This is an optimization exercise on Yosys and OpenROAD, whose aim is small area, not a production implementation. Only simulation tests tie the RTL to the original design; equivalence was not proved. Not every run is shown, and edits may drop behaviour that the tests do not exercise.

`flow/run.sh`:
```
#!/bin/bash
# synth_recipe.tcl (not shown) runs the flow's synth.tcl, then flattens the netlist and writes it again
# the make line also repeats each setting of config.mk as NAME=value (left out here)
make -C /OpenROAD-flow-scripts/flow DESIGN_CONFIG=/design/flow/config.mk WORK_HOME=/design/flow/orfs CLKGATE_MAP_FILE= SYNTH_SCRIPT=/design/flow/synth_recipe.tcl finish
```
`flow/config.mk`:
```
export PLATFORM = sky130hd
export DESIGN_NAME = top
export DESIGN_NICKNAME = top
export VERILOG_FILES = /design/flow/design.v
export SDC_FILE = /design/flow/constraint.sdc
export NUM_CORES = 4
export LEC_CHECK = 0
export CAP_MARGIN = 20
export CORE_MARGIN = 2
export CORE_UTILIZATION = 40
export SLEW_MARGIN = 20
```
`flow/constraint.sdc`:
```
create_clock -name core_clock -period 20.0 [get_ports {clk}]
set_input_delay 4.0000 -clock core_clock [delete_from_list [all_inputs] [get_ports {clk}]]
set_output_delay 4.0000 -clock core_clock [all_outputs]
set_load 0.01 [all_outputs]
```
`flow/design.v`:
```
module sdm_dac_1st #(
    parameter int dac_bw = 16
)(
    input  logic              clk,
    input  logic              rst_n,
    input  logic              valid_in,    
    input  logic [15 : 0]     din,
    output logic              valid_out,   
    output logic              dout
);
    localparam int bw_ext = 2;
    localparam int bw_tot = dac_bw + bw_ext;
    logic                    dout_r;
    logic                    dac_dout;
    logic signed [bw_tot-1:0] DAC_acc_1st;
    logic signed [bw_tot-1:0] dac_val;
    logic signed [bw_tot-1:0] in_ext;
    logic signed [bw_tot-1:0] delta_s0_c0;
    logic signed [bw_tot-1:0] delta_s0_c1;
    localparam logic signed [bw_tot-1:0] max_val = (2 ** (dac_bw - 1)) - 1;
    localparam logic signed [bw_tot-1:0] min_val = -(2 ** (dac_bw - 1));
    always_comb begin
        dac_val = (!dout_r) ? max_val : min_val;
    end
    always_comb begin
        in_ext = {{bw_ext{din[dac_bw - 1]}}, din};
    end
    always_comb begin
        delta_s0_c0 = in_ext + dac_val;
        delta_s0_c1 = DAC_acc_1st + delta_s0_c0;
    end
    always_ff @(posedge clk or negedge rst_n) begin
        if (!rst_n) begin
            DAC_acc_1st <= '0;
        end else if (valid_in) begin  
            DAC_acc_1st <= delta_s0_c1;
        end
    end
    always_ff @(posedge clk or negedge rst_n) begin
        if (!rst_n) begin
            dout_r     <= 1'b0;
            dac_dout   <= 1'b0;
            valid_out  <= 1'b0;
        end else if (valid_in) begin  
            dout_r     <= delta_s0_c1[bw_tot-1];
            dac_dout   <= ~dout_r;
            valid_out  <= 1'b1;  
        end else begin
            valid_out  <= 1'b0;  
        end
    end
    assign dout = dout_r;
endmodule
module comb_decimator #(
    parameter DECIMATION_FACTOR = 16  
)(
    input  logic clk,               
    input  logic reset,             
    input  logic valid_in,          
    input  logic signed [15:0] data_in,  
    output logic valid_out,         
    output logic signed [15:0] data_out  
);
    logic signed [31:0] integrator_reg;  
    logic signed [31:0] decimated_reg;   
    logic signed [31:0] comb_reg;        
    logic [3:0] sample_count;            
    logic valid_decimate;                
    always_ff @(posedge clk or posedge reset) begin
        if (reset) begin
            integrator_reg <= 32'd0;
        end else if (valid_in) begin
            integrator_reg <= integrator_reg + data_in;
        end
    end
    always_ff @(posedge clk or posedge reset) begin
        if (reset) begin
            sample_count <= 4'd0;
            decimated_reg <= 32'd0;
            valid_decimate <= 1'b0;
        end else if (valid_in) begin
            if (sample_count == DECIMATION_FACTOR - 1) begin
                decimated_reg <= integrator_reg;  
                valid_decimate <= 1'b1;          
                sample_count <= 4'd0;            
            end else begin
                sample_count <= sample_count + 4'd1;
                valid_decimate <= 1'b0;
            end
        end else begin
            valid_decimate <= 1'b0;  
        end
    end
    always_ff @(posedge clk or posedge reset) begin
        if (reset) begin
            comb_reg <= 32'd0;
            data_out <= 16'd0;
            valid_out <= 1'b0;
        end else if (valid_decimate) begin
            data_out <= (decimated_reg - comb_reg) >>> 4;  
            comb_reg <= decimated_reg;  
            valid_out <= 1'b1;         
        end else begin
            valid_out <= 1'b0;
        end
    end
endmodule
module fir_decimator #(
    parameter COEFF_WIDTH = 16,
    parameter DATA_WIDTH = 16,
    parameter TAPS = 17,
    parameter DECIMATION_FACTOR = 4
)(
    input  logic clk,
    input  logic rst_n,
    input  logic valid_in,                      
    input  logic signed [DATA_WIDTH-1:0] data_in,  
    output logic valid_out,                     
    output logic signed [DATA_WIDTH-1:0] data_out  
);
    localparam logic [TAPS*COEFF_WIDTH-1:0] COEFFS = {
         -16'sd119, 16'sd197, 16'sd692, 16'sd0,
         -16'sd2613, -16'sd2855, 16'sd5177, 16'sd18681,
         16'sd25580, 16'sd18681, 16'sd5177, -16'sd2855,
         -16'sd2613, 16'sd0, 16'sd692, 16'sd197, -16'sd119
    };
    logic signed [COEFF_WIDTH-1:0] coeff [TAPS];
    always_comb begin
        for (int i = 0; i < TAPS; i++)
            coeff[i] = COEFFS[COEFF_WIDTH*(TAPS-1-i) +: COEFF_WIDTH];
    end
    logic signed [DATA_WIDTH-1:0] delay_line [TAPS-1:0];
    logic valid_pipeline [TAPS-1:0];
    logic signed [DATA_WIDTH+COEFF_WIDTH-1:0] mac_result;
    logic [1:0] decimation_counter;
    always_ff @(posedge clk or negedge rst_n) begin
        if (!rst_n) begin
            for (int i = 0; i < TAPS; i++) begin
                delay_line[i] <= '0;
                valid_pipeline[i] <= 1'b0;
            end
            decimation_counter <= 2'b00;
        end else begin
            if (valid_in) begin
                for (int i = TAPS-1; i > 0; i--) begin
                    delay_line[i] <= delay_line[i-1];
                    valid_pipeline[i] <= valid_pipeline[i-1];
                end
                delay_line[0] <= data_in;
                valid_pipeline[0] <= 1'b1;
                decimation_counter <= decimation_counter + 1;
                if (decimation_counter == DECIMATION_FACTOR - 1) begin
                    decimation_counter <= 2'b00;
                end else begin
                    valid_pipeline[0] <= 1'b0;  
                end
            end else begin
                valid_pipeline[0] <= 1'b0;
            end
        end
    end
    always_comb begin
        mac_result = '0;
        for (int i = 0; i < TAPS; i++) begin
            mac_result = mac_result + delay_line[i] * coeff[i];
        end
    end
    assign data_out = mac_result[DATA_WIDTH+COEFF_WIDTH-1:COEFF_WIDTH];
    assign valid_out = (decimation_counter == DECIMATION_FACTOR - 1);
endmodule
module sdm_adc_art (
    input  logic              clk,
    input  logic              rst_n,
    input  logic              valid_in,    
    input  logic      			din,  
    output logic              valid_out,   
    output logic signed   [15 : 0]   dout  
);
	logic signed [15:0] sdm_bound;
	logic signed [15:0] avg;
	logic						valid;
	 always_comb begin
        sdm_bound = (din) ? 16'sd32767 : -16'sd32767;  
    end
    comb_decimator inst1 (
        .clk(clk),
        .reset(!rst_n),
        .valid_in(valid_in),
        .data_in(sdm_bound),
		  .valid_out(valid),
        .data_out(avg)
    );
	 fir_decimator inst2 (
        .clk(clk),
        .rst_n(rst_n),
        .valid_in(valid),
        .data_in(avg),
		  .valid_out(valid_out),
        .data_out(dout)
    );
endmodule
module top (
    input  logic              		clk,
    input  logic              		rst_n,
    input  logic              		valid_in_dac,    
    input  logic signed [15 : 0]    audio_in,        
    input  logic              		valid_in_adc,    
    input  logic              		sdm_in,          
    output logic              		valid_out_dac,
    output logic              		sdm_out,
    output logic              		valid_out_adc,
    output logic signed [15 : 0]    audio_out
);
  logic valid_out_dac_int;
  logic sdm_out_int;
  logic valid_out_adc_int;
  logic signed [15 : 0] audio_out_int;
  sdm_dac_1st dac_1st_order (
      .clk       (clk),
      .rst_n     (rst_n),
      .valid_in  (valid_in_dac),
      .din       (audio_in),
      .valid_out (valid_out_dac_int),
      .dout      (sdm_out_int)
  );
  assign valid_out_dac = valid_out_dac_int;
  assign sdm_out       = sdm_out_int;
  assign valid_out_adc = valid_out_adc_int;
  assign audio_out     = audio_out_int;
  sdm_adc_art adc_art (
      .clk       (clk),
      .rst_n     (rst_n),
      .valid_in  (valid_in_adc),
      .din       (sdm_in),
      .valid_out (valid_out_adc_int),
      .dout      (audio_out_int)
  );
endmodule
```
==> flow_summary.toml, run 1 <==
[timing]
worst_slack_ps = 1503
setup-violations-final = 0
rsz0062_at_grt = "false"
slew_viol_final = 0
finalCritPeriodShare_pct = 92.49
clock.fmax_ghz = 0.05406
period_minus_slack_ps = 18500

[yosys]
synth_compound_area_share_pct = 3.923
synth-seq-cells = 375
syn_avg_cell_area_um2 = 10.79
yosys.area_share.simple_pct = 3.187
synthMuxAreaShare_pct = 2.259
synth_cell_types = 66
synthArstFlopShare_pct = 100.0

[grt]
grt_start_max_net_pins = 142
antenna_found_initial = 11
grt_pass1_vias = 53490
grt_pass1_wl_um = 335100

[min_path]
hold_path_depth = 1
hold_class = "reg2reg"
hold_start = "adc_art.inst1.integrator_reg[19]$_DFFE_PN0P_"

[critical_path]
required_ps = 16000
r2r-start = "dac_1st_order.DAC_acc_1st[17]$_DFFE_PN0P_"
critPathArrivalTime_ps = 14500
startpoint = "adc_art.inst2.delay_line[8][0]$_DFFE_PN0P_"
path_max_fanout = 7
crit_end = "audio_out[15]"
worstSetupPathType = "reg2out"

[cells_and_area]
syn_to_final_growth_pct = 7.104
fin_nets = 10150
drive_above_1_share_pct = 3.993

[cts]
cts.repair.resized = 0
root_buffer = "clkbuf_16"
holdBufCountCts = 0
cts_buffer_depth = 3
cts_setup_buffers = 0
clk_pin_slew_ps = 60
htreeDepth = 2

[detailed_routing]
viasPerCell = 4.889
drt-initial-drc-count = 2479
first_pass_iters = 5

[outcome]
status = "finished clean"

[job]
maxCapViolCount = 0

[floorplanning]
core_mm2 = 0.1902
ios = 40
==> run 1: cells in the mapped netlist (24+ instances only) <==
cell type | count | area [um^2]
inv_1 | 2189 | 8217
dfrtp_1 | 375 | 9384
a21oi_1 | 100 | 500.5
ha_1 | 1398 | 17490
nor2_1 | 86 | 322.8
clkbuf_1 | 70 | 262.8
o21ai_0 | 250 | 1251
nor3_1 | 27 | 135.1
xnor2_1 | 181 | 1585
fa_1 | 1591 | 31850
nand3_1 | 24 | 120.1
nand2_1 | 313 | 1175
mux2_2 | 142 | 1599
a21o_1 | 47 | 352.8
xor2_1 | 59 | 516.8
==> run 1: cell type report <==
class | instances | area (um^2)
clock inverter | 29 | 381.6
antenna | 3 | 7.507
multi-input combinational | 4447 | 58650
sequential | 375 | 9392
fill | 18180 | 108200
timing repair buffer | 71 | 660.6
tap | 2511 | 3142
clock buffer | 75 | 1531
inverter | 2191 | 8224
==> run 1: how the worst min path moves through the flow <==
stage | endpoint | slack, ps
after floorplan | adc_art.inst1.valid_out$_DFF_PN0_ | 370
after global placement | adc_art.inst2.delay_line[14][13]$_DFFE_PN0P_ | 460
after detailed placement | adc_art.inst2.delay_line[4][14]$_DFFE_PN0P_ | 470
after CTS | adc_art.inst2.delay_line[4][14]$_DFFE_PN0P_ | 480
after global routing | adc_art.inst2.delay_line[14][13]$_DFFE_PN0P_ | 500
final | adc_art.inst1.integrator_reg[19]$_DFFE_PN0P_ | 480
==> run 1: routing by layer <==
metal / vias to the layer above / track usage, % / part of all wire, %
met1: 24770 / 31.94 / 44
met4: 4 / 6.978 / 3.5
li1: 21450 / - / -
met5: - / 0 / 0.012
met2: 942 / 38.84 / 48
met3: 276 / 3.106 / 4.9
==> run 1: through the flow <==
stage          cell area [um^2]  hold WS [ps]
2_1_floorplan             76550         370.4
3_3_place_gp              80060         462.3
3_5_place_dp              80060         469.9
4_1_cts                   81980         484.0
5_1_grt                   81980         504.4
6_report                  81980         479.1
==> run 1: critical path, delay by kind of cell (launching register included) <==
kind	cells	cell delay (ps)
adders and majority gates	18	7850
AOI/OAI and AO/OA	11	3030
buffers and inverters	13	1300
xor gates and xnor gates	2	640
DFF	1	560
and+or+nand+nor	2	370
run_1/metal_stack.png
(1 px per um)
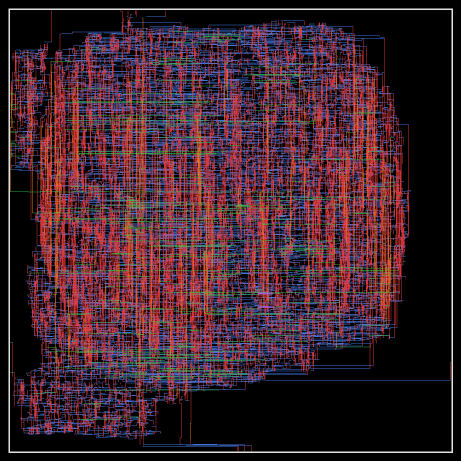
legend:
  purple:
    layer: met5
    wire_length: 27.6 um
  red:
    layer: met2
    wire_length: 103 mm
  orange:
    layer: met4
    wire_length: 7710 um
  blue:
    layer: met1
    wire_length: 95.5 mm
  green:
    layer: met3
    wire_length: 10700 um
WL final: 217400 um
via count: 47430
average wire per standard cell: 22.41 um
Tot GR Track Use: 23.40%

run_1/pins.png
(1 px per um) Pins as bars across the die edge, other pins in gray.
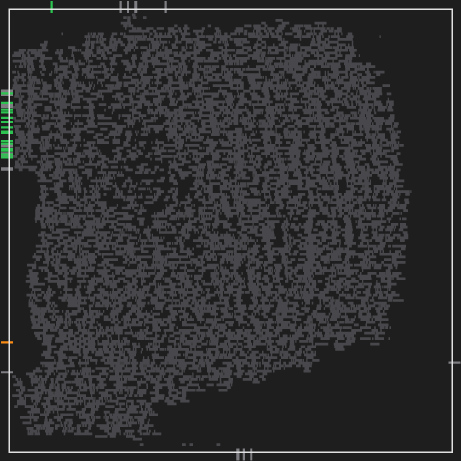
legend:
  green:
    port: audio_in
    pins: 16
    direction: input
    edge: 15 west, 1 north
  orange:
    port: valid_in_adc
    pins: 1
    direction: input
    edge: west
all pins by edge: 29 west, 6 north, 4 south, 1 east
Die X: 441.5 um
number of port buffers: 39
DIE HEIGHT: 441.5 um

run_1/hierarchy.png
(1 px per um) Other cells in gray.
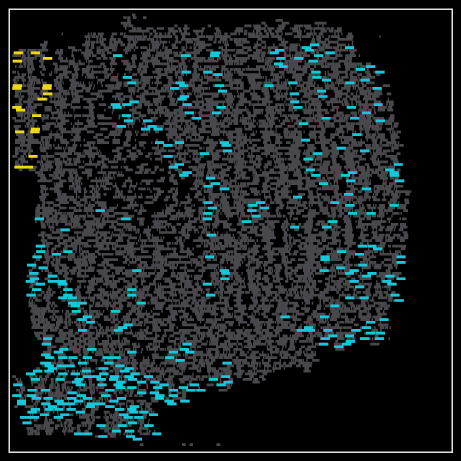
legend:
  cyan:
    scope: adc_art
    sequential_cells: 356
    where: widely spread
  yellow:
    scope: dac_1st_order
    sequential_cells: 19
    where: north-west
die area: 0.1949 mm^2
Post-Route Utilization: 43.11%

## Run 2: files that changed since run 1, shown whole
==> flow/design.v <==
module sdm_dac_1st (
    input  logic        clk,
    input  logic        rst_n,
    input  logic        valid_in,
    input  logic [15:0] din,
    output logic        valid_out,
    output logic        dout
);
    logic [17:0] acc;
    logic        s;
    assign s = acc[17];
    always_ff @(posedge clk or negedge rst_n) begin
        if (!rst_n) begin
            acc       <= '0;
            valid_out <= 1'b0;
        end else begin
            valid_out <= valid_in;
            if (valid_in)
                acc <= acc + {s, s, din[15] ^ 1'b1, din[14:0]} - {17'd0, ~s};
        end
    end
    assign dout = s;
endmodule
module comb_decimator (
    input  logic       clk,
    input  logic       rst_n,
    input  logic       valid_in,
    input  logic       din,
    output logic       take,       
    output logic [4:0] blk         
);
    logic [3:0] cnt;
    assign take = valid_in & (cnt == 4'd15);
    always_ff @(posedge clk or negedge rst_n) begin
        if (!rst_n) begin
            cnt <= 4'd0;
            blk <= 5'b11000;   
        end else if (valid_in) begin
            cnt <= cnt + 4'd1;
            if (take) blk <= {4'b1100, din};
            else      blk <= blk + {4'd0, din};
        end
    end
endmodule
module fir_decimator (
    input  logic               clk,
    input  logic               rst_n,
    input  logic               take,
    input  logic [4:0]         blk,
    output logic               valid_out,
    output logic signed [15:0] data_out
);
    localparam logic [1:0] IDLE = 2'd0, WAIT = 2'd1, RUN = 2'd2;
    logic [4:0]  hold;       
    logic [3:0]  wp;         
    logic        wrapped;    
    logic        v1, v2;     
    logic [1:0]  cnt4;       
    logic [3:0]  ph;         
    logic        clr;        
    logic        opp;        
    logic [1:0]  st;         
    logic [79:0] ring;       
    logic [31:0] acc;
    logic [3:0]  n;
    logic        op_a, op_b, op_c, use_ring, en, load, f;
    logic [3:0]  s, k, kc;
    logic [4:0]  o;
    assign n      = {wp[3:2], 2'b11};
    assign kc     = n - ph;
    assign op_a   = v2 & (cnt4 == 2'd2);
    assign op_b   = opp & (ph == wp);
    assign op_c   = (st == RUN) & (kc != 4'd1) & (kc != 4'd2) & (kc != 4'd3) & (kc != 4'd13);
    assign use_ring = op_c;
    assign en     = op_a | op_b | op_c;
    assign s      = use_ring ? ph : wp;
    assign k      = n - s;
    assign o      = use_ring ? ring[4:0] : hold;
    assign f      = (s == 4'd1) & ~wrapped;
    assign load   = clr | (v2 & (cnt4 == 2'd3));
    always_ff @(posedge clk or negedge rst_n) begin
        if (!rst_n) begin
            hold    <= '0;
            wp      <= '0;
            wrapped <= 1'b0;
            v1      <= 1'b0;
            v2      <= 1'b0;
            cnt4    <= '0;
            ph      <= '0;
            clr     <= 1'b1;
            opp     <= 1'b0;
            st      <= WAIT;
        end else begin
            ph <= ph + 4'd1;
            if (ph == 4'd15) clr <= 1'b0;
            v1 <= take;
            v2 <= v1;
            if (v2) cnt4 <= cnt4 + 2'd1;
            if (take) begin
                hold <= blk;
                wp   <= wp + 4'd1;
                if (wp == 4'd15) wrapped <= 1'b1;
                opp  <= (wp[1:0] == 2'd0) | (wp[1:0] == 2'd1);
            end else if (op_b) begin
                opp <= 1'b0;
            end
            if (v2 & (cnt4 == 2'd3))          st <= WAIT;
            else if (st == WAIT && ph == 4'd15) st <= RUN;
            else if (st == RUN && ph == 4'd15)  st <= IDLE;
        end
    end
    always_ff @(posedge clk) begin
        ring[74:0]  <= ring[79:5];
        ring[79:75] <= clr ? 5'd0 : (ph == wp) ? hold : ring[4:0];
    end
    logic signed [15:0] c;
    always_comb begin
        case (k)
            4'd0:  c = -16'sd119;
            4'd1:  c = 16'sd197;
            4'd2:  c = 16'sd692;
            4'd3:  c = 16'sd0;
            4'd4:  c = -16'sd2613;
            4'd5:  c = -16'sd2855;
            4'd6:  c = 16'sd5177;
            4'd7:  c = 16'sd18681;
            4'd8:  c = 16'sd25580;
            4'd9:  c = 16'sd18681;
            4'd10: c = 16'sd5177;
            4'd11: c = -16'sd2855;
            4'd12: c = -16'sd2613;
            4'd13: c = 16'sd0;
            4'd14: c = 16'sd692;
            default: c = 16'sd197;
        endcase
    end
    logic signed [2:0] d0, d1;
    logic signed [1:0] e;
    logic signed [2:0] o4s, o1s;
    assign o4s = o[4:2];
    assign o1s = {2'b00, o[1]};
    always_comb begin
        d0 = o[1] ? (o[0] ? -3'sd1 : -3'sd2) : (o[0] ? 3'sd1 : 3'sd0);
        d1 = o4s + o1s;
        if (f) e = (o[4] == 1'b0) ? -2'sd1 : 2'sd0;
        else   e = (o[4] == 1'b0 && o != 5'd0) ? -2'sd1 : (o == 5'b11000) ? 2'sd1 : 2'sd0;
    end
    logic signed [31:0] p0, p1, pe, addend, kload;
    assign p0 = c * d0;
    assign p1 = c * d1;
    assign pe = c * e;
    assign addend = (p0 <<< 12) + (p1 <<< 14) + pe;
    assign kload = wrapped ? 32'sd0 : (wp[3] ^ wp[2]) ? 32'sd5177 * 2048 : 32'sd692 * 2048;
    always_ff @(posedge clk) begin
        if (load)    acc[15:0] <= kload[15:0];
        else if (en) acc[15:0] <= sum[15:0];
    end
    logic [31:0] sum;
    assign sum = acc + addend;
    always_ff @(posedge clk or negedge rst_n) begin
        if (!rst_n)  acc[31:16] <= '0;
        else if (load) acc[31:16] <= kload[31:16];
        else if (en) acc[31:16] <= sum[31:16];
    end
    assign valid_out = (cnt4 == 2'd3);
    assign data_out  = acc[31:16];
endmodule
module sdm_adc_art (
    input  logic               clk,
    input  logic               rst_n,
    input  logic               valid_in,
    input  logic               din,
    output logic               valid_out,
    output logic signed [15:0] dout
);
    logic       take;
    logic [4:0] blk;
    comb_decimator inst1 (
        .clk(clk), .rst_n(rst_n), .valid_in(valid_in), .din(din),
        .take(take), .blk(blk)
    );
    fir_decimator inst2 (
        .clk(clk), .rst_n(rst_n), .take(take), .blk(blk),
        .valid_out(valid_out), .data_out(dout)
    );
endmodule
module top (
    input  logic              		clk,
    input  logic              		rst_n,
    input  logic              		valid_in_dac,    
    input  logic signed [15 : 0]    audio_in,        
    input  logic              		valid_in_adc,    
    input  logic              		sdm_in,          
    output logic              		valid_out_dac,
    output logic              		sdm_out,
    output logic              		valid_out_adc,
    output logic signed [15 : 0]    audio_out
);
  logic valid_out_dac_int;
  logic sdm_out_int;
  logic valid_out_adc_int;
  logic signed [15 : 0] audio_out_int;
  sdm_dac_1st dac_1st_order (
      .clk       (clk),
      .rst_n     (rst_n),
      .valid_in  (valid_in_dac),
      .din       (audio_in),
      .valid_out (valid_out_dac_int),
      .dout      (sdm_out_int)
  );
  assign valid_out_dac = valid_out_dac_int;
  assign sdm_out       = sdm_out_int;
  assign valid_out_adc = valid_out_adc_int;
  assign audio_out     = audio_out_int;
  sdm_adc_art adc_art (
      .clk       (clk),
      .rst_n     (rst_n),
      .valid_in  (valid_in_adc),
      .din       (sdm_in),
      .valid_out (valid_out_adc_int),
      .dout      (audio_out_int)
  );
endmodule
==> run 2 against run 1 <==
  * Synthesized cell count is 79% lower
  * Design area is 82% lower
  * Area after synthesis is 83% lower
  * Count of clock-buffer cells in the layout is 57 lower
  * Die area is 82% lower
  * Worst setup slack better by 7600 ps
  * Via count is 79% lower
  * Largest cell class unchanged
==> flow_summary.toml, run 2 <==
[min_path]
hold_class = "reg2reg"
hold_path_depth = 0
hold_end = "adc_art.inst2.ring[24]$_DFF_P_"

[grt]
grt_start_max_net_pins = 67
grt_pass1_vias = 9682

[timing]
period_minus_slack_ps = 10850
clock.fmax_ghz = 0.09216
worst_slew_pin_slew_ps = 1007
setup-violations-final = 0
rsz0062_at_grt = "false"
finalCritPeriodShare_pct = 54.26
slew_viol_final = 0

[cts]
holdBufCountCts = 0
clk_pin_slew_ps = 80
cts.repair.resized = 0
htreeDepth = 4
cts_buffers = 17
cts_buffer_depth = 2
root_buffer = "clkbuf_16"

[yosys]
yosysSeqAreaShare_pct = 28.11
syn_avg_cell_area_um2 = 9.047
yosys.area_share.simple_pct = 12.22
synth_top_area_share_pct = 17.59
synth_area_leader_cell = "ha_1"
synth.most_common_cell = "inv_1"
synth.area.top_cells = "ha_1 18%, fa_1 13%, dfxtp_1 12%"
synth_cell_types = 71
synth_compound_area_share_pct = 13.18
synth-seq-cells = 162
synthMuxAreaShare_pct = 1.496

[job]
maxCapViolCount = 0

[critical_path]
path_buf_inv = 2
worstSetupPathType = "reg2reg"
path_max_fanout = 12
required_ps = 20330
startpoint = "adc_art.inst2.wp[2]$_DFFE_PN0P_"
r2r-end = "adc_art.inst2.acc[31]$_DFFE_PN0P_"
critPathArrivalTime_ps = 11180
path_delay_family = "compound AO/OA/AOI/OAI gates"

[floorplanning]
die-height_um = 186.3
ios = 40

[detailed_routing]
routedLengthMet1_um = 14660
drt-initial-drc-count = 572
wl_met2_um = 13800
highest_layer = "met4"
first_pass_iters = 7
route.met3.wl_um = 1689

[place]
port_buffers = 39
post_dp_cell_area_mm2 = 0.01408

[cells_and_area]
drive_above_1_share_pct = 4.648
fin_nets = 1789
fillers = 3109
syn_to_final_growth_pct = 10.52

[outcome]
status = "finished clean"
-- run 2: changes by cell type after synthesis, sizes merged, moves of 35 or more --
cell / delta
inv: -1937
fa: -1503
ha: -1211
dfrtp: -313
o21ai: -173
nand2: -164
xnor2: -137
mux2: -135
dfxtp: +80
clkbuf: -47
a21oi: -37
nor2: +35
-- run 2: worst register-to-register path: cells and delay by family, from the launching register on --
family          cells  cell delay [ps]
compound gates     16             3530
fa+ha+maj           8             3060
simple gates        8             2250
xor+xnor            6             1270
flops               1              440
buf+inv             2              170
-- run 2: logic make-up after synthesis --
group | after synthesis
adders and majority gates | 275
buffers and inverters | 296
and+or+nand+nor | 368
xor gates and xnor gates | 79
DFF | 162
muxes | 19
AOI/OAI and AO/OA | 271
-- run 2: stage by stage --
step	setup WS, ps	cells	hold slack, ps
2_1_floorplan	10300	1470	309.6
3_3_place_gp	9645	1916	309.8
3_5_place_dp	9283	1916	312.1
4_1_cts	9235	1948	325.9
5_1_grt	8342	1948	332.1
6_report	9149	1949	322.0
-- run 2: worst max-delay path by stage --
stage / endpoint / slack [ps] / depth (start not counted)
2_1_floorplan: adc_art.inst2.acc[31]$_DFFE_PN0P_ / 10300 / 42
6_report: adc_art.inst2.acc[31]$_DFFE_PN0P_ / 9150 / 40
3_3_place_gp: adc_art.inst2.acc[31]$_DFFE_PN0P_ / 9650 / 39
3_5_place_dp: adc_art.inst2.acc[31]$_DFFE_PN0P_ / 9280 / 40
5_1_grt: adc_art.inst2.acc[31]$_DFFE_PN0P_ / 8340 / 39
4_1_cts: adc_art.inst2.acc[31]$_DFFE_PN0P_ / 9230 / 39
-- run 2: final cells by class --
type / count / area (um^2) / share of cell area, %
repair buffers: 47 / 447.9 / 3.048
well taps: 442 / 553.0 / 3.763
flip-flops and latches: 162 / 3739 / 25.44
clock inverters: 14 / 188.9 / 1.285
clock buffers: 18 / 429.2 / 2.920
diodes: 1 / 2.502 / 0.01703
multi-input cells: 1012 / 8388 / 57.07
inverters: 253 / 949.7 / 6.461
-- run 2: layer usage --
metal  vias up  track usage [%]
met4         0            5.015
met3        34            3.423
met1      4740            25.95
met2       235            28.34
li1       4869                -
met5         -                0
run_2/final_congestion.png
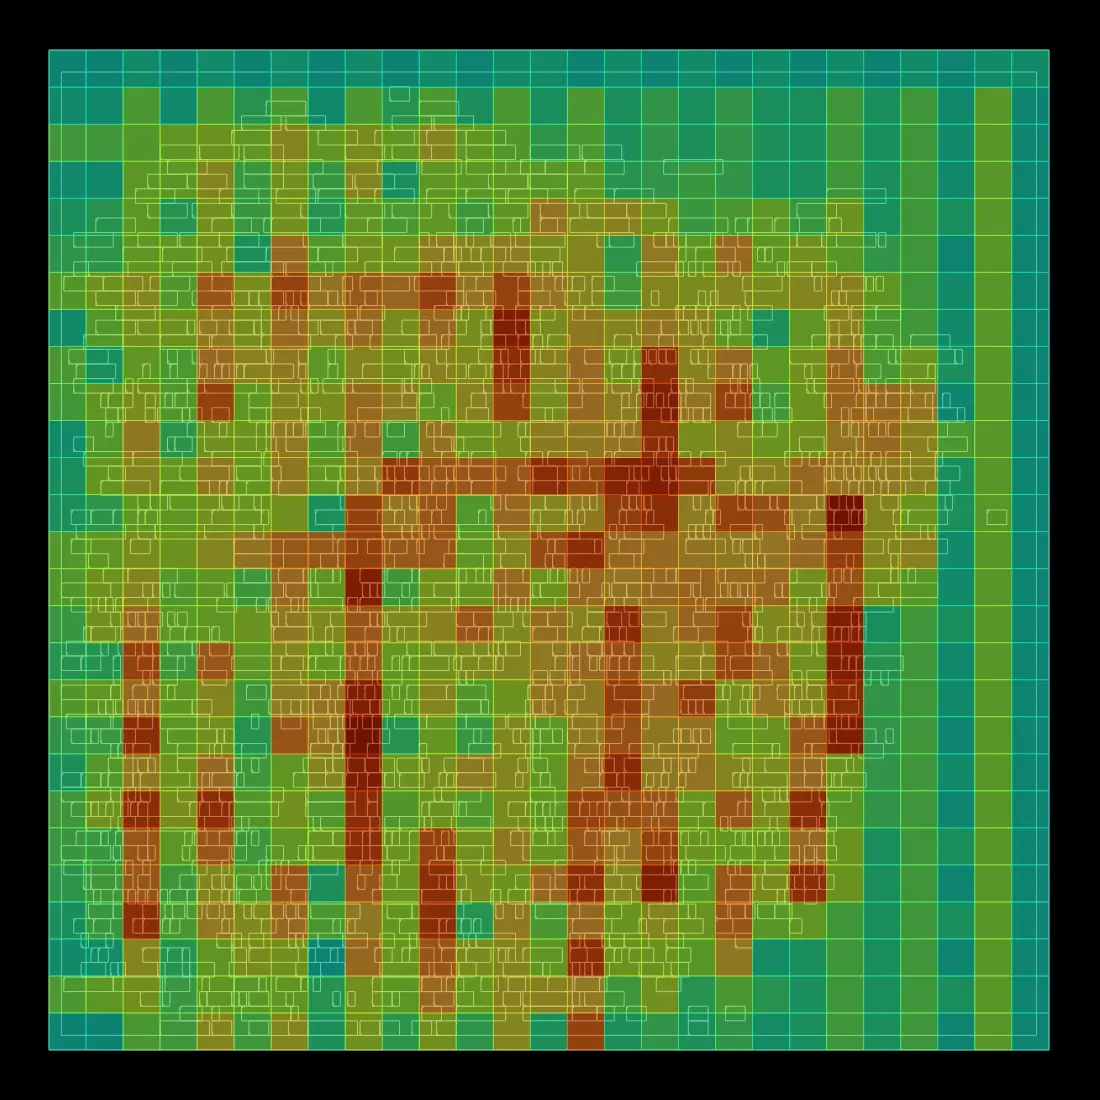
Tot GR Track Use: 18.24%
average wire per standard cell: 15.74 um
M3 GR Usage: 3.423%
GR peak layer: met2

run_2/hierarchy.png
(3 px per um) Other cells in gray.
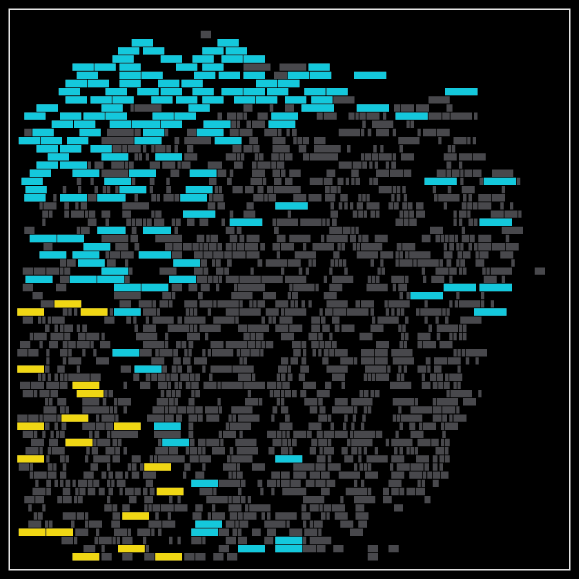
legend:
  cyan:
    scope: adc_art
    sequential_cells: 143
  yellow:
    scope: dac_1st_order
    sequential_cells: 19
die area: 0.03472 mm^2
Finished Layout Cells: 1949
Post-Route Utilization: 45.06%

run_2/metal_stack.png
(2 px per um)
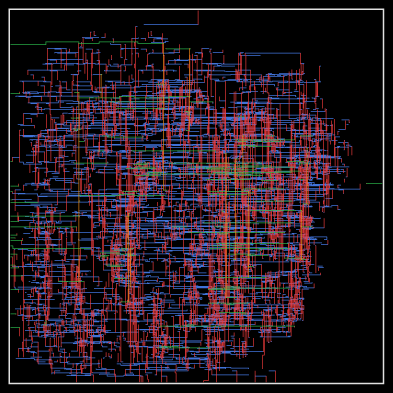
legend:
  orange:
    layer: met4
    wire_length: 545 um
  green:
    layer: met3
    wire_length: 1690 um
  blue:
    layer: met1
    wire_length: 14700 um
  red:
    layer: met2
    wire_length: 13800 um
via count: 9878
WL final: 30690 um

run_2/cell_classes.png
(3 px per um) Fill, decap, tap and diode cells in gray.
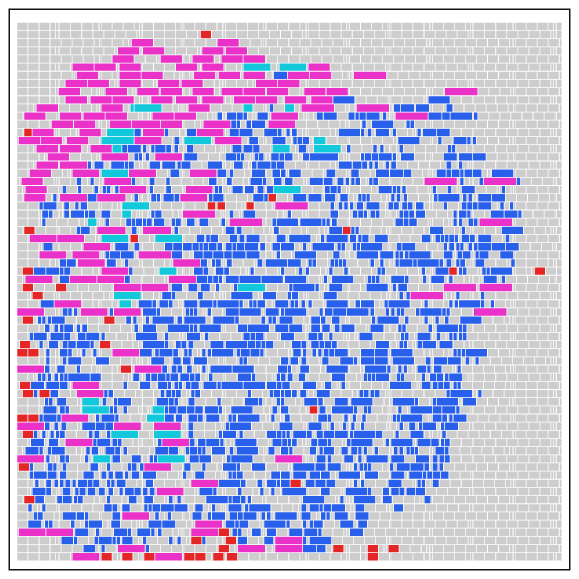
legend:
  magenta:
    class: flip-flops
    cells: 162
  cyan:
    class: clock drivers and dummy loads
    cells: 32
  blue:
    class: all other logic
    cells: 1265
  red:
    class: other buffers and delay cells
    cells: 47
fin area: 0.01470 mm^2
Core ar.: 0.03262 mm^2
fraction of area in registers: 25.44%
FP Rows: 66

==> run 3: a larger rewrite; changed files in full <==
==> flow/design.v <==
module sdm_dac_1st (
    input  logic        clk,
    input  logic        rst_n,
    input  logic        valid_in,
    input  logic [15:0] din,
    output logic        valid_out,
    output logic        dout
);
    logic [17:0] acc, y, t;
    logic [15:0] u;
    logic [16:0] z;    
    logic        s;
    assign s = acc[17];
    assign u = {~din[15], din[14:0]};
    always_comb begin
        z[0] = ~s;
        for (int i = 0; i < 16; i++) begin
            z[i+1] = z[i] & ~u[i];
            y[i]   = u[i] ^ z[i];
        end
        y[16] = s | z[16];
        y[17] = s | z[16];
    end
    dac_sum add (.acc(acc), .y(y), .t(t));
    always_ff @(posedge clk or negedge rst_n) begin
        if (!rst_n) begin
            acc       <= '0;
            valid_out <= 1'b0;
        end else begin
            valid_out <= valid_in;
            if (valid_in) acc <= t;
        end
    end
    assign dout = s;
endmodule
module dac_sum (
    input  logic [17:0] acc,
    input  logic [17:0] y,
    output logic [17:0] t
);
  logic d_s1;
  logic d_c1;
  logic d_s2;
  logic d_c2;
  logic d_s3;
  logic d_c3;
  logic d_s4;
  logic d_c4;
  logic d_s5;
  logic d_c5;
  logic d_s6;
  logic d_c6;
  logic d_s7;
  logic d_c7;
  logic d_s8;
  logic d_c8;
  logic d_s9;
  logic d_c9;
  logic d_s10;
  logic d_c10;
  logic d_s11;
  logic d_c11;
  logic d_s12;
  logic d_c12;
  logic d_s13;
  logic d_c13;
  logic d_s14;
  logic d_c14;
  logic d_s15;
  logic d_c15;
  logic d_s16;
  logic d_c16;
  logic d_s17;
  logic d_c17;
  logic d_s18;
  logic d_c18;
  assign d_s1 = acc[0] ^ y[0];
  assign d_c1 = acc[0] & y[0];
  assign t[0] = d_s1;
  assign d_s2 = acc[1] ^ y[1] ^ d_c1;
  assign d_c2 = (acc[1] & y[1]) | (acc[1] & d_c1) | (y[1] & d_c1);
  assign t[1] = d_s2;
  assign d_s3 = acc[2] ^ y[2] ^ d_c2;
  assign d_c3 = (acc[2] & y[2]) | (acc[2] & d_c2) | (y[2] & d_c2);
  assign t[2] = d_s3;
  assign d_s4 = acc[3] ^ y[3] ^ d_c3;
  assign d_c4 = (acc[3] & y[3]) | (acc[3] & d_c3) | (y[3] & d_c3);
  assign t[3] = d_s4;
  assign d_s5 = acc[4] ^ y[4] ^ d_c4;
  assign d_c5 = (acc[4] & y[4]) | (acc[4] & d_c4) | (y[4] & d_c4);
  assign t[4] = d_s5;
  assign d_s6 = acc[5] ^ y[5] ^ d_c5;
  assign d_c6 = (acc[5] & y[5]) | (acc[5] & d_c5) | (y[5] & d_c5);
  assign t[5] = d_s6;
  assign d_s7 = acc[6] ^ y[6] ^ d_c6;
  assign d_c7 = (acc[6] & y[6]) | (acc[6] & d_c6) | (y[6] & d_c6);
  assign t[6] = d_s7;
  assign d_s8 = acc[7] ^ y[7] ^ d_c7;
  assign d_c8 = (acc[7] & y[7]) | (acc[7] & d_c7) | (y[7] & d_c7);
  assign t[7] = d_s8;
  assign d_s9 = acc[8] ^ y[8] ^ d_c8;
  assign d_c9 = (acc[8] & y[8]) | (acc[8] & d_c8) | (y[8] & d_c8);
  assign t[8] = d_s9;
  assign d_s10 = acc[9] ^ y[9] ^ d_c9;
  assign d_c10 = (acc[9] & y[9]) | (acc[9] & d_c9) | (y[9] & d_c9);
  assign t[9] = d_s10;
  assign d_s11 = acc[10] ^ y[10] ^ d_c10;
  assign d_c11 = (acc[10] & y[10]) | (acc[10] & d_c10) | (y[10] & d_c10);
  assign t[10] = d_s11;
  assign d_s12 = acc[11] ^ y[11] ^ d_c11;
  assign d_c12 = (acc[11] & y[11]) | (acc[11] & d_c11) | (y[11] & d_c11);
  assign t[11] = d_s12;
  assign d_s13 = acc[12] ^ y[12] ^ d_c12;
  assign d_c13 = (acc[12] & y[12]) | (acc[12] & d_c12) | (y[12] & d_c12);
  assign t[12] = d_s13;
  assign d_s14 = acc[13] ^ y[13] ^ d_c13;
  assign d_c14 = (acc[13] & y[13]) | (acc[13] & d_c13) | (y[13] & d_c13);
  assign t[13] = d_s14;
  assign d_s15 = acc[14] ^ y[14] ^ d_c14;
  assign d_c15 = (acc[14] & y[14]) | (acc[14] & d_c14) | (y[14] & d_c14);
  assign t[14] = d_s15;
  assign d_s16 = acc[15] ^ y[15] ^ d_c15;
  assign d_c16 = (acc[15] & y[15]) | (acc[15] & d_c15) | (y[15] & d_c15);
  assign t[15] = d_s16;
  assign d_s17 = acc[16] ^ y[16] ^ d_c16;
  assign d_c17 = (acc[16] & y[16]) | (acc[16] & d_c16) | (y[16] & d_c16);
  assign t[16] = d_s17;
  assign d_s18 = acc[17] ^ y[17] ^ d_c17;
  assign d_c18 = (acc[17] & y[17]) | (acc[17] & d_c17) | (y[17] & d_c17);
  assign t[17] = d_s18;
endmodule
module comb_decimator (
    input  logic       clk,
    input  logic       rst_n,
    input  logic       valid_in,
    input  logic       din,
    output logic       take,       
    output logic [4:0] blk         
);
    logic [3:0] cnt, cnt_n;
    logic [4:0] blk_n;
    assign take = valid_in & (cnt == 4'd15);
    inc4 ic (.x(cnt), .ci(1'b1), .y(cnt_n));
    inc5 ib (.x(blk), .ci(din), .y(blk_n));
    always_ff @(posedge clk or negedge rst_n) begin
        if (!rst_n) begin
            cnt <= 4'd0;
            blk <= 5'b11000;   
        end else if (valid_in) begin
            cnt <= cnt_n;
            if (take) blk <= {4'b1100, din};
            else      blk <= blk_n;
        end
    end
endmodule
module inc5 (
    input  logic [4:0] x,
    input  logic ci,
    output logic [4:0] y
);
  logic inc5_s1;
  logic inc5_c1;
  logic inc5_s2;
  logic inc5_c2;
  logic inc5_s3;
  logic inc5_c3;
  logic inc5_s4;
  logic inc5_c4;
  assign inc5_s1 = x[0] ^ ci;
  assign inc5_c1 = x[0] & ci;
  assign y[0] = inc5_s1;
  assign inc5_s2 = x[1] ^ inc5_c1;
  assign inc5_c2 = x[1] & inc5_c1;
  assign y[1] = inc5_s2;
  assign inc5_s3 = x[2] ^ inc5_c2;
  assign inc5_c3 = x[2] & inc5_c2;
  assign y[2] = inc5_s3;
  assign inc5_s4 = x[3] ^ inc5_c3;
  assign inc5_c4 = x[3] & inc5_c3;
  assign y[3] = inc5_s4;
  assign y[4] = (x[4] ^ inc5_c4);
endmodule
module fir_decimator (
    input  logic               clk,
    input  logic               rst_n,
    input  logic               take,
    input  logic [4:0]         blk,
    output logic               valid_out,
    output logic signed [15:0] data_out
);
    localparam logic [1:0] IDLE = 2'd0, WAIT = 2'd1, RUN = 2'd2;
    logic [4:0]  hold;       
    logic [3:0]  wp;         
    logic        wrapped;    
    logic        v1, v2;     
    logic [1:0]  cnt4;       
    logic [3:0]  ph;         
    logic        clr;        
    logic        opp;        
    logic [1:0]  st;         
    logic [79:0] ring;       
    logic [31:0] acc;
    logic [3:0]  n, ph_n, wp_n;
    logic [1:0]  cnt4_n;
    inc4 iph (.x(ph), .ci(1'b1), .y(ph_n));
    inc4 iwp (.x(wp), .ci(1'b1), .y(wp_n));
    inc2 ic4 (.x(cnt4), .ci(1'b1), .y(cnt4_n));
    logic        op_a, op_b, op_c, use_ring, en, load, f;
    logic [3:0]  s, k, kc;
    logic [4:0]  o;
    assign n      = {wp[3:2], 2'b11};
    sub4 skc (.x(n), .y(ph), .d(kc));
    assign op_a   = v2 & (cnt4 == 2'd2);
    assign op_b   = opp & (ph == wp);
    assign op_c   = (st == RUN) & (kc != 4'd1) & (kc != 4'd2) & (kc != 4'd3) & (kc != 4'd13);
    assign use_ring = op_c;
    assign en     = op_a | op_b | op_c;
    assign s      = use_ring ? ph : wp;
    sub4 sk (.x(n), .y(s), .d(k));
    assign o      = use_ring ? ring[4:0] : hold;
    assign f      = (s == 4'd1) & ~wrapped;
    assign load   = clr | (v2 & (cnt4 == 2'd3));
    always_ff @(posedge clk or negedge rst_n) begin
        if (!rst_n) begin
            hold    <= '0;
            wp      <= '0;
            wrapped <= 1'b0;
            v1      <= 1'b0;
            v2      <= 1'b0;
            cnt4    <= '0;
            ph      <= '0;
            clr     <= 1'b1;
            opp     <= 1'b0;
            st      <= WAIT;
        end else begin
            ph <= ph_n;
            if (ph == 4'd15) clr <= 1'b0;
            v1 <= take;
            v2 <= v1;
            if (v2) cnt4 <= cnt4_n;
            if (take) begin
                hold <= blk;
                wp   <= wp_n;
                if (wp == 4'd15) wrapped <= 1'b1;
                opp  <= (wp[1:0] == 2'd0) | (wp[1:0] == 2'd1);
            end else if (op_b) begin
                opp <= 1'b0;
            end
            if (v2 & (cnt4 == 2'd3))          st <= WAIT;
            else if (st == WAIT && ph == 4'd15) st <= RUN;
            else if (st == RUN && ph == 4'd15)  st <= IDLE;
        end
    end
    always_ff @(posedge clk) begin
        ring[74:0]  <= ring[79:5];
        ring[79:75] <= clr ? 5'd0 : (ph == wp) ? hold : ring[4:0];
    end
    logic signed [15:0] c;
    always_comb begin
        if (!en) c = 16'sd0;
        else case (k)
            4'd0:  c = -16'sd119;
            4'd1:  c = 16'sd197;
            4'd2:  c = 16'sd692;
            4'd3:  c = 16'sd0;
            4'd4:  c = -16'sd2613;
            4'd5:  c = -16'sd2855;
            4'd6:  c = 16'sd5177;
            4'd7:  c = 16'sd18681;
            4'd8:  c = 16'sd25580;
            4'd9:  c = 16'sd18681;
            4'd10: c = 16'sd5177;
            4'd11: c = -16'sd2855;
            4'd12: c = -16'sd2613;
            4'd13: c = 16'sd0;
            4'd14: c = 16'sd692;
            default: c = 16'sd197;
        endcase
    end
    logic [2:0] d1;
    logic       neg0, two0, one0, neg1, two1, one1, neg3, one3;
    logic [16:0] m0, m1, t0, t1;
    logic [15:0] m3, t3;
    assign d1   = o[4:2] + {2'b00, o[1]};
    assign neg0 = en & o[1];
    assign two0 = o[1] & ~o[0];
    assign one0 = o[0];
    assign neg1 = en & d1[2];
    assign two1 = (d1 == 3'd2) | (d1 == 3'b110);
    assign one1 = d1[0];
    always_comb begin
        if (f) begin
            one3 = ~o[4];
            neg3 = en & ~o[4];
        end else begin
            one3 = (~o[4] & (o != 5'd0)) | (o == 5'b11000);
            neg3 = en & ~o[4] & (o != 5'd0);
        end
    end
    assign m0 = two0 ? {c, 1'b0} : one0 ? {c[15], c} : 17'd0;
    assign m1 = two1 ? {c, 1'b0} : one1 ? {c[15], c} : 17'd0;
    assign m3 = one3 ? c : 16'd0;
    assign t0 = m0 ^ {17{neg0}};
    assign t1 = m1 ^ {17{neg1}};
    assign t3 = m3 ^ {16{neg3}};
    logic [16:0] a0, a1;
    logic [15:0] a3;
    logic [31:0] sum, kload;
    assign a0 = {en & ~t0[16], t0[15:0]};
    assign a1 = {en & ~t1[16], t1[15:0]};
    assign a3 = {en & ~t3[15], t3[14:0]};
    fir_sum add (.acc(acc), .a3(a3), .a0(a0), .a1(a1), .neg0(neg0), .neg1(neg1), .neg3(neg3), .sum(sum));
    localparam logic [31:0] KBASE = 32'd0 - 32'd15 * (32'h10000000 + 32'h40000000 + 32'h00008000);
    assign kload = KBASE + (wrapped ? 32'd0 : (wp[3] ^ wp[2]) ? 32'd5177 * 2048 : 32'd692 * 2048);
    always_ff @(posedge clk) begin
        if (load) acc[15:0] <= kload[15:0];
        else      acc[15:0] <= sum[15:0];
    end
    always_ff @(posedge clk or negedge rst_n) begin
        if (!rst_n)    acc[31:16] <= '0;
        else if (load) acc[31:16] <= kload[31:16];
        else           acc[31:16] <= sum[31:16];
    end
    assign valid_out = (cnt4 == 2'd3);
    assign data_out  = acc[31:16];
endmodule
module fir_sum (
    input  logic [31:0] acc,
    input  logic [15:0] a3,
    input  logic [16:0] a0,
    input  logic [16:0] a1,
    input  logic neg0,
    input  logic neg1,
    input  logic neg3,
    output logic [31:0] sum
);
  logic e_s1;
  logic e_c1;
  logic e_s2;
  logic e_c2;
  logic e_s3;
  logic e_c3;
  logic e_s4;
  logic e_c4;
  logic e_s5;
  logic e_c5;
  logic e_s6;
  logic e_c6;
  logic e_s7;
  logic e_c7;
  logic e_s8;
  logic e_c8;
  logic e_s9;
  logic e_c9;
  logic e_s10;
  logic e_c10;
  logic e_s11;
  logic e_c11;
  logic e_s12;
  logic e_c12;
  logic e_s13;
  logic e_c13;
  logic e_s14;
  logic e_c14;
  logic e_s15;
  logic e_c15;
  logic e_s16;
  logic e_c16;
  logic e_s17;
  logic e_c17;
  logic e_s18;
  logic e_c18;
  logic e_s19;
  logic e_c19;
  logic e_s20;
  logic e_c20;
  logic e_s21;
  logic e_c21;
  logic e_s22;
  logic e_c22;
  logic e_s23;
  logic e_c23;
  logic e_s24;
  logic e_c24;
  logic e_s25;
  logic e_c25;
  logic e_s26;
  logic e_c26;
  logic e_s27;
  logic e_c27;
  logic e_s28;
  logic e_c28;
  logic e_s29;
  logic e_c29;
  logic e_s30;
  logic e_c30;
  logic e_s31;
  logic e_c31;
  logic e_s32;
  logic e_c32;
  logic e_s33;
  logic e_c33;
  logic e_s34;
  logic e_c34;
  logic e_s35;
  logic e_c35;
  logic e_s36;
  logic e_c36;
  logic e_s37;
  logic e_c37;
  logic e_s38;
  logic e_c38;
  logic e_s39;
  logic e_c39;
  logic e_s40;
  logic e_c40;
  logic e_s41;
  logic e_c41;
  logic e_s42;
  logic e_c42;
  logic e_s43;
  logic e_c43;
  logic e_s44;
  logic e_c44;
  logic e_s45;
  logic e_c45;
  logic e_s46;
  logic e_c46;
  logic e_s47;
  logic e_c47;
  logic e_s48;
  logic e_c48;
  logic e_s49;
  logic e_c49;
  logic e_s50;
  logic e_c50;
  logic e_s51;
  logic e_c51;
  logic e_s52;
  logic e_c52;
  logic e_s53;
  logic e_c53;
  logic e_s54;
  logic e_c54;
  logic e_s55;
  logic e_c55;
  logic e_s56;
  logic e_c56;
  logic e_s57;
  logic e_c57;
  logic e_s58;
  logic e_c58;
  logic e_s59;
  logic e_c59;
  logic e_s60;
  logic e_c60;
  logic e_s61;
  logic e_c61;
  logic e_s62;
  logic e_c62;
  logic e_s63;
  logic e_c63;
  logic e_s64;
  logic e_c64;
  logic e_s65;
  logic e_c65;
  logic e_s66;
  logic e_c66;
  assign e_s1 = acc[0] ^ a3[0] ^ neg3;
  assign e_c1 = (acc[0] & a3[0]) | (acc[0] & neg3) | (a3[0] & neg3);
  assign sum[0] = e_s1;
  assign e_s2 = acc[1] ^ a3[1] ^ e_c1;
  assign e_c2 = (acc[1] & a3[1]) | (acc[1] & e_c1) | (a3[1] & e_c1);
  assign sum[1] = e_s2;
  assign e_s3 = acc[2] ^ a3[2] ^ e_c2;
  assign e_c3 = (acc[2] & a3[2]) | (acc[2] & e_c2) | (a3[2] & e_c2);
  assign sum[2] = e_s3;
  assign e_s4 = acc[3] ^ a3[3] ^ e_c3;
  assign e_c4 = (acc[3] & a3[3]) | (acc[3] & e_c3) | (a3[3] & e_c3);
  assign sum[3] = e_s4;
  assign e_s5 = acc[4] ^ a3[4] ^ e_c4;
  assign e_c5 = (acc[4] & a3[4]) | (acc[4] & e_c4) | (a3[4] & e_c4);
  assign sum[4] = e_s5;
  assign e_s6 = acc[5] ^ a3[5] ^ e_c5;
  assign e_c6 = (acc[5] & a3[5]) | (acc[5] & e_c5) | (a3[5] & e_c5);
  assign sum[5] = e_s6;
  assign e_s7 = acc[6] ^ a3[6] ^ e_c6;
  assign e_c7 = (acc[6] & a3[6]) | (acc[6] & e_c6) | (a3[6] & e_c6);
  assign sum[6] = e_s7;
  assign e_s8 = acc[7] ^ a3[7] ^ e_c7;
  assign e_c8 = (acc[7] & a3[7]) | (acc[7] & e_c7) | (a3[7] & e_c7);
  assign sum[7] = e_s8;
  assign e_s9 = acc[8] ^ a3[8] ^ e_c8;
  assign e_c9 = (acc[8] & a3[8]) | (acc[8] & e_c8) | (a3[8] & e_c8);
  assign sum[8] = e_s9;
  assign e_s10 = acc[9] ^ a3[9] ^ e_c9;
  assign e_c10 = (acc[9] & a3[9]) | (acc[9] & e_c9) | (a3[9] & e_c9);
  assign sum[9] = e_s10;
  assign e_s11 = acc[10] ^ a3[10] ^ e_c10;
  assign e_c11 = (acc[10] & a3[10]) | (acc[10] & e_c10) | (a3[10] & e_c10);
  assign sum[10] = e_s11;
  assign e_s12 = acc[11] ^ a3[11] ^ e_c11;
  assign e_c12 = (acc[11] & a3[11]) | (acc[11] & e_c11) | (a3[11] & e_c11);
  assign sum[11] = e_s12;
  assign e_s13 = acc[12] ^ a3[12] ^ a0[0];
  assign e_c13 = (acc[12] & a3[12]) | (acc[12] & a0[0]) | (a3[12] & a0[0]);
  assign e_s14 = neg0 ^ e_c12 ^ e_s13;
  assign e_c14 = (neg0 & e_c12) | (neg0 & e_s13) | (e_c12 & e_s13);
  assign sum[12] = e_s14;
  assign e_s15 = acc[13] ^ a3[13] ^ a0[1];
  assign e_c15 = (acc[13] & a3[13]) | (acc[13] & a0[1]) | (a3[13] & a0[1]);
  assign e_s16 = e_c13 ^ e_c14 ^ e_s15;
  assign e_c16 = (e_c13 & e_c14) | (e_c13 & e_s15) | (e_c14 & e_s15);
  assign sum[13] = e_s16;
  assign e_s17 = acc[14] ^ a3[14] ^ a0[2];
  assign e_c17 = (acc[14] & a3[14]) | (acc[14] & a0[2]) | (a3[14] & a0[2]);
  assign e_s18 = a1[0] ^ neg1 ^ e_c15;
  assign e_c18 = (a1[0] & neg1) | (a1[0] & e_c15) | (neg1 & e_c15);
  assign e_s19 = e_c16 ^ e_s17 ^ e_s18;
  assign e_c19 = (e_c16 & e_s17) | (e_c16 & e_s18) | (e_s17 & e_s18);
  assign sum[14] = e_s19;
  assign e_s20 = acc[15] ^ a3[15] ^ a0[3];
  assign e_c20 = (acc[15] & a3[15]) | (acc[15] & a0[3]) | (a3[15] & a0[3]);
  assign e_s21 = a1[1] ^ e_c17 ^ e_c18;
  assign e_c21 = (a1[1] & e_c17) | (a1[1] & e_c18) | (e_c17 & e_c18);
  assign e_s22 = e_c19 ^ e_s20 ^ e_s21;
  assign e_c22 = (e_c19 & e_s20) | (e_c19 & e_s21) | (e_s20 & e_s21);
  assign sum[15] = e_s22;
  assign e_s23 = acc[16] ^ a0[4] ^ a1[2];
  assign e_c23 = (acc[16] & a0[4]) | (acc[16] & a1[2]) | (a0[4] & a1[2]);
  assign e_s24 = e_c20 ^ e_c21 ^ e_c22;
  assign e_c24 = (e_c20 & e_c21) | (e_c20 & e_c22) | (e_c21 & e_c22);
  assign e_s25 = e_s23 ^ e_s24;
  assign e_c25 = e_s23 & e_s24;
  assign sum[16] = e_s25;
  assign e_s26 = acc[17] ^ a0[5] ^ a1[3];
  assign e_c26 = (acc[17] & a0[5]) | (acc[17] & a1[3]) | (a0[5] & a1[3]);
  assign e_s27 = e_c23 ^ e_c24 ^ e_c25;
  assign e_c27 = (e_c23 & e_c24) | (e_c23 & e_c25) | (e_c24 & e_c25);
  assign e_s28 = e_s26 ^ e_s27;
  assign e_c28 = e_s26 & e_s27;
  assign sum[17] = e_s28;
  assign e_s29 = acc[18] ^ a0[6] ^ a1[4];
  assign e_c29 = (acc[18] & a0[6]) | (acc[18] & a1[4]) | (a0[6] & a1[4]);
  assign e_s30 = e_c26 ^ e_c27 ^ e_c28;
  assign e_c30 = (e_c26 & e_c27) | (e_c26 & e_c28) | (e_c27 & e_c28);
  assign e_s31 = e_s29 ^ e_s30;
  assign e_c31 = e_s29 & e_s30;
  assign sum[18] = e_s31;
  assign e_s32 = acc[19] ^ a0[7] ^ a1[5];
  assign e_c32 = (acc[19] & a0[7]) | (acc[19] & a1[5]) | (a0[7] & a1[5]);
  assign e_s33 = e_c29 ^ e_c30 ^ e_c31;
  assign e_c33 = (e_c29 & e_c30) | (e_c29 & e_c31) | (e_c30 & e_c31);
  assign e_s34 = e_s32 ^ e_s33;
  assign e_c34 = e_s32 & e_s33;
  assign sum[19] = e_s34;
  assign e_s35 = acc[20] ^ a0[8] ^ a1[6];
  assign e_c35 = (acc[20] & a0[8]) | (acc[20] & a1[6]) | (a0[8] & a1[6]);
  assign e_s36 = e_c32 ^ e_c33 ^ e_c34;
  assign e_c36 = (e_c32 & e_c33) | (e_c32 & e_c34) | (e_c33 & e_c34);
  assign e_s37 = e_s35 ^ e_s36;
  assign e_c37 = e_s35 & e_s36;
  assign sum[20] = e_s37;
  assign e_s38 = acc[21] ^ a0[9] ^ a1[7];
  assign e_c38 = (acc[21] & a0[9]) | (acc[21] & a1[7]) | (a0[9] & a1[7]);
  assign e_s39 = e_c35 ^ e_c36 ^ e_c37;
  assign e_c39 = (e_c35 & e_c36) | (e_c35 & e_c37) | (e_c36 & e_c37);
  assign e_s40 = e_s38 ^ e_s39;
  assign e_c40 = e_s38 & e_s39;
  assign sum[21] = e_s40;
  assign e_s41 = acc[22] ^ a0[10] ^ a1[8];
  assign e_c41 = (acc[22] & a0[10]) | (acc[22] & a1[8]) | (a0[10] & a1[8]);
  assign e_s42 = e_c38 ^ e_c39 ^ e_c40;
  assign e_c42 = (e_c38 & e_c39) | (e_c38 & e_c40) | (e_c39 & e_c40);
  assign e_s43 = e_s41 ^ e_s42;
  assign e_c43 = e_s41 & e_s42;
  assign sum[22] = e_s43;
  assign e_s44 = acc[23] ^ a0[11] ^ a1[9];
  assign e_c44 = (acc[23] & a0[11]) | (acc[23] & a1[9]) | (a0[11] & a1[9]);
  assign e_s45 = e_c41 ^ e_c42 ^ e_c43;
  assign e_c45 = (e_c41 & e_c42) | (e_c41 & e_c43) | (e_c42 & e_c43);
  assign e_s46 = e_s44 ^ e_s45;
  assign e_c46 = e_s44 & e_s45;
  assign sum[23] = e_s46;
  assign e_s47 = acc[24] ^ a0[12] ^ a1[10];
  assign e_c47 = (acc[24] & a0[12]) | (acc[24] & a1[10]) | (a0[12] & a1[10]);
  assign e_s48 = e_c44 ^ e_c45 ^ e_c46;
  assign e_c48 = (e_c44 & e_c45) | (e_c44 & e_c46) | (e_c45 & e_c46);
  assign e_s49 = e_s47 ^ e_s48;
  assign e_c49 = e_s47 & e_s48;
  assign sum[24] = e_s49;
  assign e_s50 = acc[25] ^ a0[13] ^ a1[11];
  assign e_c50 = (acc[25] & a0[13]) | (acc[25] & a1[11]) | (a0[13] & a1[11]);
  assign e_s51 = e_c47 ^ e_c48 ^ e_c49;
  assign e_c51 = (e_c47 & e_c48) | (e_c47 & e_c49) | (e_c48 & e_c49);
  assign e_s52 = e_s50 ^ e_s51;
  assign e_c52 = e_s50 & e_s51;
  assign sum[25] = e_s52;
  assign e_s53 = acc[26] ^ a0[14] ^ a1[12];
  assign e_c53 = (acc[26] & a0[14]) | (acc[26] & a1[12]) | (a0[14] & a1[12]);
  assign e_s54 = e_c50 ^ e_c51 ^ e_c52;
  assign e_c54 = (e_c50 & e_c51) | (e_c50 & e_c52) | (e_c51 & e_c52);
  assign e_s55 = e_s53 ^ e_s54;
  assign e_c55 = e_s53 & e_s54;
  assign sum[26] = e_s55;
  assign e_s56 = acc[27] ^ a0[15] ^ a1[13];
  assign e_c56 = (acc[27] & a0[15]) | (acc[27] & a1[13]) | (a0[15] & a1[13]);
  assign e_s57 = e_c53 ^ e_c54 ^ e_c55;
  assign e_c57 = (e_c53 & e_c54) | (e_c53 & e_c55) | (e_c54 & e_c55);
  assign e_s58 = e_s56 ^ e_s57;
  assign e_c58 = e_s56 & e_s57;
  assign sum[27] = e_s58;
  assign e_s59 = acc[28] ^ a0[16] ^ a1[14];
  assign e_c59 = (acc[28] & a0[16]) | (acc[28] & a1[14]) | (a0[16] & a1[14]);
  assign e_s60 = e_c56 ^ e_c57 ^ e_c58;
  assign e_c60 = (e_c56 & e_c57) | (e_c56 & e_c58) | (e_c57 & e_c58);
  assign e_s61 = e_s59 ^ e_s60;
  assign e_c61 = e_s59 & e_s60;
  assign sum[28] = e_s61;
  assign e_s62 = acc[29] ^ a1[15] ^ e_c59;
  assign e_c62 = (acc[29] & a1[15]) | (acc[29] & e_c59) | (a1[15] & e_c59);
  assign e_s63 = e_c60 ^ e_c61 ^ e_s62;
  assign e_c63 = (e_c60 & e_c61) | (e_c60 & e_s62) | (e_c61 & e_s62);
  assign sum[29] = e_s63;
  assign e_s64 = acc[30] ^ a1[16] ^ e_c62;
  assign e_c64 = (acc[30] & a1[16]) | (acc[30] & e_c62) | (a1[16] & e_c62);
  assign e_s65 = e_c63 ^ e_s64;
  assign e_c65 = e_c63 & e_s64;
  assign sum[30] = e_s65;
  assign e_s66 = acc[31] ^ e_c64 ^ e_c65;
  assign e_c66 = (acc[31] & e_c64) | (acc[31] & e_c65) | (e_c64 & e_c65);
  assign sum[31] = e_s66;
endmodule
module inc4 (
    input  logic [3:0] x,
    input  logic ci,
    output logic [3:0] y
);
  logic inc4_s1;
  logic inc4_c1;
  logic inc4_s2;
  logic inc4_c2;
  logic inc4_s3;
  logic inc4_c3;
  assign inc4_s1 = x[0] ^ ci;
  assign inc4_c1 = x[0] & ci;
  assign y[0] = inc4_s1;
  assign inc4_s2 = x[1] ^ inc4_c1;
  assign inc4_c2 = x[1] & inc4_c1;
  assign y[1] = inc4_s2;
  assign inc4_s3 = x[2] ^ inc4_c2;
  assign inc4_c3 = x[2] & inc4_c2;
  assign y[2] = inc4_s3;
  assign y[3] = (x[3] ^ inc4_c3);
endmodule
module inc2 (
    input  logic [1:0] x,
    input  logic ci,
    output logic [1:0] y
);
  logic inc2_s1;
  logic inc2_c1;
  assign inc2_s1 = x[0] ^ ci;
  assign inc2_c1 = x[0] & ci;
  assign y[0] = inc2_s1;
  assign y[1] = (x[1] ^ inc2_c1);
endmodule
module sub4 (
    input  logic [3:0] x,
    input  logic [3:0] y,
    output logic [3:0] d
);
  logic sb_s1;
  logic sb_c1;
  logic sb_s2;
  logic sb_c2;
  logic sb_s3;
  logic sb_c3;
  logic sb_s4;
  logic sb_c4;
  assign sb_s1 = x[0] ^ ~y[0] ^ 1'b1;
  assign sb_c1 = (x[0] & ~y[0]) | (x[0] & 1'b1) | (~y[0] & 1'b1);
  assign d[0] = sb_s1;
  assign sb_s2 = x[1] ^ ~y[1] ^ sb_c1;
  assign sb_c2 = (x[1] & ~y[1]) | (x[1] & sb_c1) | (~y[1] & sb_c1);
  assign d[1] = sb_s2;
  assign sb_s3 = x[2] ^ ~y[2] ^ sb_c2;
  assign sb_c3 = (x[2] & ~y[2]) | (x[2] & sb_c2) | (~y[2] & sb_c2);
  assign d[2] = sb_s3;
  assign sb_s4 = x[3] ^ ~y[3] ^ sb_c3;
  assign sb_c4 = (x[3] & ~y[3]) | (x[3] & sb_c3) | (~y[3] & sb_c3);
  assign d[3] = sb_s4;
endmodule
module sdm_adc_art (
    input  logic               clk,
    input  logic               rst_n,
    input  logic               valid_in,
    input  logic               din,
    output logic               valid_out,
    output logic signed [15:0] dout
);
    logic       take;
    logic [4:0] blk;
    comb_decimator inst1 (
        .clk(clk), .rst_n(rst_n), .valid_in(valid_in), .din(din),
        .take(take), .blk(blk)
    );
    fir_decimator inst2 (
        .clk(clk), .rst_n(rst_n), .take(take), .blk(blk),
        .valid_out(valid_out), .data_out(dout)
    );
endmodule
module top (
    input  logic              		clk,
    input  logic              		rst_n,
    input  logic              		valid_in_dac,    
    input  logic signed [15 : 0]    audio_in,        
    input  logic              		valid_in_adc,    
    input  logic              		sdm_in,          
    output logic              		valid_out_dac,
    output logic              		sdm_out,
    output logic              		valid_out_adc,
    output logic signed [15 : 0]    audio_out
);
  logic valid_out_dac_int;
  logic sdm_out_int;
  logic valid_out_adc_int;
  logic signed [15 : 0] audio_out_int;
  sdm_dac_1st dac_1st_order (
      .clk       (clk),
      .rst_n     (rst_n),
      .valid_in  (valid_in_dac),
      .din       (audio_in),
      .valid_out (valid_out_dac_int),
      .dout      (sdm_out_int)
  );
  assign valid_out_dac = valid_out_dac_int;
  assign sdm_out       = sdm_out_int;
  assign valid_out_adc = valid_out_adc_int;
  assign audio_out     = audio_out_int;
  sdm_adc_art adc_art (
      .clk       (clk),
      .rst_n     (rst_n),
      .valid_in  (valid_in_adc),
      .din       (sdm_in),
      .valid_out (valid_out_adc_int),
      .dout      (audio_out_int)
  );
endmodule
==> flow/config.mk <==
export PLATFORM = sky130hd
export DESIGN_NAME = top
export DESIGN_NICKNAME = top
export VERILOG_FILES = /design/flow/design.v
export SDC_FILE = /design/flow/constraint.sdc
export NUM_CORES = 4
export LEC_CHECK = 0
export CAP_MARGIN = 20
export CORE_MARGIN = 2
export CORE_UTILIZATION = 40
export CTS_BUF_LIST = sky130_fd_sc_hd__clkbuf_8
export SLEW_MARGIN = 20
==> run 3 against run 2 <==
  * Still clean on timing, DRC and antenna
  * First-iteration DRC count decreased by 28%
  * Non-clock buffer count increased by 2
  * Largest cell class unchanged
  * Area after synthesis decreased by 32%
  * Via count decreased by 41%
==> flow_summary.toml, run 3 <==
[outcome]
status = "finished clean"

[cells_and_area]
diodes = 0
fillers = 2150

[grt]
grt_pass1_vias = 5812

[cts]
cts_buffers = 17
htreeDepth = 4
clk_pin_slew_ps = 110
cts_buffer_depth = 2
root_buffer = "clkbuf_8"

[floorplanning]
ios = 40

[yosys]
synth.area.top_cells = "dfxtp_1 21%, dfrtp_1 17%, fa_1 14%"
synth-seq-cells = 162
synth.most_common_cell = "inv_1"

[detailed_routing]
wire_per_inst_um = 15.54
first_pass_iters = 5
drt-initial-drc-count = 411

[place]
post_dp_cell_area_mm2 = 0.009663
placed_cells = 1137

[timing]
finalCritPeriodShare_pct = 95.23
rsz0062_at_grt = "false"
slew_viol_final = 0
clock.fmax_ghz = 0.05250

[critical_path]
required_ps = 20340
path_max_fanout = 11
startpoint = "adc_art.inst2.ph[0]$_DFF_PN0_"
r2r-end = "adc_art.inst2.acc[31]$_DFF_PN0_"
worst-path-stages = 66
-- run 3: cell types whose count changed after synthesis, moves of 30 or more --
| cell | delta |
|---|---|
| a21oi_1 | -34 |
| ha_1 | -125 |
| nor2_1 | -79 |
| o21ai_0 | -49 |
| nand2_1 | -81 |
| inv_1 | -138 |
| mux2i_1 | +30 |
-- run 3: kinds of logic after synthesis --
kind of cell	count (synthesis)	synth area share (%)
AOI/OAI and AO/OA	116	9.175
buffers and inverters	159	7.425
DFF	162	39.40
adders and majority gates	127	22.87
muxes	57	6.929
and+or+nand+nor	188	9.988
xor gates and xnor gates	38	4.215
-- run 3: final cells by class --
type / instances / area (um^2) / share of cell area [%]
multi-input combinational: 526 / 4836 / 47.88
sequential: 162 / 3578 / 35.43
timing repair buffer: 49 / 457.9 / 4.534
inverter: 115 / 431.7 / 4.274
tap: 285 / 356.6 / 3.530
clock buffer: 17 / 234.0 / 2.316
clock inverter: 15 / 206.4 / 2.044
-- run 3: per-stage QoR --
stage / setup slack (ps) / hold WS, ps / util (%)
after floorplan: 1687 / 309.6 / -
after global placement: 1071 / 310.0 / 43.07
after detailed placement: 828.9 / 312.1 / 43.07
after CTS: 757.3 / 328.5 / 45.04
after global routing: 2.188 / 328.4 / 45.03
final: 954.2 / 331.2 / 45.03
-- run 3: metal layers --
layer / up-vias / GRT usage (%) / share of wire, %
met5: - / 0 / 0
li1: 2835 / - / -
met2: 117 / 25.64 / 46
met3: 25 / 3.026 / 3.6
met1: 2818 / 22.67 / 49
met4: 0 / 5.644 / 1.6
-- run 3: what timing repair did --
| action | CTS | global route |
|---|---|---|
| hold buffers | 0 | 0 |
| setup endpoints to repair | 0 | 1 |
| resized for setup | 0 | 1 |
run_3/pins.png
(3 px per um) Pins as bars across the die edge, other pins in gray.
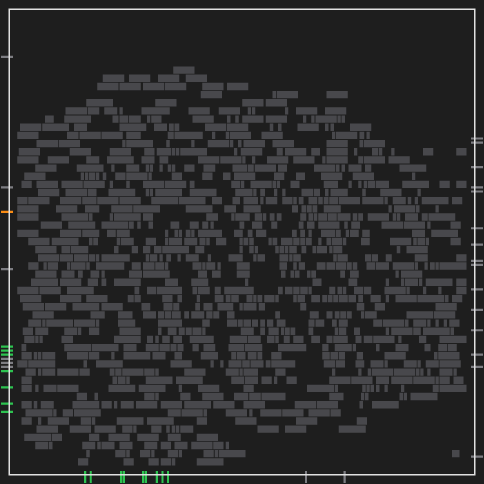
legend:
  orange:
    port: valid_in_adc
    pins: 1
    direction: input
    edge: west
  green:
    port: audio_in
    pins: 16
    direction: input
    edge: 9 south, 7 west
all pins by edge: 15 east, 14 west, 11 south
DIE HEIGHT: 154.7 um
Die X: 154.7 um

run_3/hierarchy.png
(4 px per um) Other cells in gray.
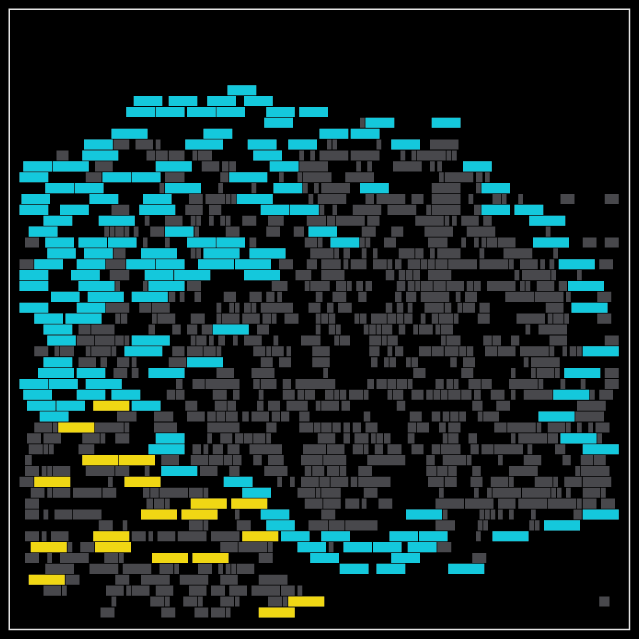
legend:
  yellow:
    scope: dac_1st_order
    sequential_cells: 19
    where: south-west
  cyan:
    scope: adc_art
    sequential_cells: 143
    where: widely spread
Post-Route Utilization: 45.03%
Finished Layout Cells: 1169
die area: 0.02393 mm^2

run_3/cell_classes.png
(4 px per um) Fill, decap, tap and diode cells in gray.
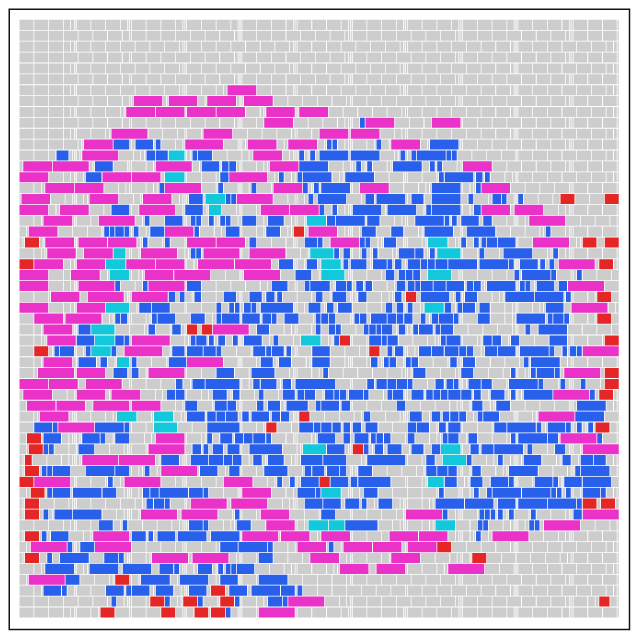
legend:
  cyan:
    class: clock drivers and dummy loads
    cells: 32
  magenta:
    class: flip-flops
    cells: 162
  blue:
    class: all other logic
    cells: 641
  red:
    class: other buffers and delay cells
    cells: 49
Core ar.: 0.02243 mm^2
fraction of area in registers: 35.43%
fin area: 0.01010 mm^2
FP Rows: 55

run_3/metal_stack.png
(2 px per um)
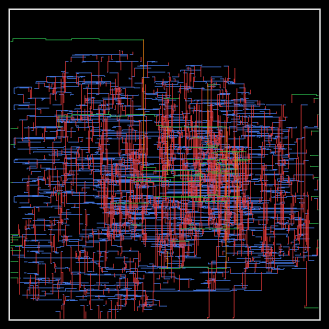
legend:
  red:
    layer: met2
    wire_length: 8340 um
  green:
    layer: met3
    wire_length: 660 um
  blue:
    layer: met1
    wire_length: 8870 um
  orange:
    layer: met4
    wire_length: 292 um
Tot GR Track Use: 16.30%
WL final: 18160 um

## Run 4: what changed since run 3
--- a/flow/config.mk
+++ b/flow/config.mk
@@ -10,3 +10,2 @@
 export CORE_UTILIZATION = 40
-export CTS_BUF_LIST = sky130_fd_sc_hd__clkbuf_8
 export SLEW_MARGIN = 20
==> run 4 against run 3 <==
  * Area after synthesis stayed put
  * First-iteration DRC count decreased by 11%
  * Non-clock buffer count stayed put
  * Maximum frequency about the same
  * Worst hold slack worse by 5.3 ps
  * Sequential share of layout area shrank 0.66 points
  * Worst setup slack lost 9.1 ps
  * Critical path type unchanged
  * Highest routed layer unchanged
==> flow_summary.toml, run 4 <==
[outcome]
status = "finished clean"

[detailed_routing]
route.met3.wl_um = 744
first_pass_iters = 5
viasPerCell = 4.941
routedLengthMet1_um = 8869
drt-initial-drc-count = 366
highest_layer = "met4"
wl_met2_um = 8340

[floorplanning]
rows = 55
ios = 40
dieArea_mm2 = 0.02393
core_mm2 = 0.02243
fp.dieW_um = 154.7

[grt]
grt-busiest-layer = "met2"
grt_pass1_vias = 5901
use_met1_pct = 22.75

[critical_path]
required_ps = 20310
r2r-end = "adc_art.inst2.acc[31]$_DFF_PN0_"
path_max_fanout = 11
worstSetupPathType = "reg2reg"

[timing]
clock.fmax_ghz = 0.05248
finalCritPeriodShare_pct = 95.27
slew_viol_final = 0

[yosys]
synth.area.top_cells = "dfxtp_1 21%, dfrtp_1 17%, fa_1 14%"
synthMuxAreaShare_pct = 6.929
synth_top_family_by_area = "adder cells"
synth.most_common_cell = "inv_1"
synth-seq-cells = 162
synthAdderAreaFrac_pct = 22.87
synth-xor-area-share_pct = 4.215
synth_compound_area_share_pct = 9.175

[cells_and_area]
final_cell_mix = "114 x inv_1, 96 x dfxtp_1, 68 x nand2_1"
diodes = 0

[cts]
cts_buffer_depth = 2
root_buffer = "clkbuf_16"
clk_pin_slew_ps = 70

[place]
pre_cts_ws_ps = 828.9
[run 4: cell types whose count changed in the layout (fill, tap and decap cells not counted)]
cell and change:
clkbuf_16 +17, clkbuf_8 -17
[run 4: how the worst max path moves through the flow]
stage                     depth (start not counted)                           from                               to  slack, ps
after detailed placement                         66  adc_art.inst2.ph[0]$_DFF_PN0_  adc_art.inst2.acc[31]$_DFF_PN0_        830
final                                            66  adc_art.inst2.ph[0]$_DFF_PN0_  adc_art.inst2.acc[31]$_DFF_PN0_        950
after global placement                           66  adc_art.inst2.ph[0]$_DFF_PN0_  adc_art.inst2.acc[31]$_DFF_PN0_       1070
after global routing                             66  adc_art.inst2.ph[0]$_DFF_PN0_  adc_art.inst2.acc[31]$_DFF_PN0_          6
after CTS                                        66  adc_art.inst2.ph[0]$_DFF_PN0_  adc_art.inst2.acc[31]$_DFF_PN0_        740
after floorplan                                  66  adc_art.inst2.ph[0]$_DFF_PN0_  adc_art.inst2.acc[31]$_DFF_PN0_       1690
[run 4: kinds of logic (layout without fill, tap and decap cells)]
| kind of cell | Yosys count | count (layout) |
|---|---|---|
| and+or+nand+nor | 188 | 188 |
| DFF | 162 | 162 |
| buffers and inverters | 159 | 196 |
| adders and majority gates | 127 | 127 |
| AOI/OAI and AO/OA | 116 | 116 |
| muxes | 57 | 57 |
| xor gates and xnor gates | 38 | 38 |
[run 4: timing repair]
action,CTS,global route
endpoints found under the setup margin,0,1
gates resized for setup,0,1
hold buffers,0,0
[run 4: critical path, delay by kind of cell, from the launching register on]
kind | cells | cell delay (ps)
adders and majority gates | 45 | 14890
xor gates and xnor gates | 2 | 320
and+or+nand+nor | 6 | 1660
buffers and inverters | 8 | 680
AOI/OAI and AO/OA | 4 | 710
muxes | 1 | 220
DFF | 1 | 440
[run 4: through the flow]
| stage | cells | cell area (um^2) | utilization [%] |
|---|---|---|---|
| global route | 1169 | 10290 | 45.88 |
| CTS | 1169 | 10290 | 45.89 |
| detailed placement | 1137 | 9663 | 43.07 |
| global placement | 1137 | 9663 | 43.07 |
| floorplan | 847 | 9082 | - |
| finish | 1169 | 10290 | 45.88 |
[run 4: cell type report]
cell class                 count  area [um^2]
fill                        2113        12140
multi-input combinational    526         4836
sequential                   162         3578
timing repair buffer          49        457.9
inverter                     115        431.7
clock buffer                  17        425.4
tap                          285        356.6
clock inverter                15        206.4
run_4/cell_classes.png
(4 px per um) Fill, decap, tap and diode cells in gray.
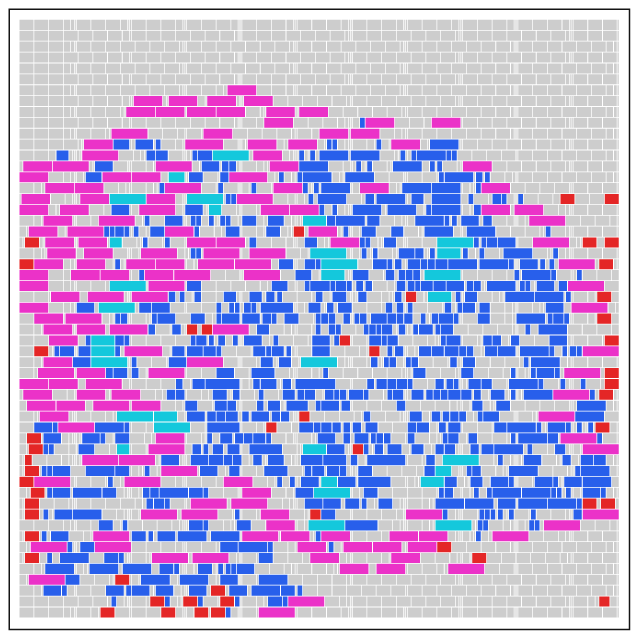
legend:
  magenta:
    class: flip-flops
    cells: 162
  red:
    class: other buffers and delay cells
    cells: 49
  cyan:
    class: clock drivers and dummy loads
    cells: 32
  blue:
    class: all other logic
    cells: 641
fin area: 0.01029 mm^2
fraction of area in registers: 34.77%
Post-Route Utilization: 45.88%

run_4/final_congestion.png
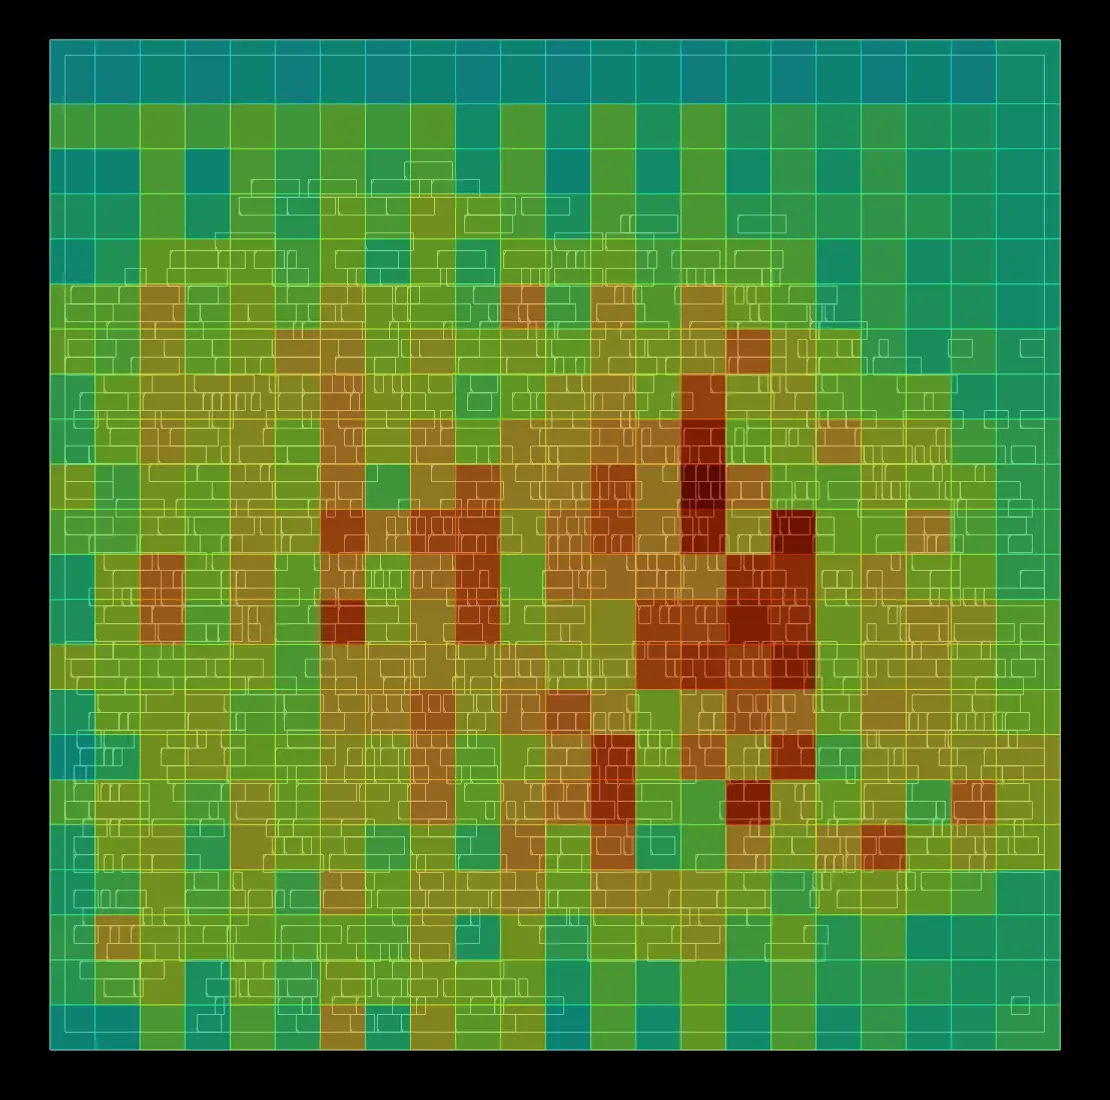
M3 GR Usage: 3.222%
Tot GR Track Use: 16.54%
met2 Track Usage GR: 26.11%

run_4/metal_stack.png
(2 px per um)
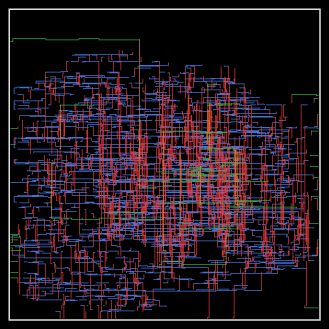
legend:
  red:
    layer: met2
    wire_length: 8340 um
  blue:
    layer: met1
    wire_length: 8870 um
  orange:
    layer: met4
    wire_length: 382 um
  green:
    layer: met3
    wire_length: 745 um
WL final: 18340 um
average wire per standard cell: 15.69 um

run_4/pins.png
(3 px per um) Pins as bars across the die edge, other pins in gray.
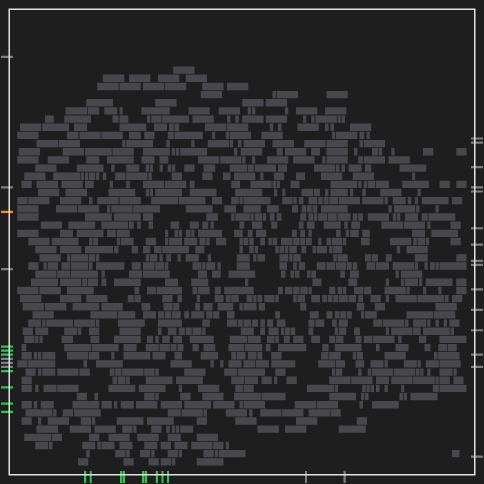
legend:
  green:
    port: audio_in
    pins: 16
    direction: input
    edge: 9 south, 7 west
  orange:
    port: valid_in_adc
    pins: 1
    direction: input
    edge: west
all pins by edge: 15 east, 14 west, 11 south

--- run 5: outline of the changes from run 4 ---
flow/design.v: 749 -> 731 lines; modules unchanged: 6
  dac_sum: edited, 96 -> 96 lines
  fir_decimator: edited, 144 -> 138 lines
  fir_sum: edited, 307 -> 307 lines
  sub4: edited, 26 -> 26 lines
  removed: inc2
==> module sub4 as of run 5 <==
module sub4 (
    input  logic [3:0] x,
    input  logic [3:0] y,
    output logic [3:0] d
);
  logic sb_s1;
  logic sb_c1;
  logic sb_s2;
  logic sb_c2;
  logic sb_s3;
  logic sb_c3;
  logic sb_s4;
  logic sb_c4;
  assign sb_s1 = x[0] ^ ~y[0] ^ 1'b1;
  assign sb_c1 = (x[0] | ~y[0]) & (x[0] | 1'b1) & (~y[0] | 1'b1);
  assign d[0] = sb_s1;
  assign sb_s2 = x[1] ^ ~y[1] ^ sb_c1;
  assign sb_c2 = (x[1] | ~y[1]) & (x[1] | sb_c1) & (~y[1] | sb_c1);
  assign d[1] = sb_s2;
  assign sb_s3 = x[2] ^ ~y[2] ^ sb_c2;
  assign sb_c3 = (x[2] | ~y[2]) & (x[2] | sb_c2) & (~y[2] | sb_c2);
  assign d[2] = sb_s3;
  assign sb_s4 = x[3] ^ ~y[3] ^ sb_c3;
  assign sb_c4 = (x[3] | ~y[3]) & (x[3] | sb_c3) & (~y[3] | sb_c3);
  assign d[3] = sb_s4;
endmodule
==> module dac_sum as of run 5 <==
module dac_sum (
    input  logic [17:0] acc,
    input  logic [17:0] y,
    output logic [17:0] t
);
  logic d_s1;
  logic d_c1;
  logic d_s2;
  logic d_c2;
  logic d_s3;
  logic d_c3;
  logic d_s4;
  logic d_c4;
  logic d_s5;
  logic d_c5;
  logic d_s6;
  logic d_c6;
  logic d_s7;
  logic d_c7;
  logic d_s8;
  logic d_c8;
  logic d_s9;
  logic d_c9;
  logic d_s10;
  logic d_c10;
  logic d_s11;
  logic d_c11;
  logic d_s12;
  logic d_c12;
  logic d_s13;
  logic d_c13;
  logic d_s14;
  logic d_c14;
  logic d_s15;
  logic d_c15;
  logic d_s16;
  logic d_c16;
  logic d_s17;
  logic d_c17;
  logic d_s18;
  logic d_c18;
  assign d_s1 = acc[0] ^ y[0];
  assign d_c1 = acc[0] & y[0];
  assign t[0] = d_s1;
  assign d_s2 = acc[1] ^ y[1] ^ d_c1;
  assign d_c2 = (acc[1] | y[1]) & (acc[1] | d_c1) & (y[1] | d_c1);
  assign t[1] = d_s2;
  assign d_s3 = acc[2] ^ y[2] ^ d_c2;
  assign d_c3 = (acc[2] | y[2]) & (acc[2] | d_c2) & (y[2] | d_c2);
  assign t[2] = d_s3;
  assign d_s4 = acc[3] ^ y[3] ^ d_c3;
  assign d_c4 = (acc[3] | y[3]) & (acc[3] | d_c3) & (y[3] | d_c3);
  assign t[3] = d_s4;
  assign d_s5 = acc[4] ^ y[4] ^ d_c4;
  assign d_c5 = (acc[4] | y[4]) & (acc[4] | d_c4) & (y[4] | d_c4);
  assign t[4] = d_s5;
  assign d_s6 = acc[5] ^ y[5] ^ d_c5;
  assign d_c6 = (acc[5] | y[5]) & (acc[5] | d_c5) & (y[5] | d_c5);
  assign t[5] = d_s6;
  assign d_s7 = acc[6] ^ y[6] ^ d_c6;
  assign d_c7 = (acc[6] | y[6]) & (acc[6] | d_c6) & (y[6] | d_c6);
  assign t[6] = d_s7;
  assign d_s8 = acc[7] ^ y[7] ^ d_c7;
  assign d_c8 = (acc[7] | y[7]) & (acc[7] | d_c7) & (y[7] | d_c7);
  assign t[7] = d_s8;
  assign d_s9 = acc[8] ^ y[8] ^ d_c8;
  assign d_c9 = (acc[8] | y[8]) & (acc[8] | d_c8) & (y[8] | d_c8);
  assign t[8] = d_s9;
  assign d_s10 = acc[9] ^ y[9] ^ d_c9;
  assign d_c10 = (acc[9] | y[9]) & (acc[9] | d_c9) & (y[9] | d_c9);
  assign t[9] = d_s10;
  assign d_s11 = acc[10] ^ y[10] ^ d_c10;
  assign d_c11 = (acc[10] | y[10]) & (acc[10] | d_c10) & (y[10] | d_c10);
  assign t[10] = d_s11;
  assign d_s12 = acc[11] ^ y[11] ^ d_c11;
  assign d_c12 = (acc[11] | y[11]) & (acc[11] | d_c11) & (y[11] | d_c11);
  assign t[11] = d_s12;
  assign d_s13 = acc[12] ^ y[12] ^ d_c12;
  assign d_c13 = (acc[12] | y[12]) & (acc[12] | d_c12) & (y[12] | d_c12);
  assign t[12] = d_s13;
  assign d_s14 = acc[13] ^ y[13] ^ d_c13;
  assign d_c14 = (acc[13] | y[13]) & (acc[13] | d_c13) & (y[13] | d_c13);
  assign t[13] = d_s14;
  assign d_s15 = acc[14] ^ y[14] ^ d_c14;
  assign d_c15 = (acc[14] | y[14]) & (acc[14] | d_c14) & (y[14] | d_c14);
  assign t[14] = d_s15;
  assign d_s16 = acc[15] ^ y[15] ^ d_c15;
  assign d_c16 = (acc[15] | y[15]) & (acc[15] | d_c15) & (y[15] | d_c15);
  assign t[15] = d_s16;
  assign d_s17 = acc[16] ^ y[16] ^ d_c16;
  assign d_c17 = (acc[16] | y[16]) & (acc[16] | d_c16) & (y[16] | d_c16);
  assign t[16] = d_s17;
  assign d_s18 = acc[17] ^ y[17] ^ d_c17;
  assign d_c18 = (acc[17] | y[17]) & (acc[17] | d_c17) & (y[17] | d_c17);
  assign t[17] = d_s18;
endmodule
==> module fir_decimator as of run 5 <==
module fir_decimator (
    input  logic               clk,
    input  logic               rst_n,
    input  logic               take,
    input  logic [4:0]         blk,
    output logic               valid_out,
    output logic signed [15:0] data_out
);
    localparam logic [1:0] IDLE = 2'd0, WAIT = 2'd1, RUN = 2'd2;
    logic [4:0]  hold;       
    logic [3:0]  wp;         
    logic        wrapped;    
    logic        v1, v2;     
    logic [3:0]  ph;         
    logic        opp;        
    logic [1:0]  st;         
    logic [79:0] ring;       
    logic [31:0] acc;
    logic [3:0]  n, ph_n, wp_n;
    inc4 iph (.x(ph), .ci(1'b1), .y(ph_n));
    inc4 iwp (.x(wp), .ci(1'b1), .y(wp_n));
    logic        op_a, op_b, op_c, use_ring, en, load, f, clr, late;
    assign clr  = (st == WAIT) & (wp == 4'd0) & ~wrapped;
    assign late = v1 | v2;
    logic [3:0]  s, k, kc;
    logic [4:0]  o;
    assign n      = {wp[3:2], 2'b11};
    sub4 skc (.x(n), .y(ph), .d(kc));
    assign op_a   = v2 & (wp[1:0] == 2'd3);
    assign op_b   = opp & (ph == wp);
    assign op_c   = (st == RUN) & (kc != 4'd1) & (kc != 4'd2) & (kc != 4'd3) & (kc != 4'd13);
    assign use_ring = op_c;
    assign en     = op_a | op_b | op_c;
    assign s      = use_ring ? ph : wp;
    sub4 sk (.x(n), .y(s), .d(k));
    assign o      = use_ring ? ring[4:0] : hold;
    assign f      = (s == 4'd1) & ~wrapped;
    assign load   = clr | (v2 & (wp[1:0] == 2'd0));
    always_ff @(posedge clk or negedge rst_n) begin
        if (!rst_n) begin
            hold    <= '0;
            wp      <= '0;
            wrapped <= 1'b0;
            v1      <= 1'b0;
            v2      <= 1'b0;
            ph      <= '0;
            opp     <= 1'b0;
            st      <= WAIT;
        end else begin
            ph <= ph_n;
            v1 <= take;
            v2 <= v1;
            if (take) begin
                hold <= blk;
                wp   <= wp_n;
                if (wp == 4'd15) wrapped <= 1'b1;
                opp  <= (wp[1:0] == 2'd0) | (wp[1:0] == 2'd1);
            end else if (op_b) begin
                opp <= 1'b0;
            end
            if (v2 & (wp[1:0] == 2'd0))       st <= WAIT;
            else if (st == WAIT && ph == 4'd15) st <= RUN;
            else if (st == RUN && ph == 4'd15)  st <= IDLE;
        end
    end
    always_ff @(posedge clk) begin
        ring[74:0]  <= ring[79:5];
        ring[79:75] <= clr ? 5'd0 : (ph == wp) ? hold : ring[4:0];
    end
    logic signed [15:0] c;
    always_comb begin
        if (!en) c = 16'sd0;
        else case (k)
            4'd0:  c = -16'sd119;
            4'd1:  c = 16'sd197;
            4'd2:  c = 16'sd692;
            4'd3:  c = 16'sd0;
            4'd4:  c = -16'sd2613;
            4'd5:  c = -16'sd2855;
            4'd6:  c = 16'sd5177;
            4'd7:  c = 16'sd18681;
            4'd8:  c = 16'sd25580;
            4'd9:  c = 16'sd18681;
            4'd10: c = 16'sd5177;
            4'd11: c = -16'sd2855;
            4'd12: c = -16'sd2613;
            4'd13: c = 16'sd0;
            4'd14: c = 16'sd692;
            default: c = 16'sd197;
        endcase
    end
    logic [2:0] d1;
    logic       neg0, two0, one0, neg1, two1, one1, neg3, one3;
    logic [16:0] m0, m1, t0, t1;
    logic [15:0] m3, t3;
    assign d1   = o[4:2] + {2'b00, o[1]};
    assign neg0 = en & o[1];
    assign two0 = o[1] & ~o[0];
    assign one0 = o[0];
    assign neg1 = en & d1[2];
    assign two1 = (d1 == 3'd2) | (d1 == 3'b110);
    assign one1 = d1[0];
    always_comb begin
        if (f) begin
            one3 = ~o[4];
            neg3 = en & ~o[4];
        end else begin
            one3 = (~o[4] & (o != 5'd0)) | (o == 5'b11000);
            neg3 = en & ~o[4] & (o != 5'd0);
        end
    end
    assign m0 = two0 ? {c, 1'b0} : one0 ? {c[15], c} : 17'd0;
    assign m1 = two1 ? {c, 1'b0} : one1 ? {c[15], c} : 17'd0;
    assign m3 = one3 ? c : 16'd0;
    assign t0 = m0 ^ {17{neg0}};
    assign t1 = m1 ^ {17{neg1}};
    assign t3 = m3 ^ {16{neg3}};
    logic [16:0] a0, a1;
    logic [15:0] a3;
    logic [31:0] sum, kload;
    assign a0 = {en & ~t0[16], t0[15:0]};
    assign a1 = {en & ~t1[16], t1[15:0]};
    assign a3 = {en & ~t3[15], t3[14:0]};
    fir_sum add (.acc(acc), .a3(a3), .a0(a0), .a1(a1), .neg0(neg0), .neg1(neg1), .neg3(neg3), .sum(sum));
    localparam logic [31:0] KBASE = 32'd0 - 32'd15 * (32'h10000000 + 32'h40000000 + 32'h00008000);
    assign kload = KBASE + (wrapped ? 32'd0 : (wp[3] ^ wp[2]) ? 32'd5177 * 2048 : 32'd692 * 2048);
    always_ff @(posedge clk) begin
        if (load) acc[15:0] <= kload[15:0];
        else      acc[15:0] <= sum[15:0];
    end
    always_ff @(posedge clk or negedge rst_n) begin
        if (!rst_n)    acc[31:16] <= '0;
        else if (load) acc[31:16] <= kload[31:16];
        else           acc[31:16] <= sum[31:16];
    end
    assign valid_out = late ? (wp[1:0] == 2'd0) : (wp[1:0] == 2'd3);
    assign data_out  = acc[31:16];
endmodule
--- a/flow/config.mk
+++ b/flow/config.mk
@@ -9,3 +9,4 @@
 export CORE_MARGIN = 2
 export CORE_UTILIZATION = 40
+export CTS_BUF_LIST = sky130_fd_sc_hd__clkbuf_8
 export SLEW_MARGIN = 20
==> run 5 against run 4 <==
  * Non-clock buffer count did not move
  * Highest routed layer unchanged
  * First-iteration DRC count decreased by 2.7%
  * Largest cell class unchanged
  * Critical endpoint unchanged
  * Count of clock-buffer cells in the layout unchanged
==> flow_summary.toml, run 5 <==
[outcome]
status = "finished clean"

[place]
placed_cells = 1113
pre_cts_ws_ps = 856.9
post_dp_cell_area_mm2 = 0.009414
place_hpwl_um = 13180

[detailed_routing]
wire_per_inst_um = 15.81
drt-initial-drc-count = 356
remaining_drc_errors = 0
viasPerCell = 5.105
first_pass_iters = 5

[job]
maxCapViolCount = 0

[yosys]
synth_cell_types = 72
syn-num-nets = 976
syn_area_mm2 = 0.008855
syn_avg_cell_area_um2 = 10.68
synth.most_common_cell = "dfxtp_1"
yosysSeqAreaShare_pct = 39.55
synth.area.top_cells = "dfxtp_1 22%, dfrtp_1 17%, fa_1 15%"
synth-seq-cells = 159

[cells_and_area]
largest_reg_flops = 80
regArea_mm2 = 0.003502
diodes = 0
multiInputGateArea_mm2 = 0.004776
fillers = 2102
final_cell_mix = "96 x dfxtp_1, 86 x inv_1, 66 x nand2_1"
final_area_mm2 = 0.009847
top_register = "adc_art.inst2.ring"
top_regs = "adc_art.inst2.ring: 80 flops, adc_art.inst2.acc: 32 flops, dac_1st_order.acc: 18 flops"
fin_nets = 999

[cts]
htreeDepth = 4
clk_pin_slew_ps = 110
cts.repair.resized = 0
root_buffer = "clkbuf_8"
tritoncts = "built"
holdBufCountCts = 0
cts_buffer_depth = 2
cts_setup_buffers = 0

[critical_path]
path_max_fanout = 12
path_delay_family = "adder cells"
required_ps = 20360
worstSetupPathType = "reg2reg"
slowest_delay_ps = 520
startpoint_type = "register"
path_buf_inv = 5
critPathArrivalTime_ps = 19310

[grt]
grt_pass1_vias = 5830
antenna_found_initial = 0

[timing]
slew_viol_final = 0
finalCritPeriodShare_pct = 94.73
clock.fmax_ghz = 0.05278
max_slew_margin_pct = 44.92
period_minus_slack_ps = 18950
tns_ps = 0

[min_path]
hold_class = "reg2reg"

[floorplanning]
ios = 40
## run 5: worst reg2reg max path, delay by kind of cell, from the launching register on
| family | cells | cell delay [ps] |
|---|---|---|
| compound gates | 3 | 810 |
| xor+xnor | 3 | 790 |
| fa+ha+maj | 45 | 14910 |
| buf+inv | 5 | 390 |
| flops | 1 | 410 |
| mux | 2 | 710 |
| simple gates | 4 | 810 |
## run 5: final cells by class
type | count | area share (%)
well taps | 280 | 3.558
repair buffers | 49 | 4.676
clock inverters | 15 | 1.970
multi-input cells | 537 | 48.50
flip-flops and latches | 159 | 35.57
inverters | 88 | 3.355
clock buffers | 17 | 2.376
## run 5: worst paths after layout
path,start,to,slack (ps),cells after the start
worst max register to register,adc_art.inst2.wp[2]$_DFFE_PN0P_,adc_art.inst2.acc[31]$_DFF_PN0_,1050,62
min in group asynchronous,rst_n,adc_art.inst2.acc[24]$_DFF_PN0_,3680,2
worst min register to register,adc_art.inst2.ring[21]$_DFF_P_,adc_art.inst2.ring[16]$_DFF_P_,330,0
max in group asynchronous,rst_n,adc_art.inst2.hold[4]$_DFFE_PN0P_,15740,2
worst max-delay path,adc_art.inst2.wp[2]$_DFFE_PN0P_,adc_art.inst2.acc[31]$_DFF_PN0_,1050,62
worst min-delay path,adc_art.inst2.ring[21]$_DFF_P_,adc_art.inst2.ring[16]$_DFF_P_,330,0
## run 5: cell families (layout without fill, tap and decap cells)
kind of cell,count (synthesis),count (layout),share of synthesized area [%]
flip-flops,159,159,39.55
buffers and inverters,133,169,6.613
multiplexers,56,56,6.698
XOR/XNOR,27,27,3.094
adder cells (fa/ha/maj),126,126,23.31
AND/OR/NAND/NOR,192,192,10.22
AO/OA/AOI/OAI,136,136,10.51
## run 5: layer usage
layer	wire [um]	track usage [%]
met2	8115	25.01
met1	8769	23.55
met5	0	0
met3	750	3.356
met4	467	5.996
## run 5: per-stage QoR
| step | utilization (%) | hold WS [ps] |
|---|---|---|
| finish | 45.26 | 326.9 |
| global placement | 43.27 | 310.2 |
| floorplan | - | 309.6 |
| detailed placement | 43.27 | 312.1 |
| global route | 45.26 | 321.4 |
| CTS | 45.24 | 329.3 |
run_5/cell_classes.png
(4 px per um) Fill, decap, tap and diode cells in gray.
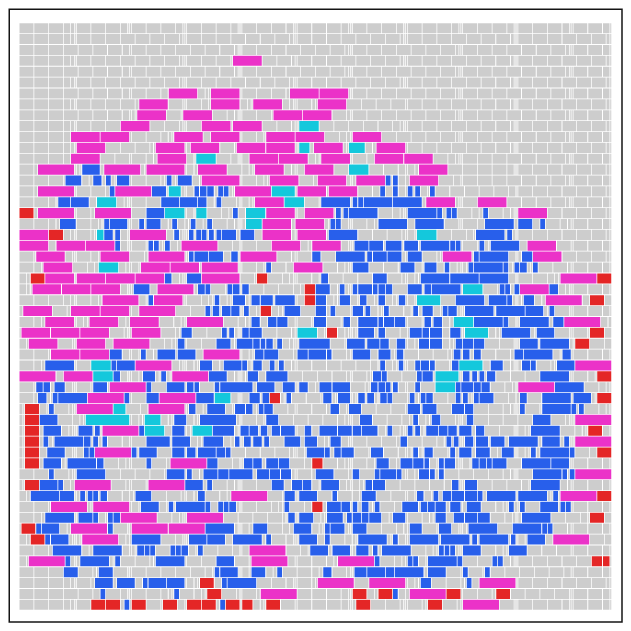
legend:
  magenta:
    class: flip-flops
    cells: 159
  cyan:
    class: clock drivers and dummy loads
    cells: 32
  blue:
    class: all other logic
    cells: 625
  red:
    class: other buffers and delay cells
    cells: 49
Core ar.: 0.02176 mm^2
FP Rows: 54

run_5/metal_stack.png
(2 px per um)
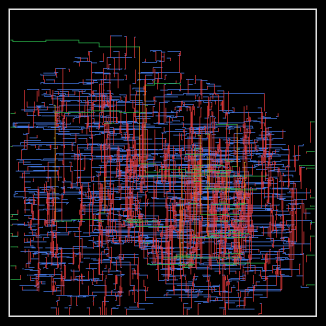
legend:
  green:
    layer: met3
    wire_length: 751 um
  orange:
    layer: met4
    wire_length: 468 um
  blue:
    layer: met1
    wire_length: 8770 um
  red:
    layer: met2
    wire_length: 8120 um
WL final: 18100 um
Tot GR Track Use: 16.53%
via count: 5845

run_5/hierarchy.png
(4 px per um) Other cells in gray.
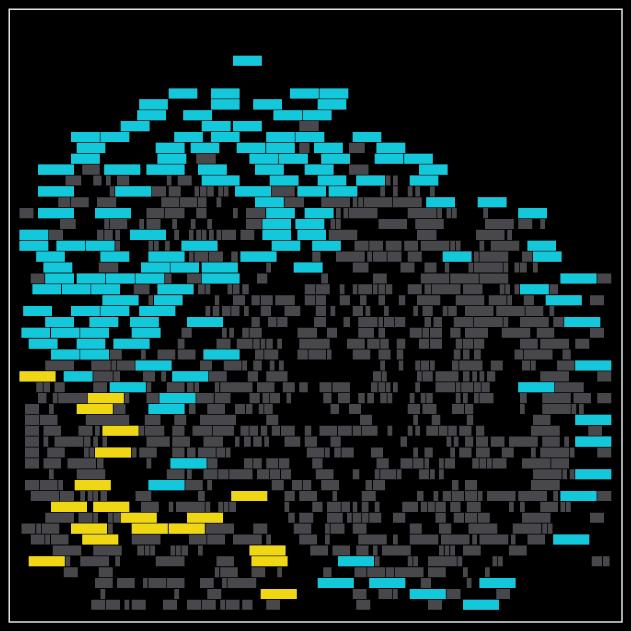
legend:
  yellow:
    scope: dac_1st_order
    sequential_cells: 19
    where: south-west
  cyan:
    scope: adc_art
    sequential_cells: 140
Finished Layout Cells: 1145
die area: 0.02334 mm^2

run_5/pins.png
(3 px per um) Pins as bars across the die edge, other pins in gray.
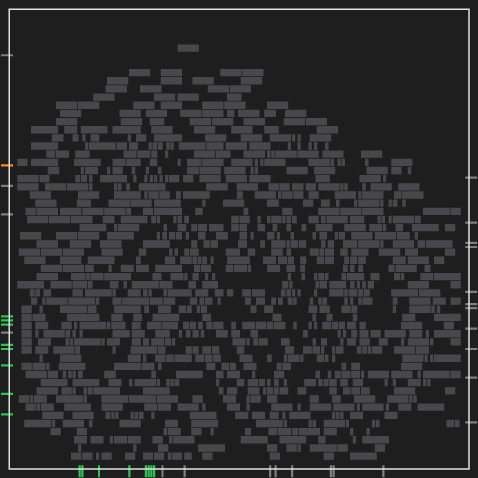
legend:
  orange:
    port: valid_in_adc
    pins: 1
    direction: input
    edge: west
  green:
    port: audio_in
    pins: 16
    direction: input
    edge: 8 west, 8 south
Die X: 152.8 um
DIE HEIGHT: 152.8 um

==> run 6: too many edits to list; what changed since run 5 <==
flow/design.v: 731 -> 688 lines; modules unchanged: 8
  fir_decimator: edited, 138 -> 148 lines
  fir_sum: edited, 307 -> 254 lines
==> run 6 against run 5 <==
  * Sequential share of layout area increased by 2.1 points
  * Utilization decreased by 0.13 points
  * Maximum frequency increased by 41%
  * First-iteration DRC count decreased by 15%
  * Wire length decreased by 9.1%
==> flow_summary.toml, run 6 <==
[outcome]
status = "finished clean"

[job]
maxCapViolCount = 0

[timing]
max_slew_margin_pct = 28.75
slew_viol_final = 0
clock.fmax_ghz = 0.07425
tns_ps = 0
period_minus_slack_ps = 13470

[grt]
met3_usage_pct = 3.364
grt_pass1_vias = 5381
grt_util_met2_pct = 25.02
grt-busiest-layer = "met2"

[cells_and_area]
largest_reg_flops = 80
top_regs = "adc_art.inst2.ring: 80 flops, adc_art.inst2.acc: 32 flops, dac_1st_order.acc: 18 flops"
fin_nets = 944
diodes = 0
top_register = "adc_art.inst2.ring"

[place]
place_hpwl_um = 12240
post_dp_cell_area_mm2 = 0.009042

[yosys]
synth_cell_types = 70
syn_area_mm2 = 0.008562
syn_avg_cell_area_um2 = 10.81
synth-seq-cells = 162
yosysSeqAreaShare_pct = 41.78

[floorplanning]
ios = 40

[cts]
cts.repair.resized = 0
tritoncts = "built"
holdBufCountCts = 0
cts_buffer_depth = 2
clk_pin_slew_ps = 110
root_buffer = "clkbuf_8"

[critical_path]
slowest_delay_ps = 610
worstSetupPathType = "reg2reg"
startpoint_type = "register"
critPathArrivalTime_ps = 13810
path_buf_inv = 7
path_delay_family = "adder cells"
path_max_fanout = 21

[min_path]
hold_class = "reg2reg"

[detailed_routing]
viasPerCell = 4.871
run 6: cell types whose count changed in the layout (fill, tap and decap cells not counted), moves of 5 or more:
cell      change
buf_4         -5
nand2b_1      -6
o21ai_0       -9
nor2_1       -13
xnor2_1       +5
fa_1         -14
nand2_1      +15
xor2_1       +14
o22ai_1       -5
a21oi_1       -5
o31ai_1       -5
run 6: cells by family (layout without fill, tap and decap cells):
kind of cell	Yosys count	in the layout	share of synthesized area, %
and+or+nand+nor	194	194	10.74
adders and majority gates	114	114	21.13
xor gates and xnor gates	46	46	5.129
buffers and inverters	129	159	6.985
AOI/OAI and AO/OA	99	99	8.418
muxes	48	48	5.816
DFF	162	162	41.78
run 6: through the flow:
stage	setup slack [ps]	hold WS [ps]	cells
2_1_floorplan	7634	309.6	792
3_3_place_gp	6888	310.1	1065
3_5_place_dp	6564	312.1	1065
4_1_cts	6499	332.9	1097
5_1_grt	5646	334.7	1097
6_report	6531	324.6	1097
run 6: cell type report:
class                           count  area [um^2]
Fill cell                        1938        11530
Multi-Input combinational cell    501         4387
Sequential cell                   162         3577
Timing Repair Buffer               44        422.9
Tap cell                          275        344.1
Inverter                           83        311.5
Clock buffer                       17        234.0
Clock inverter                     15        211.5
run 6: path summary, 6_finish.rpt:
check	start	to	slack [ps]	cells after the start
worst max-delay path	adc_art.inst2.ph[0]$_DFF_PN0_	adc_art.inst2.acc[31]$_DFF_PN0_	6530	55
worst min-delay path	adc_art.inst2.ring[8]$_DFF_P_	adc_art.inst2.ring[3]$_DFF_P_	320	0
worst max register to register	adc_art.inst2.ph[0]$_DFF_PN0_	adc_art.inst2.acc[31]$_DFF_PN0_	6530	55
worst min register to register	adc_art.inst2.ring[8]$_DFF_P_	adc_art.inst2.ring[3]$_DFF_P_	320	0
max in group asynchronous	rst_n	dac_1st_order.acc[15]$_DFFE_PN0P_	15720	2
min in group asynchronous	rst_n	adc_art.inst2.acc[27]$_DFF_PN0_	3700	2
run 6: per-layer routing:
metal  wire (um)  part of all wire, %
met5           0                    0
met2        7394                   45
met4         297                  1.8
met1        8071                   49
met3         685                  4.2
run_6/hierarchy.png
(4 px per um) Other cells in gray.
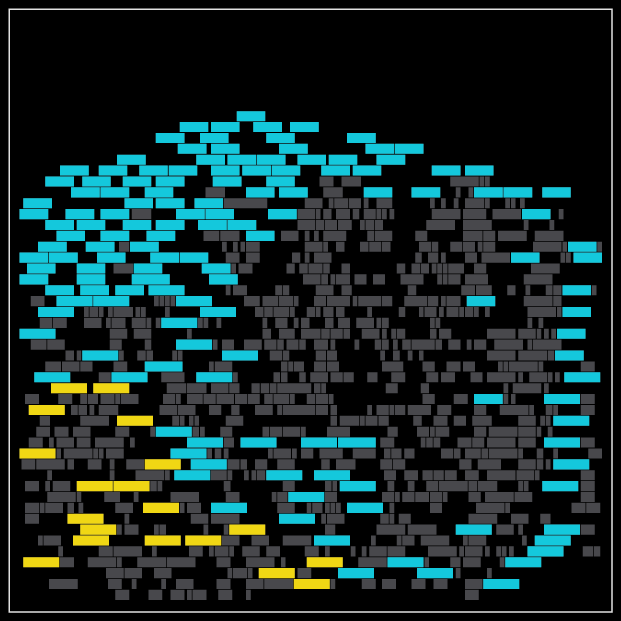
legend:
  cyan:
    scope: adc_art
    sequential_cells: 143
  yellow:
    scope: dac_1st_order
    sequential_cells: 19
    where: south-west
Post-Route Utilization: 45.13%
die area: 0.02259 mm^2
Finished Layout Cells: 1097

run_6/cell_classes.png
(4 px per um) Fill, decap, tap and diode cells in gray.
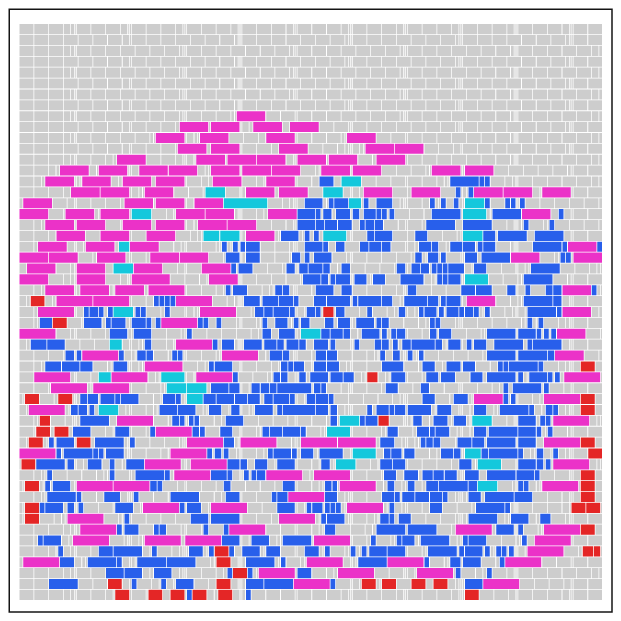
legend:
  red:
    class: other buffers and delay cells
    cells: 44
  magenta:
    class: flip-flops
    cells: 162
  cyan:
    class: clock drivers and dummy loads
    cells: 32
  blue:
    class: all other logic
    cells: 584
fraction of area in registers: 37.70%
FP Rows: 53
Core ar.: 0.02102 mm^2
fin area: 0.009488 mm^2

run_6/pins.png
(3 px per um) Pins as bars across the die edge, other pins in gray.
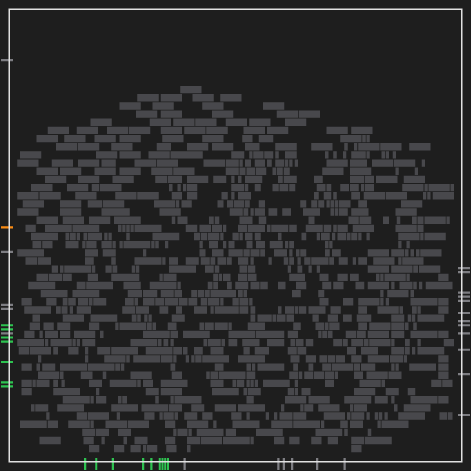
legend:
  orange:
    port: valid_in_adc
    pins: 1
    direction: input
    edge: west
  green:
    port: audio_in
    pins: 16
    direction: input
    edge: 9 south, 7 west
all pins by edge: 15 south, 13 west, 12 east
DIE HEIGHT: 150.3 um
Die X: 150.3 um

run_6/metal_stack.png
(2 px per um)
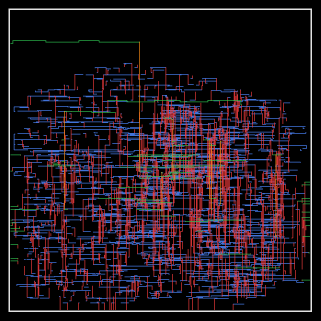
legend:
  green:
    layer: met3
    wire_length: 686 um
  orange:
    layer: met4
    wire_length: 297 um
  blue:
    layer: met1
    wire_length: 8070 um
  red:
    layer: met2
    wire_length: 7390 um
Tot GR Track Use: 15.81%
WL final: 16450 um
average wire per standard cell: 14.99 um
via count: 5343

## Run 7: what changed since run 6
==> flow/flow/run.sh (new file) <==
#!/bin/bash
# The standard layout with two changes: the port buffers are the smallest
# buffer cell, and clock tree synthesis adds no dummy loads. Each tool's full
# output stays in ORFS's own logs; make's output goes to standard.log here.
set -euo pipefail
export BUFFER_PORTS_ARGS="-buffer_cell sky130_fd_sc_hd__buf_1"
export CTS_ARGS="-sink_clustering_enable -repair_clock_nets -buf_list sky130_fd_sc_hd__clkbuf_8 -dont_use_dummy_load"
bash standard.sh > standard.log 2>&1
==> flow/standard.sh (new file) <==
#!/bin/bash
# synth_recipe.tcl (not shown) runs the flow's synth.tcl, then flattens the netlist and writes it again
# the make line also repeats each setting of config.mk as NAME=value (left out here)
make -C /OpenROAD-flow-scripts/flow DESIGN_CONFIG=/design/flow/config.mk WORK_HOME=/design/flow/orfs CLKGATE_MAP_FILE= SYNTH_SCRIPT=/design/flow/synth_recipe.tcl "${@:-finish}"
removed: flow/run.sh
==> run 7 against run 6 <==
  * Sequential share of layout area rose by 1.9 points
  * Worst setup slack improved by 0.83 ps
  * Largest cell class unchanged
  * Highest routed layer unchanged
==> flow_summary.toml, run 7 <==
[grt]
grt_pass1_vias = 5395

[timing]
period_minus_slack_ps = 13470
holdWs_ps = 289.8
slew_viol_final = 0
max_slew_margin_pct = 32.03

[critical_path]
r2r_cells = 56
worstSetupPathType = "reg2reg"
startpoint_type = "register"
critPathArrivalTime_ps = 13780

[yosys]
yosys.area_share.simple_pct = 10.74
synth_cell_types = 70
synth-xor-area-share_pct = 5.129
synth-seq-cells = 162
synth_top_family_by_area = "adder cells"
syn_avg_cell_area_um2 = 10.81
synthAdderAreaFrac_pct = 21.13
synth_compound_area_share_pct = 8.417

[place]
pre_cts_ws_ps = 6605
post_dp_cell_area_mm2 = 0.008805

[outcome]
status = "finished clean"

[cells_and_area]
regArea_mm2 = 0.003577
fin_nets = 944
fillers = 2040

[min_path]
hold_path_depth = 0

[cts]
tritoncts = "built"
cts_buffer_depth = 2
clk_pin_slew_ps = 110

[floorplanning]
die-height_um = 150.3
fp.dieW_um = 150.3
rows = 53

[detailed_routing]
viasPerCell = 4.894
[run 7: cell count changes in the layout (fill, tap and decap cells not counted), moves of 2 or more]
cell             change
inv_8                -3
clkdlybuf4s50_1     -38
clkinv_8             -6
inv_6                -2
buf_1               +38
[run 7: final cells by class]
type	instances	share of cell area [%]
clock buffer	17	2.589
multi-input combinational	501	48.53
sequential	162	39.58
timing repair buffer	44	2.049
tap	275	3.807
inverter	83	3.447
[run 7: routing by layer]
layer / track usage [%] / up-vias / routed length [um]
met3: 3.242 / 17 / 573
li1: - / 2632 / -
met1: 21.76 / 2561 / 8100
met2: 24.77 / 85 / 7362
met4: 5.472 / 0 / 289
met5: 0 / - / 0
[run 7: worst paths after layout]
check | start | to | slack (ps)
min in group asynchronous | rst_n | adc_art.inst2.acc[22]$_DFF_PN0_ | 3720
max in group asynchronous | rst_n | adc_art.inst2.wp[1]$_DFFE_PN0P_ | 15710
min | adc_art.inst2.ring[65]$_DFF_P_ | adc_art.inst2.ring[60]$_DFF_P_ | 290
min reg2reg | adc_art.inst2.ring[65]$_DFF_P_ | adc_art.inst2.ring[60]$_DFF_P_ | 290
max | adc_art.inst2.wp[2]$_DFFE_PN0P_ | adc_art.inst2.acc[31]$_DFF_PN0_ | 6530
max reg2reg | adc_art.inst2.wp[2]$_DFFE_PN0P_ | adc_art.inst2.acc[31]$_DFF_PN0_ | 6530
[run 7: cell families after synthesis]
family	after synthesis
XOR/XNOR	46
multiplexers	48
AO/OA/AOI/OAI	99
adder cells (fa/ha/maj)	114
buffers and inverters	129
flip-flops	162
AND/OR/NAND/NOR	194
[run 7: critical path, delay by kind of cell (launching register included)]
| family | cells | cell delay (ps) |
|---|---|---|
| fa+ha+maj | 34 | 9150 |
| simple gates | 8 | 1380 |
| compound gates | 3 | 1120 |
| xor+xnor | 3 | 570 |
| buf+inv | 7 | 490 |
| flops | 1 | 450 |
| mux | 1 | 190 |
run_7/metal_stack.png
(2 px per um)
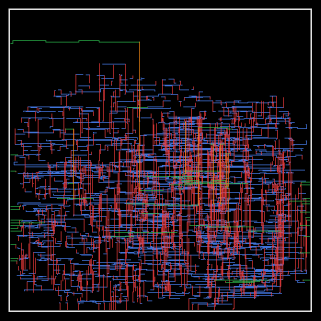
legend:
  orange:
    layer: met4
    wire_length: 289 um
  green:
    layer: met3
    wire_length: 574 um
  red:
    layer: met2
    wire_length: 7360 um
  blue:
    layer: met1
    wire_length: 8100 um
WL final: 16330 um
Tot GR Track Use: 15.80%
via count: 5295
average wire per standard cell: 15.09 um

run_7/cell_classes.png
(4 px per um) Fill, decap, tap and diode cells in gray.
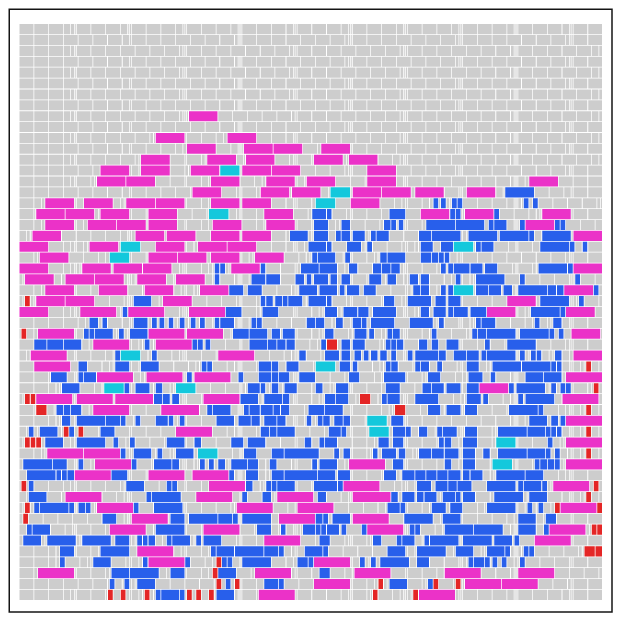
legend:
  cyan:
    class: cells driving clock nets
    cells: 17
  red:
    class: other buffers and delay cells
    cells: 44
  blue:
    class: all other logic
    cells: 584
  magenta:
    class: flip-flops
    cells: 162
fin area: 0.009039 mm^2
Post-Route Utilization: 43.00%

run_7/final_congestion.png
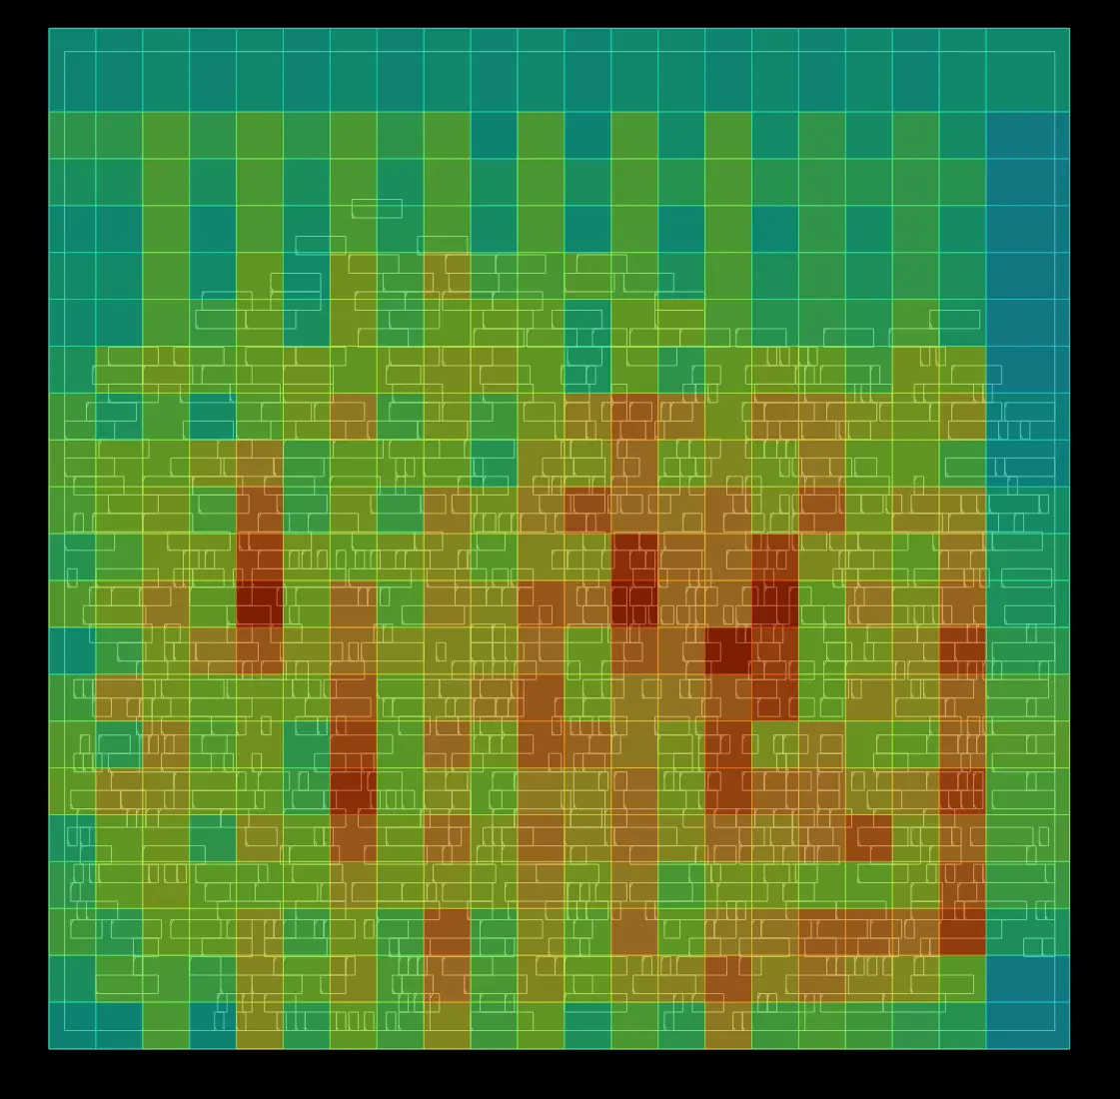
met2 Track Usage GR: 24.77%
M3 GR Usage: 3.242%

run_7/hierarchy.png
(4 px per um) Other cells in gray.
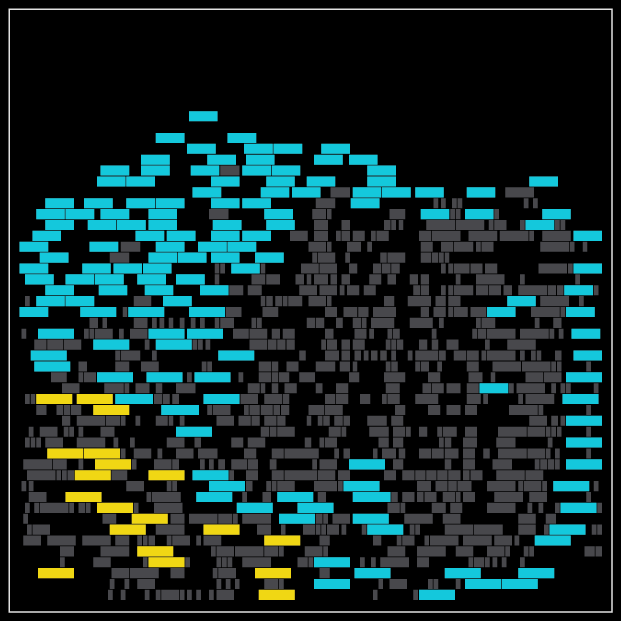
legend:
  yellow:
    scope: dac_1st_order
    sequential_cells: 19
    where: south-west
  cyan:
    scope: adc_art
    sequential_cells: 143
Finished Layout Cells: 1082


==> screenshots <==
Routing congestion.
picture 1
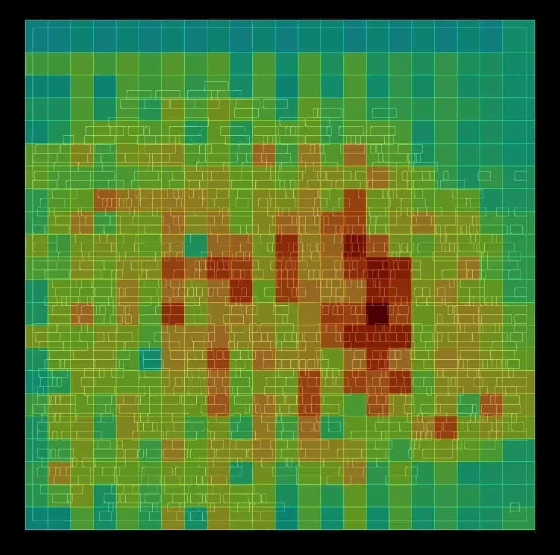
picture 2
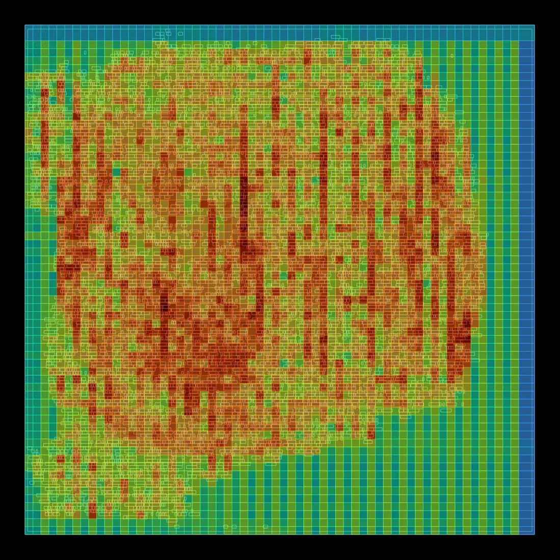
picture 3
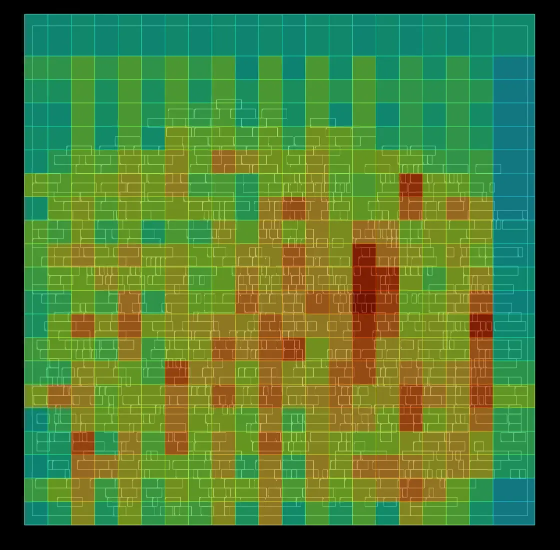
Run 3 is picture 1.
Run 1 is picture 2.
Run 6 is picture 3.
Of these, highest track usage: picture 2
Of these, most wire per cell: picture 2

re-timing with driven ports:
How much do the figures lean on ideal ports? The routed layouts below were timed once more, with nothing changed but the port constraints.
Step 1 (the two cells are an assumption about what drives the block):
set clk [get_ports {clk}]
set_driving_cell -lib_cell sky130_fd_sc_hd__clkbuf_16 $clk
set_driving_cell -lib_cell sky130_fd_sc_hd__buf_2 [delete_from_list [all_inputs] $clk]
Step 2 adds t to the input delays and takes it off the output delays; t is the mean of the earliest and latest rising clock arrival at the registers after step 1. Input paths then give back, and output paths get back, about the clock's delay inside the block.
a / b / c = ideal / step 1 / step 2; a / b = the first two.
run	t, ns	slack for setup (ns)	hold WS [ns]	worst setup path after step 2	latest minus earliest clock arrival (ns)
run 1	0.747	1.503 / 1.423 / 2.170	0.479 / 0.479 / 0.479	register to output	0.124 / 0.124
run 2	0.481	9.149 / 9.149 / 9.149	0.322 / 0.322 / 0.322	register to register	0.018 / 0.018
run 3	0.502	0.954 / 0.954 / 0.954	0.331 / 0.331 / 0.331	register to register	0.015 / 0.015
run 4	0.475	0.945 / 0.945 / 0.945	0.326 / 0.326 / 0.326	register to register	0.011 / 0.010
run 5	0.496	1.054 / 1.054 / 1.054	0.327 / 0.327 / 0.327	register to register	0.021 / 0.020
run 6	0.493	6.531 / 6.531 / 6.531	0.325 / 0.325 / 0.325	register to register	0.015 / 0.015
run 7	0.490	6.532 / 6.532 / 6.532	0.290 / 0.290 / 0.290	register to register	0.045 / 0.045
After both steps setup and hold are still met in every run listed.
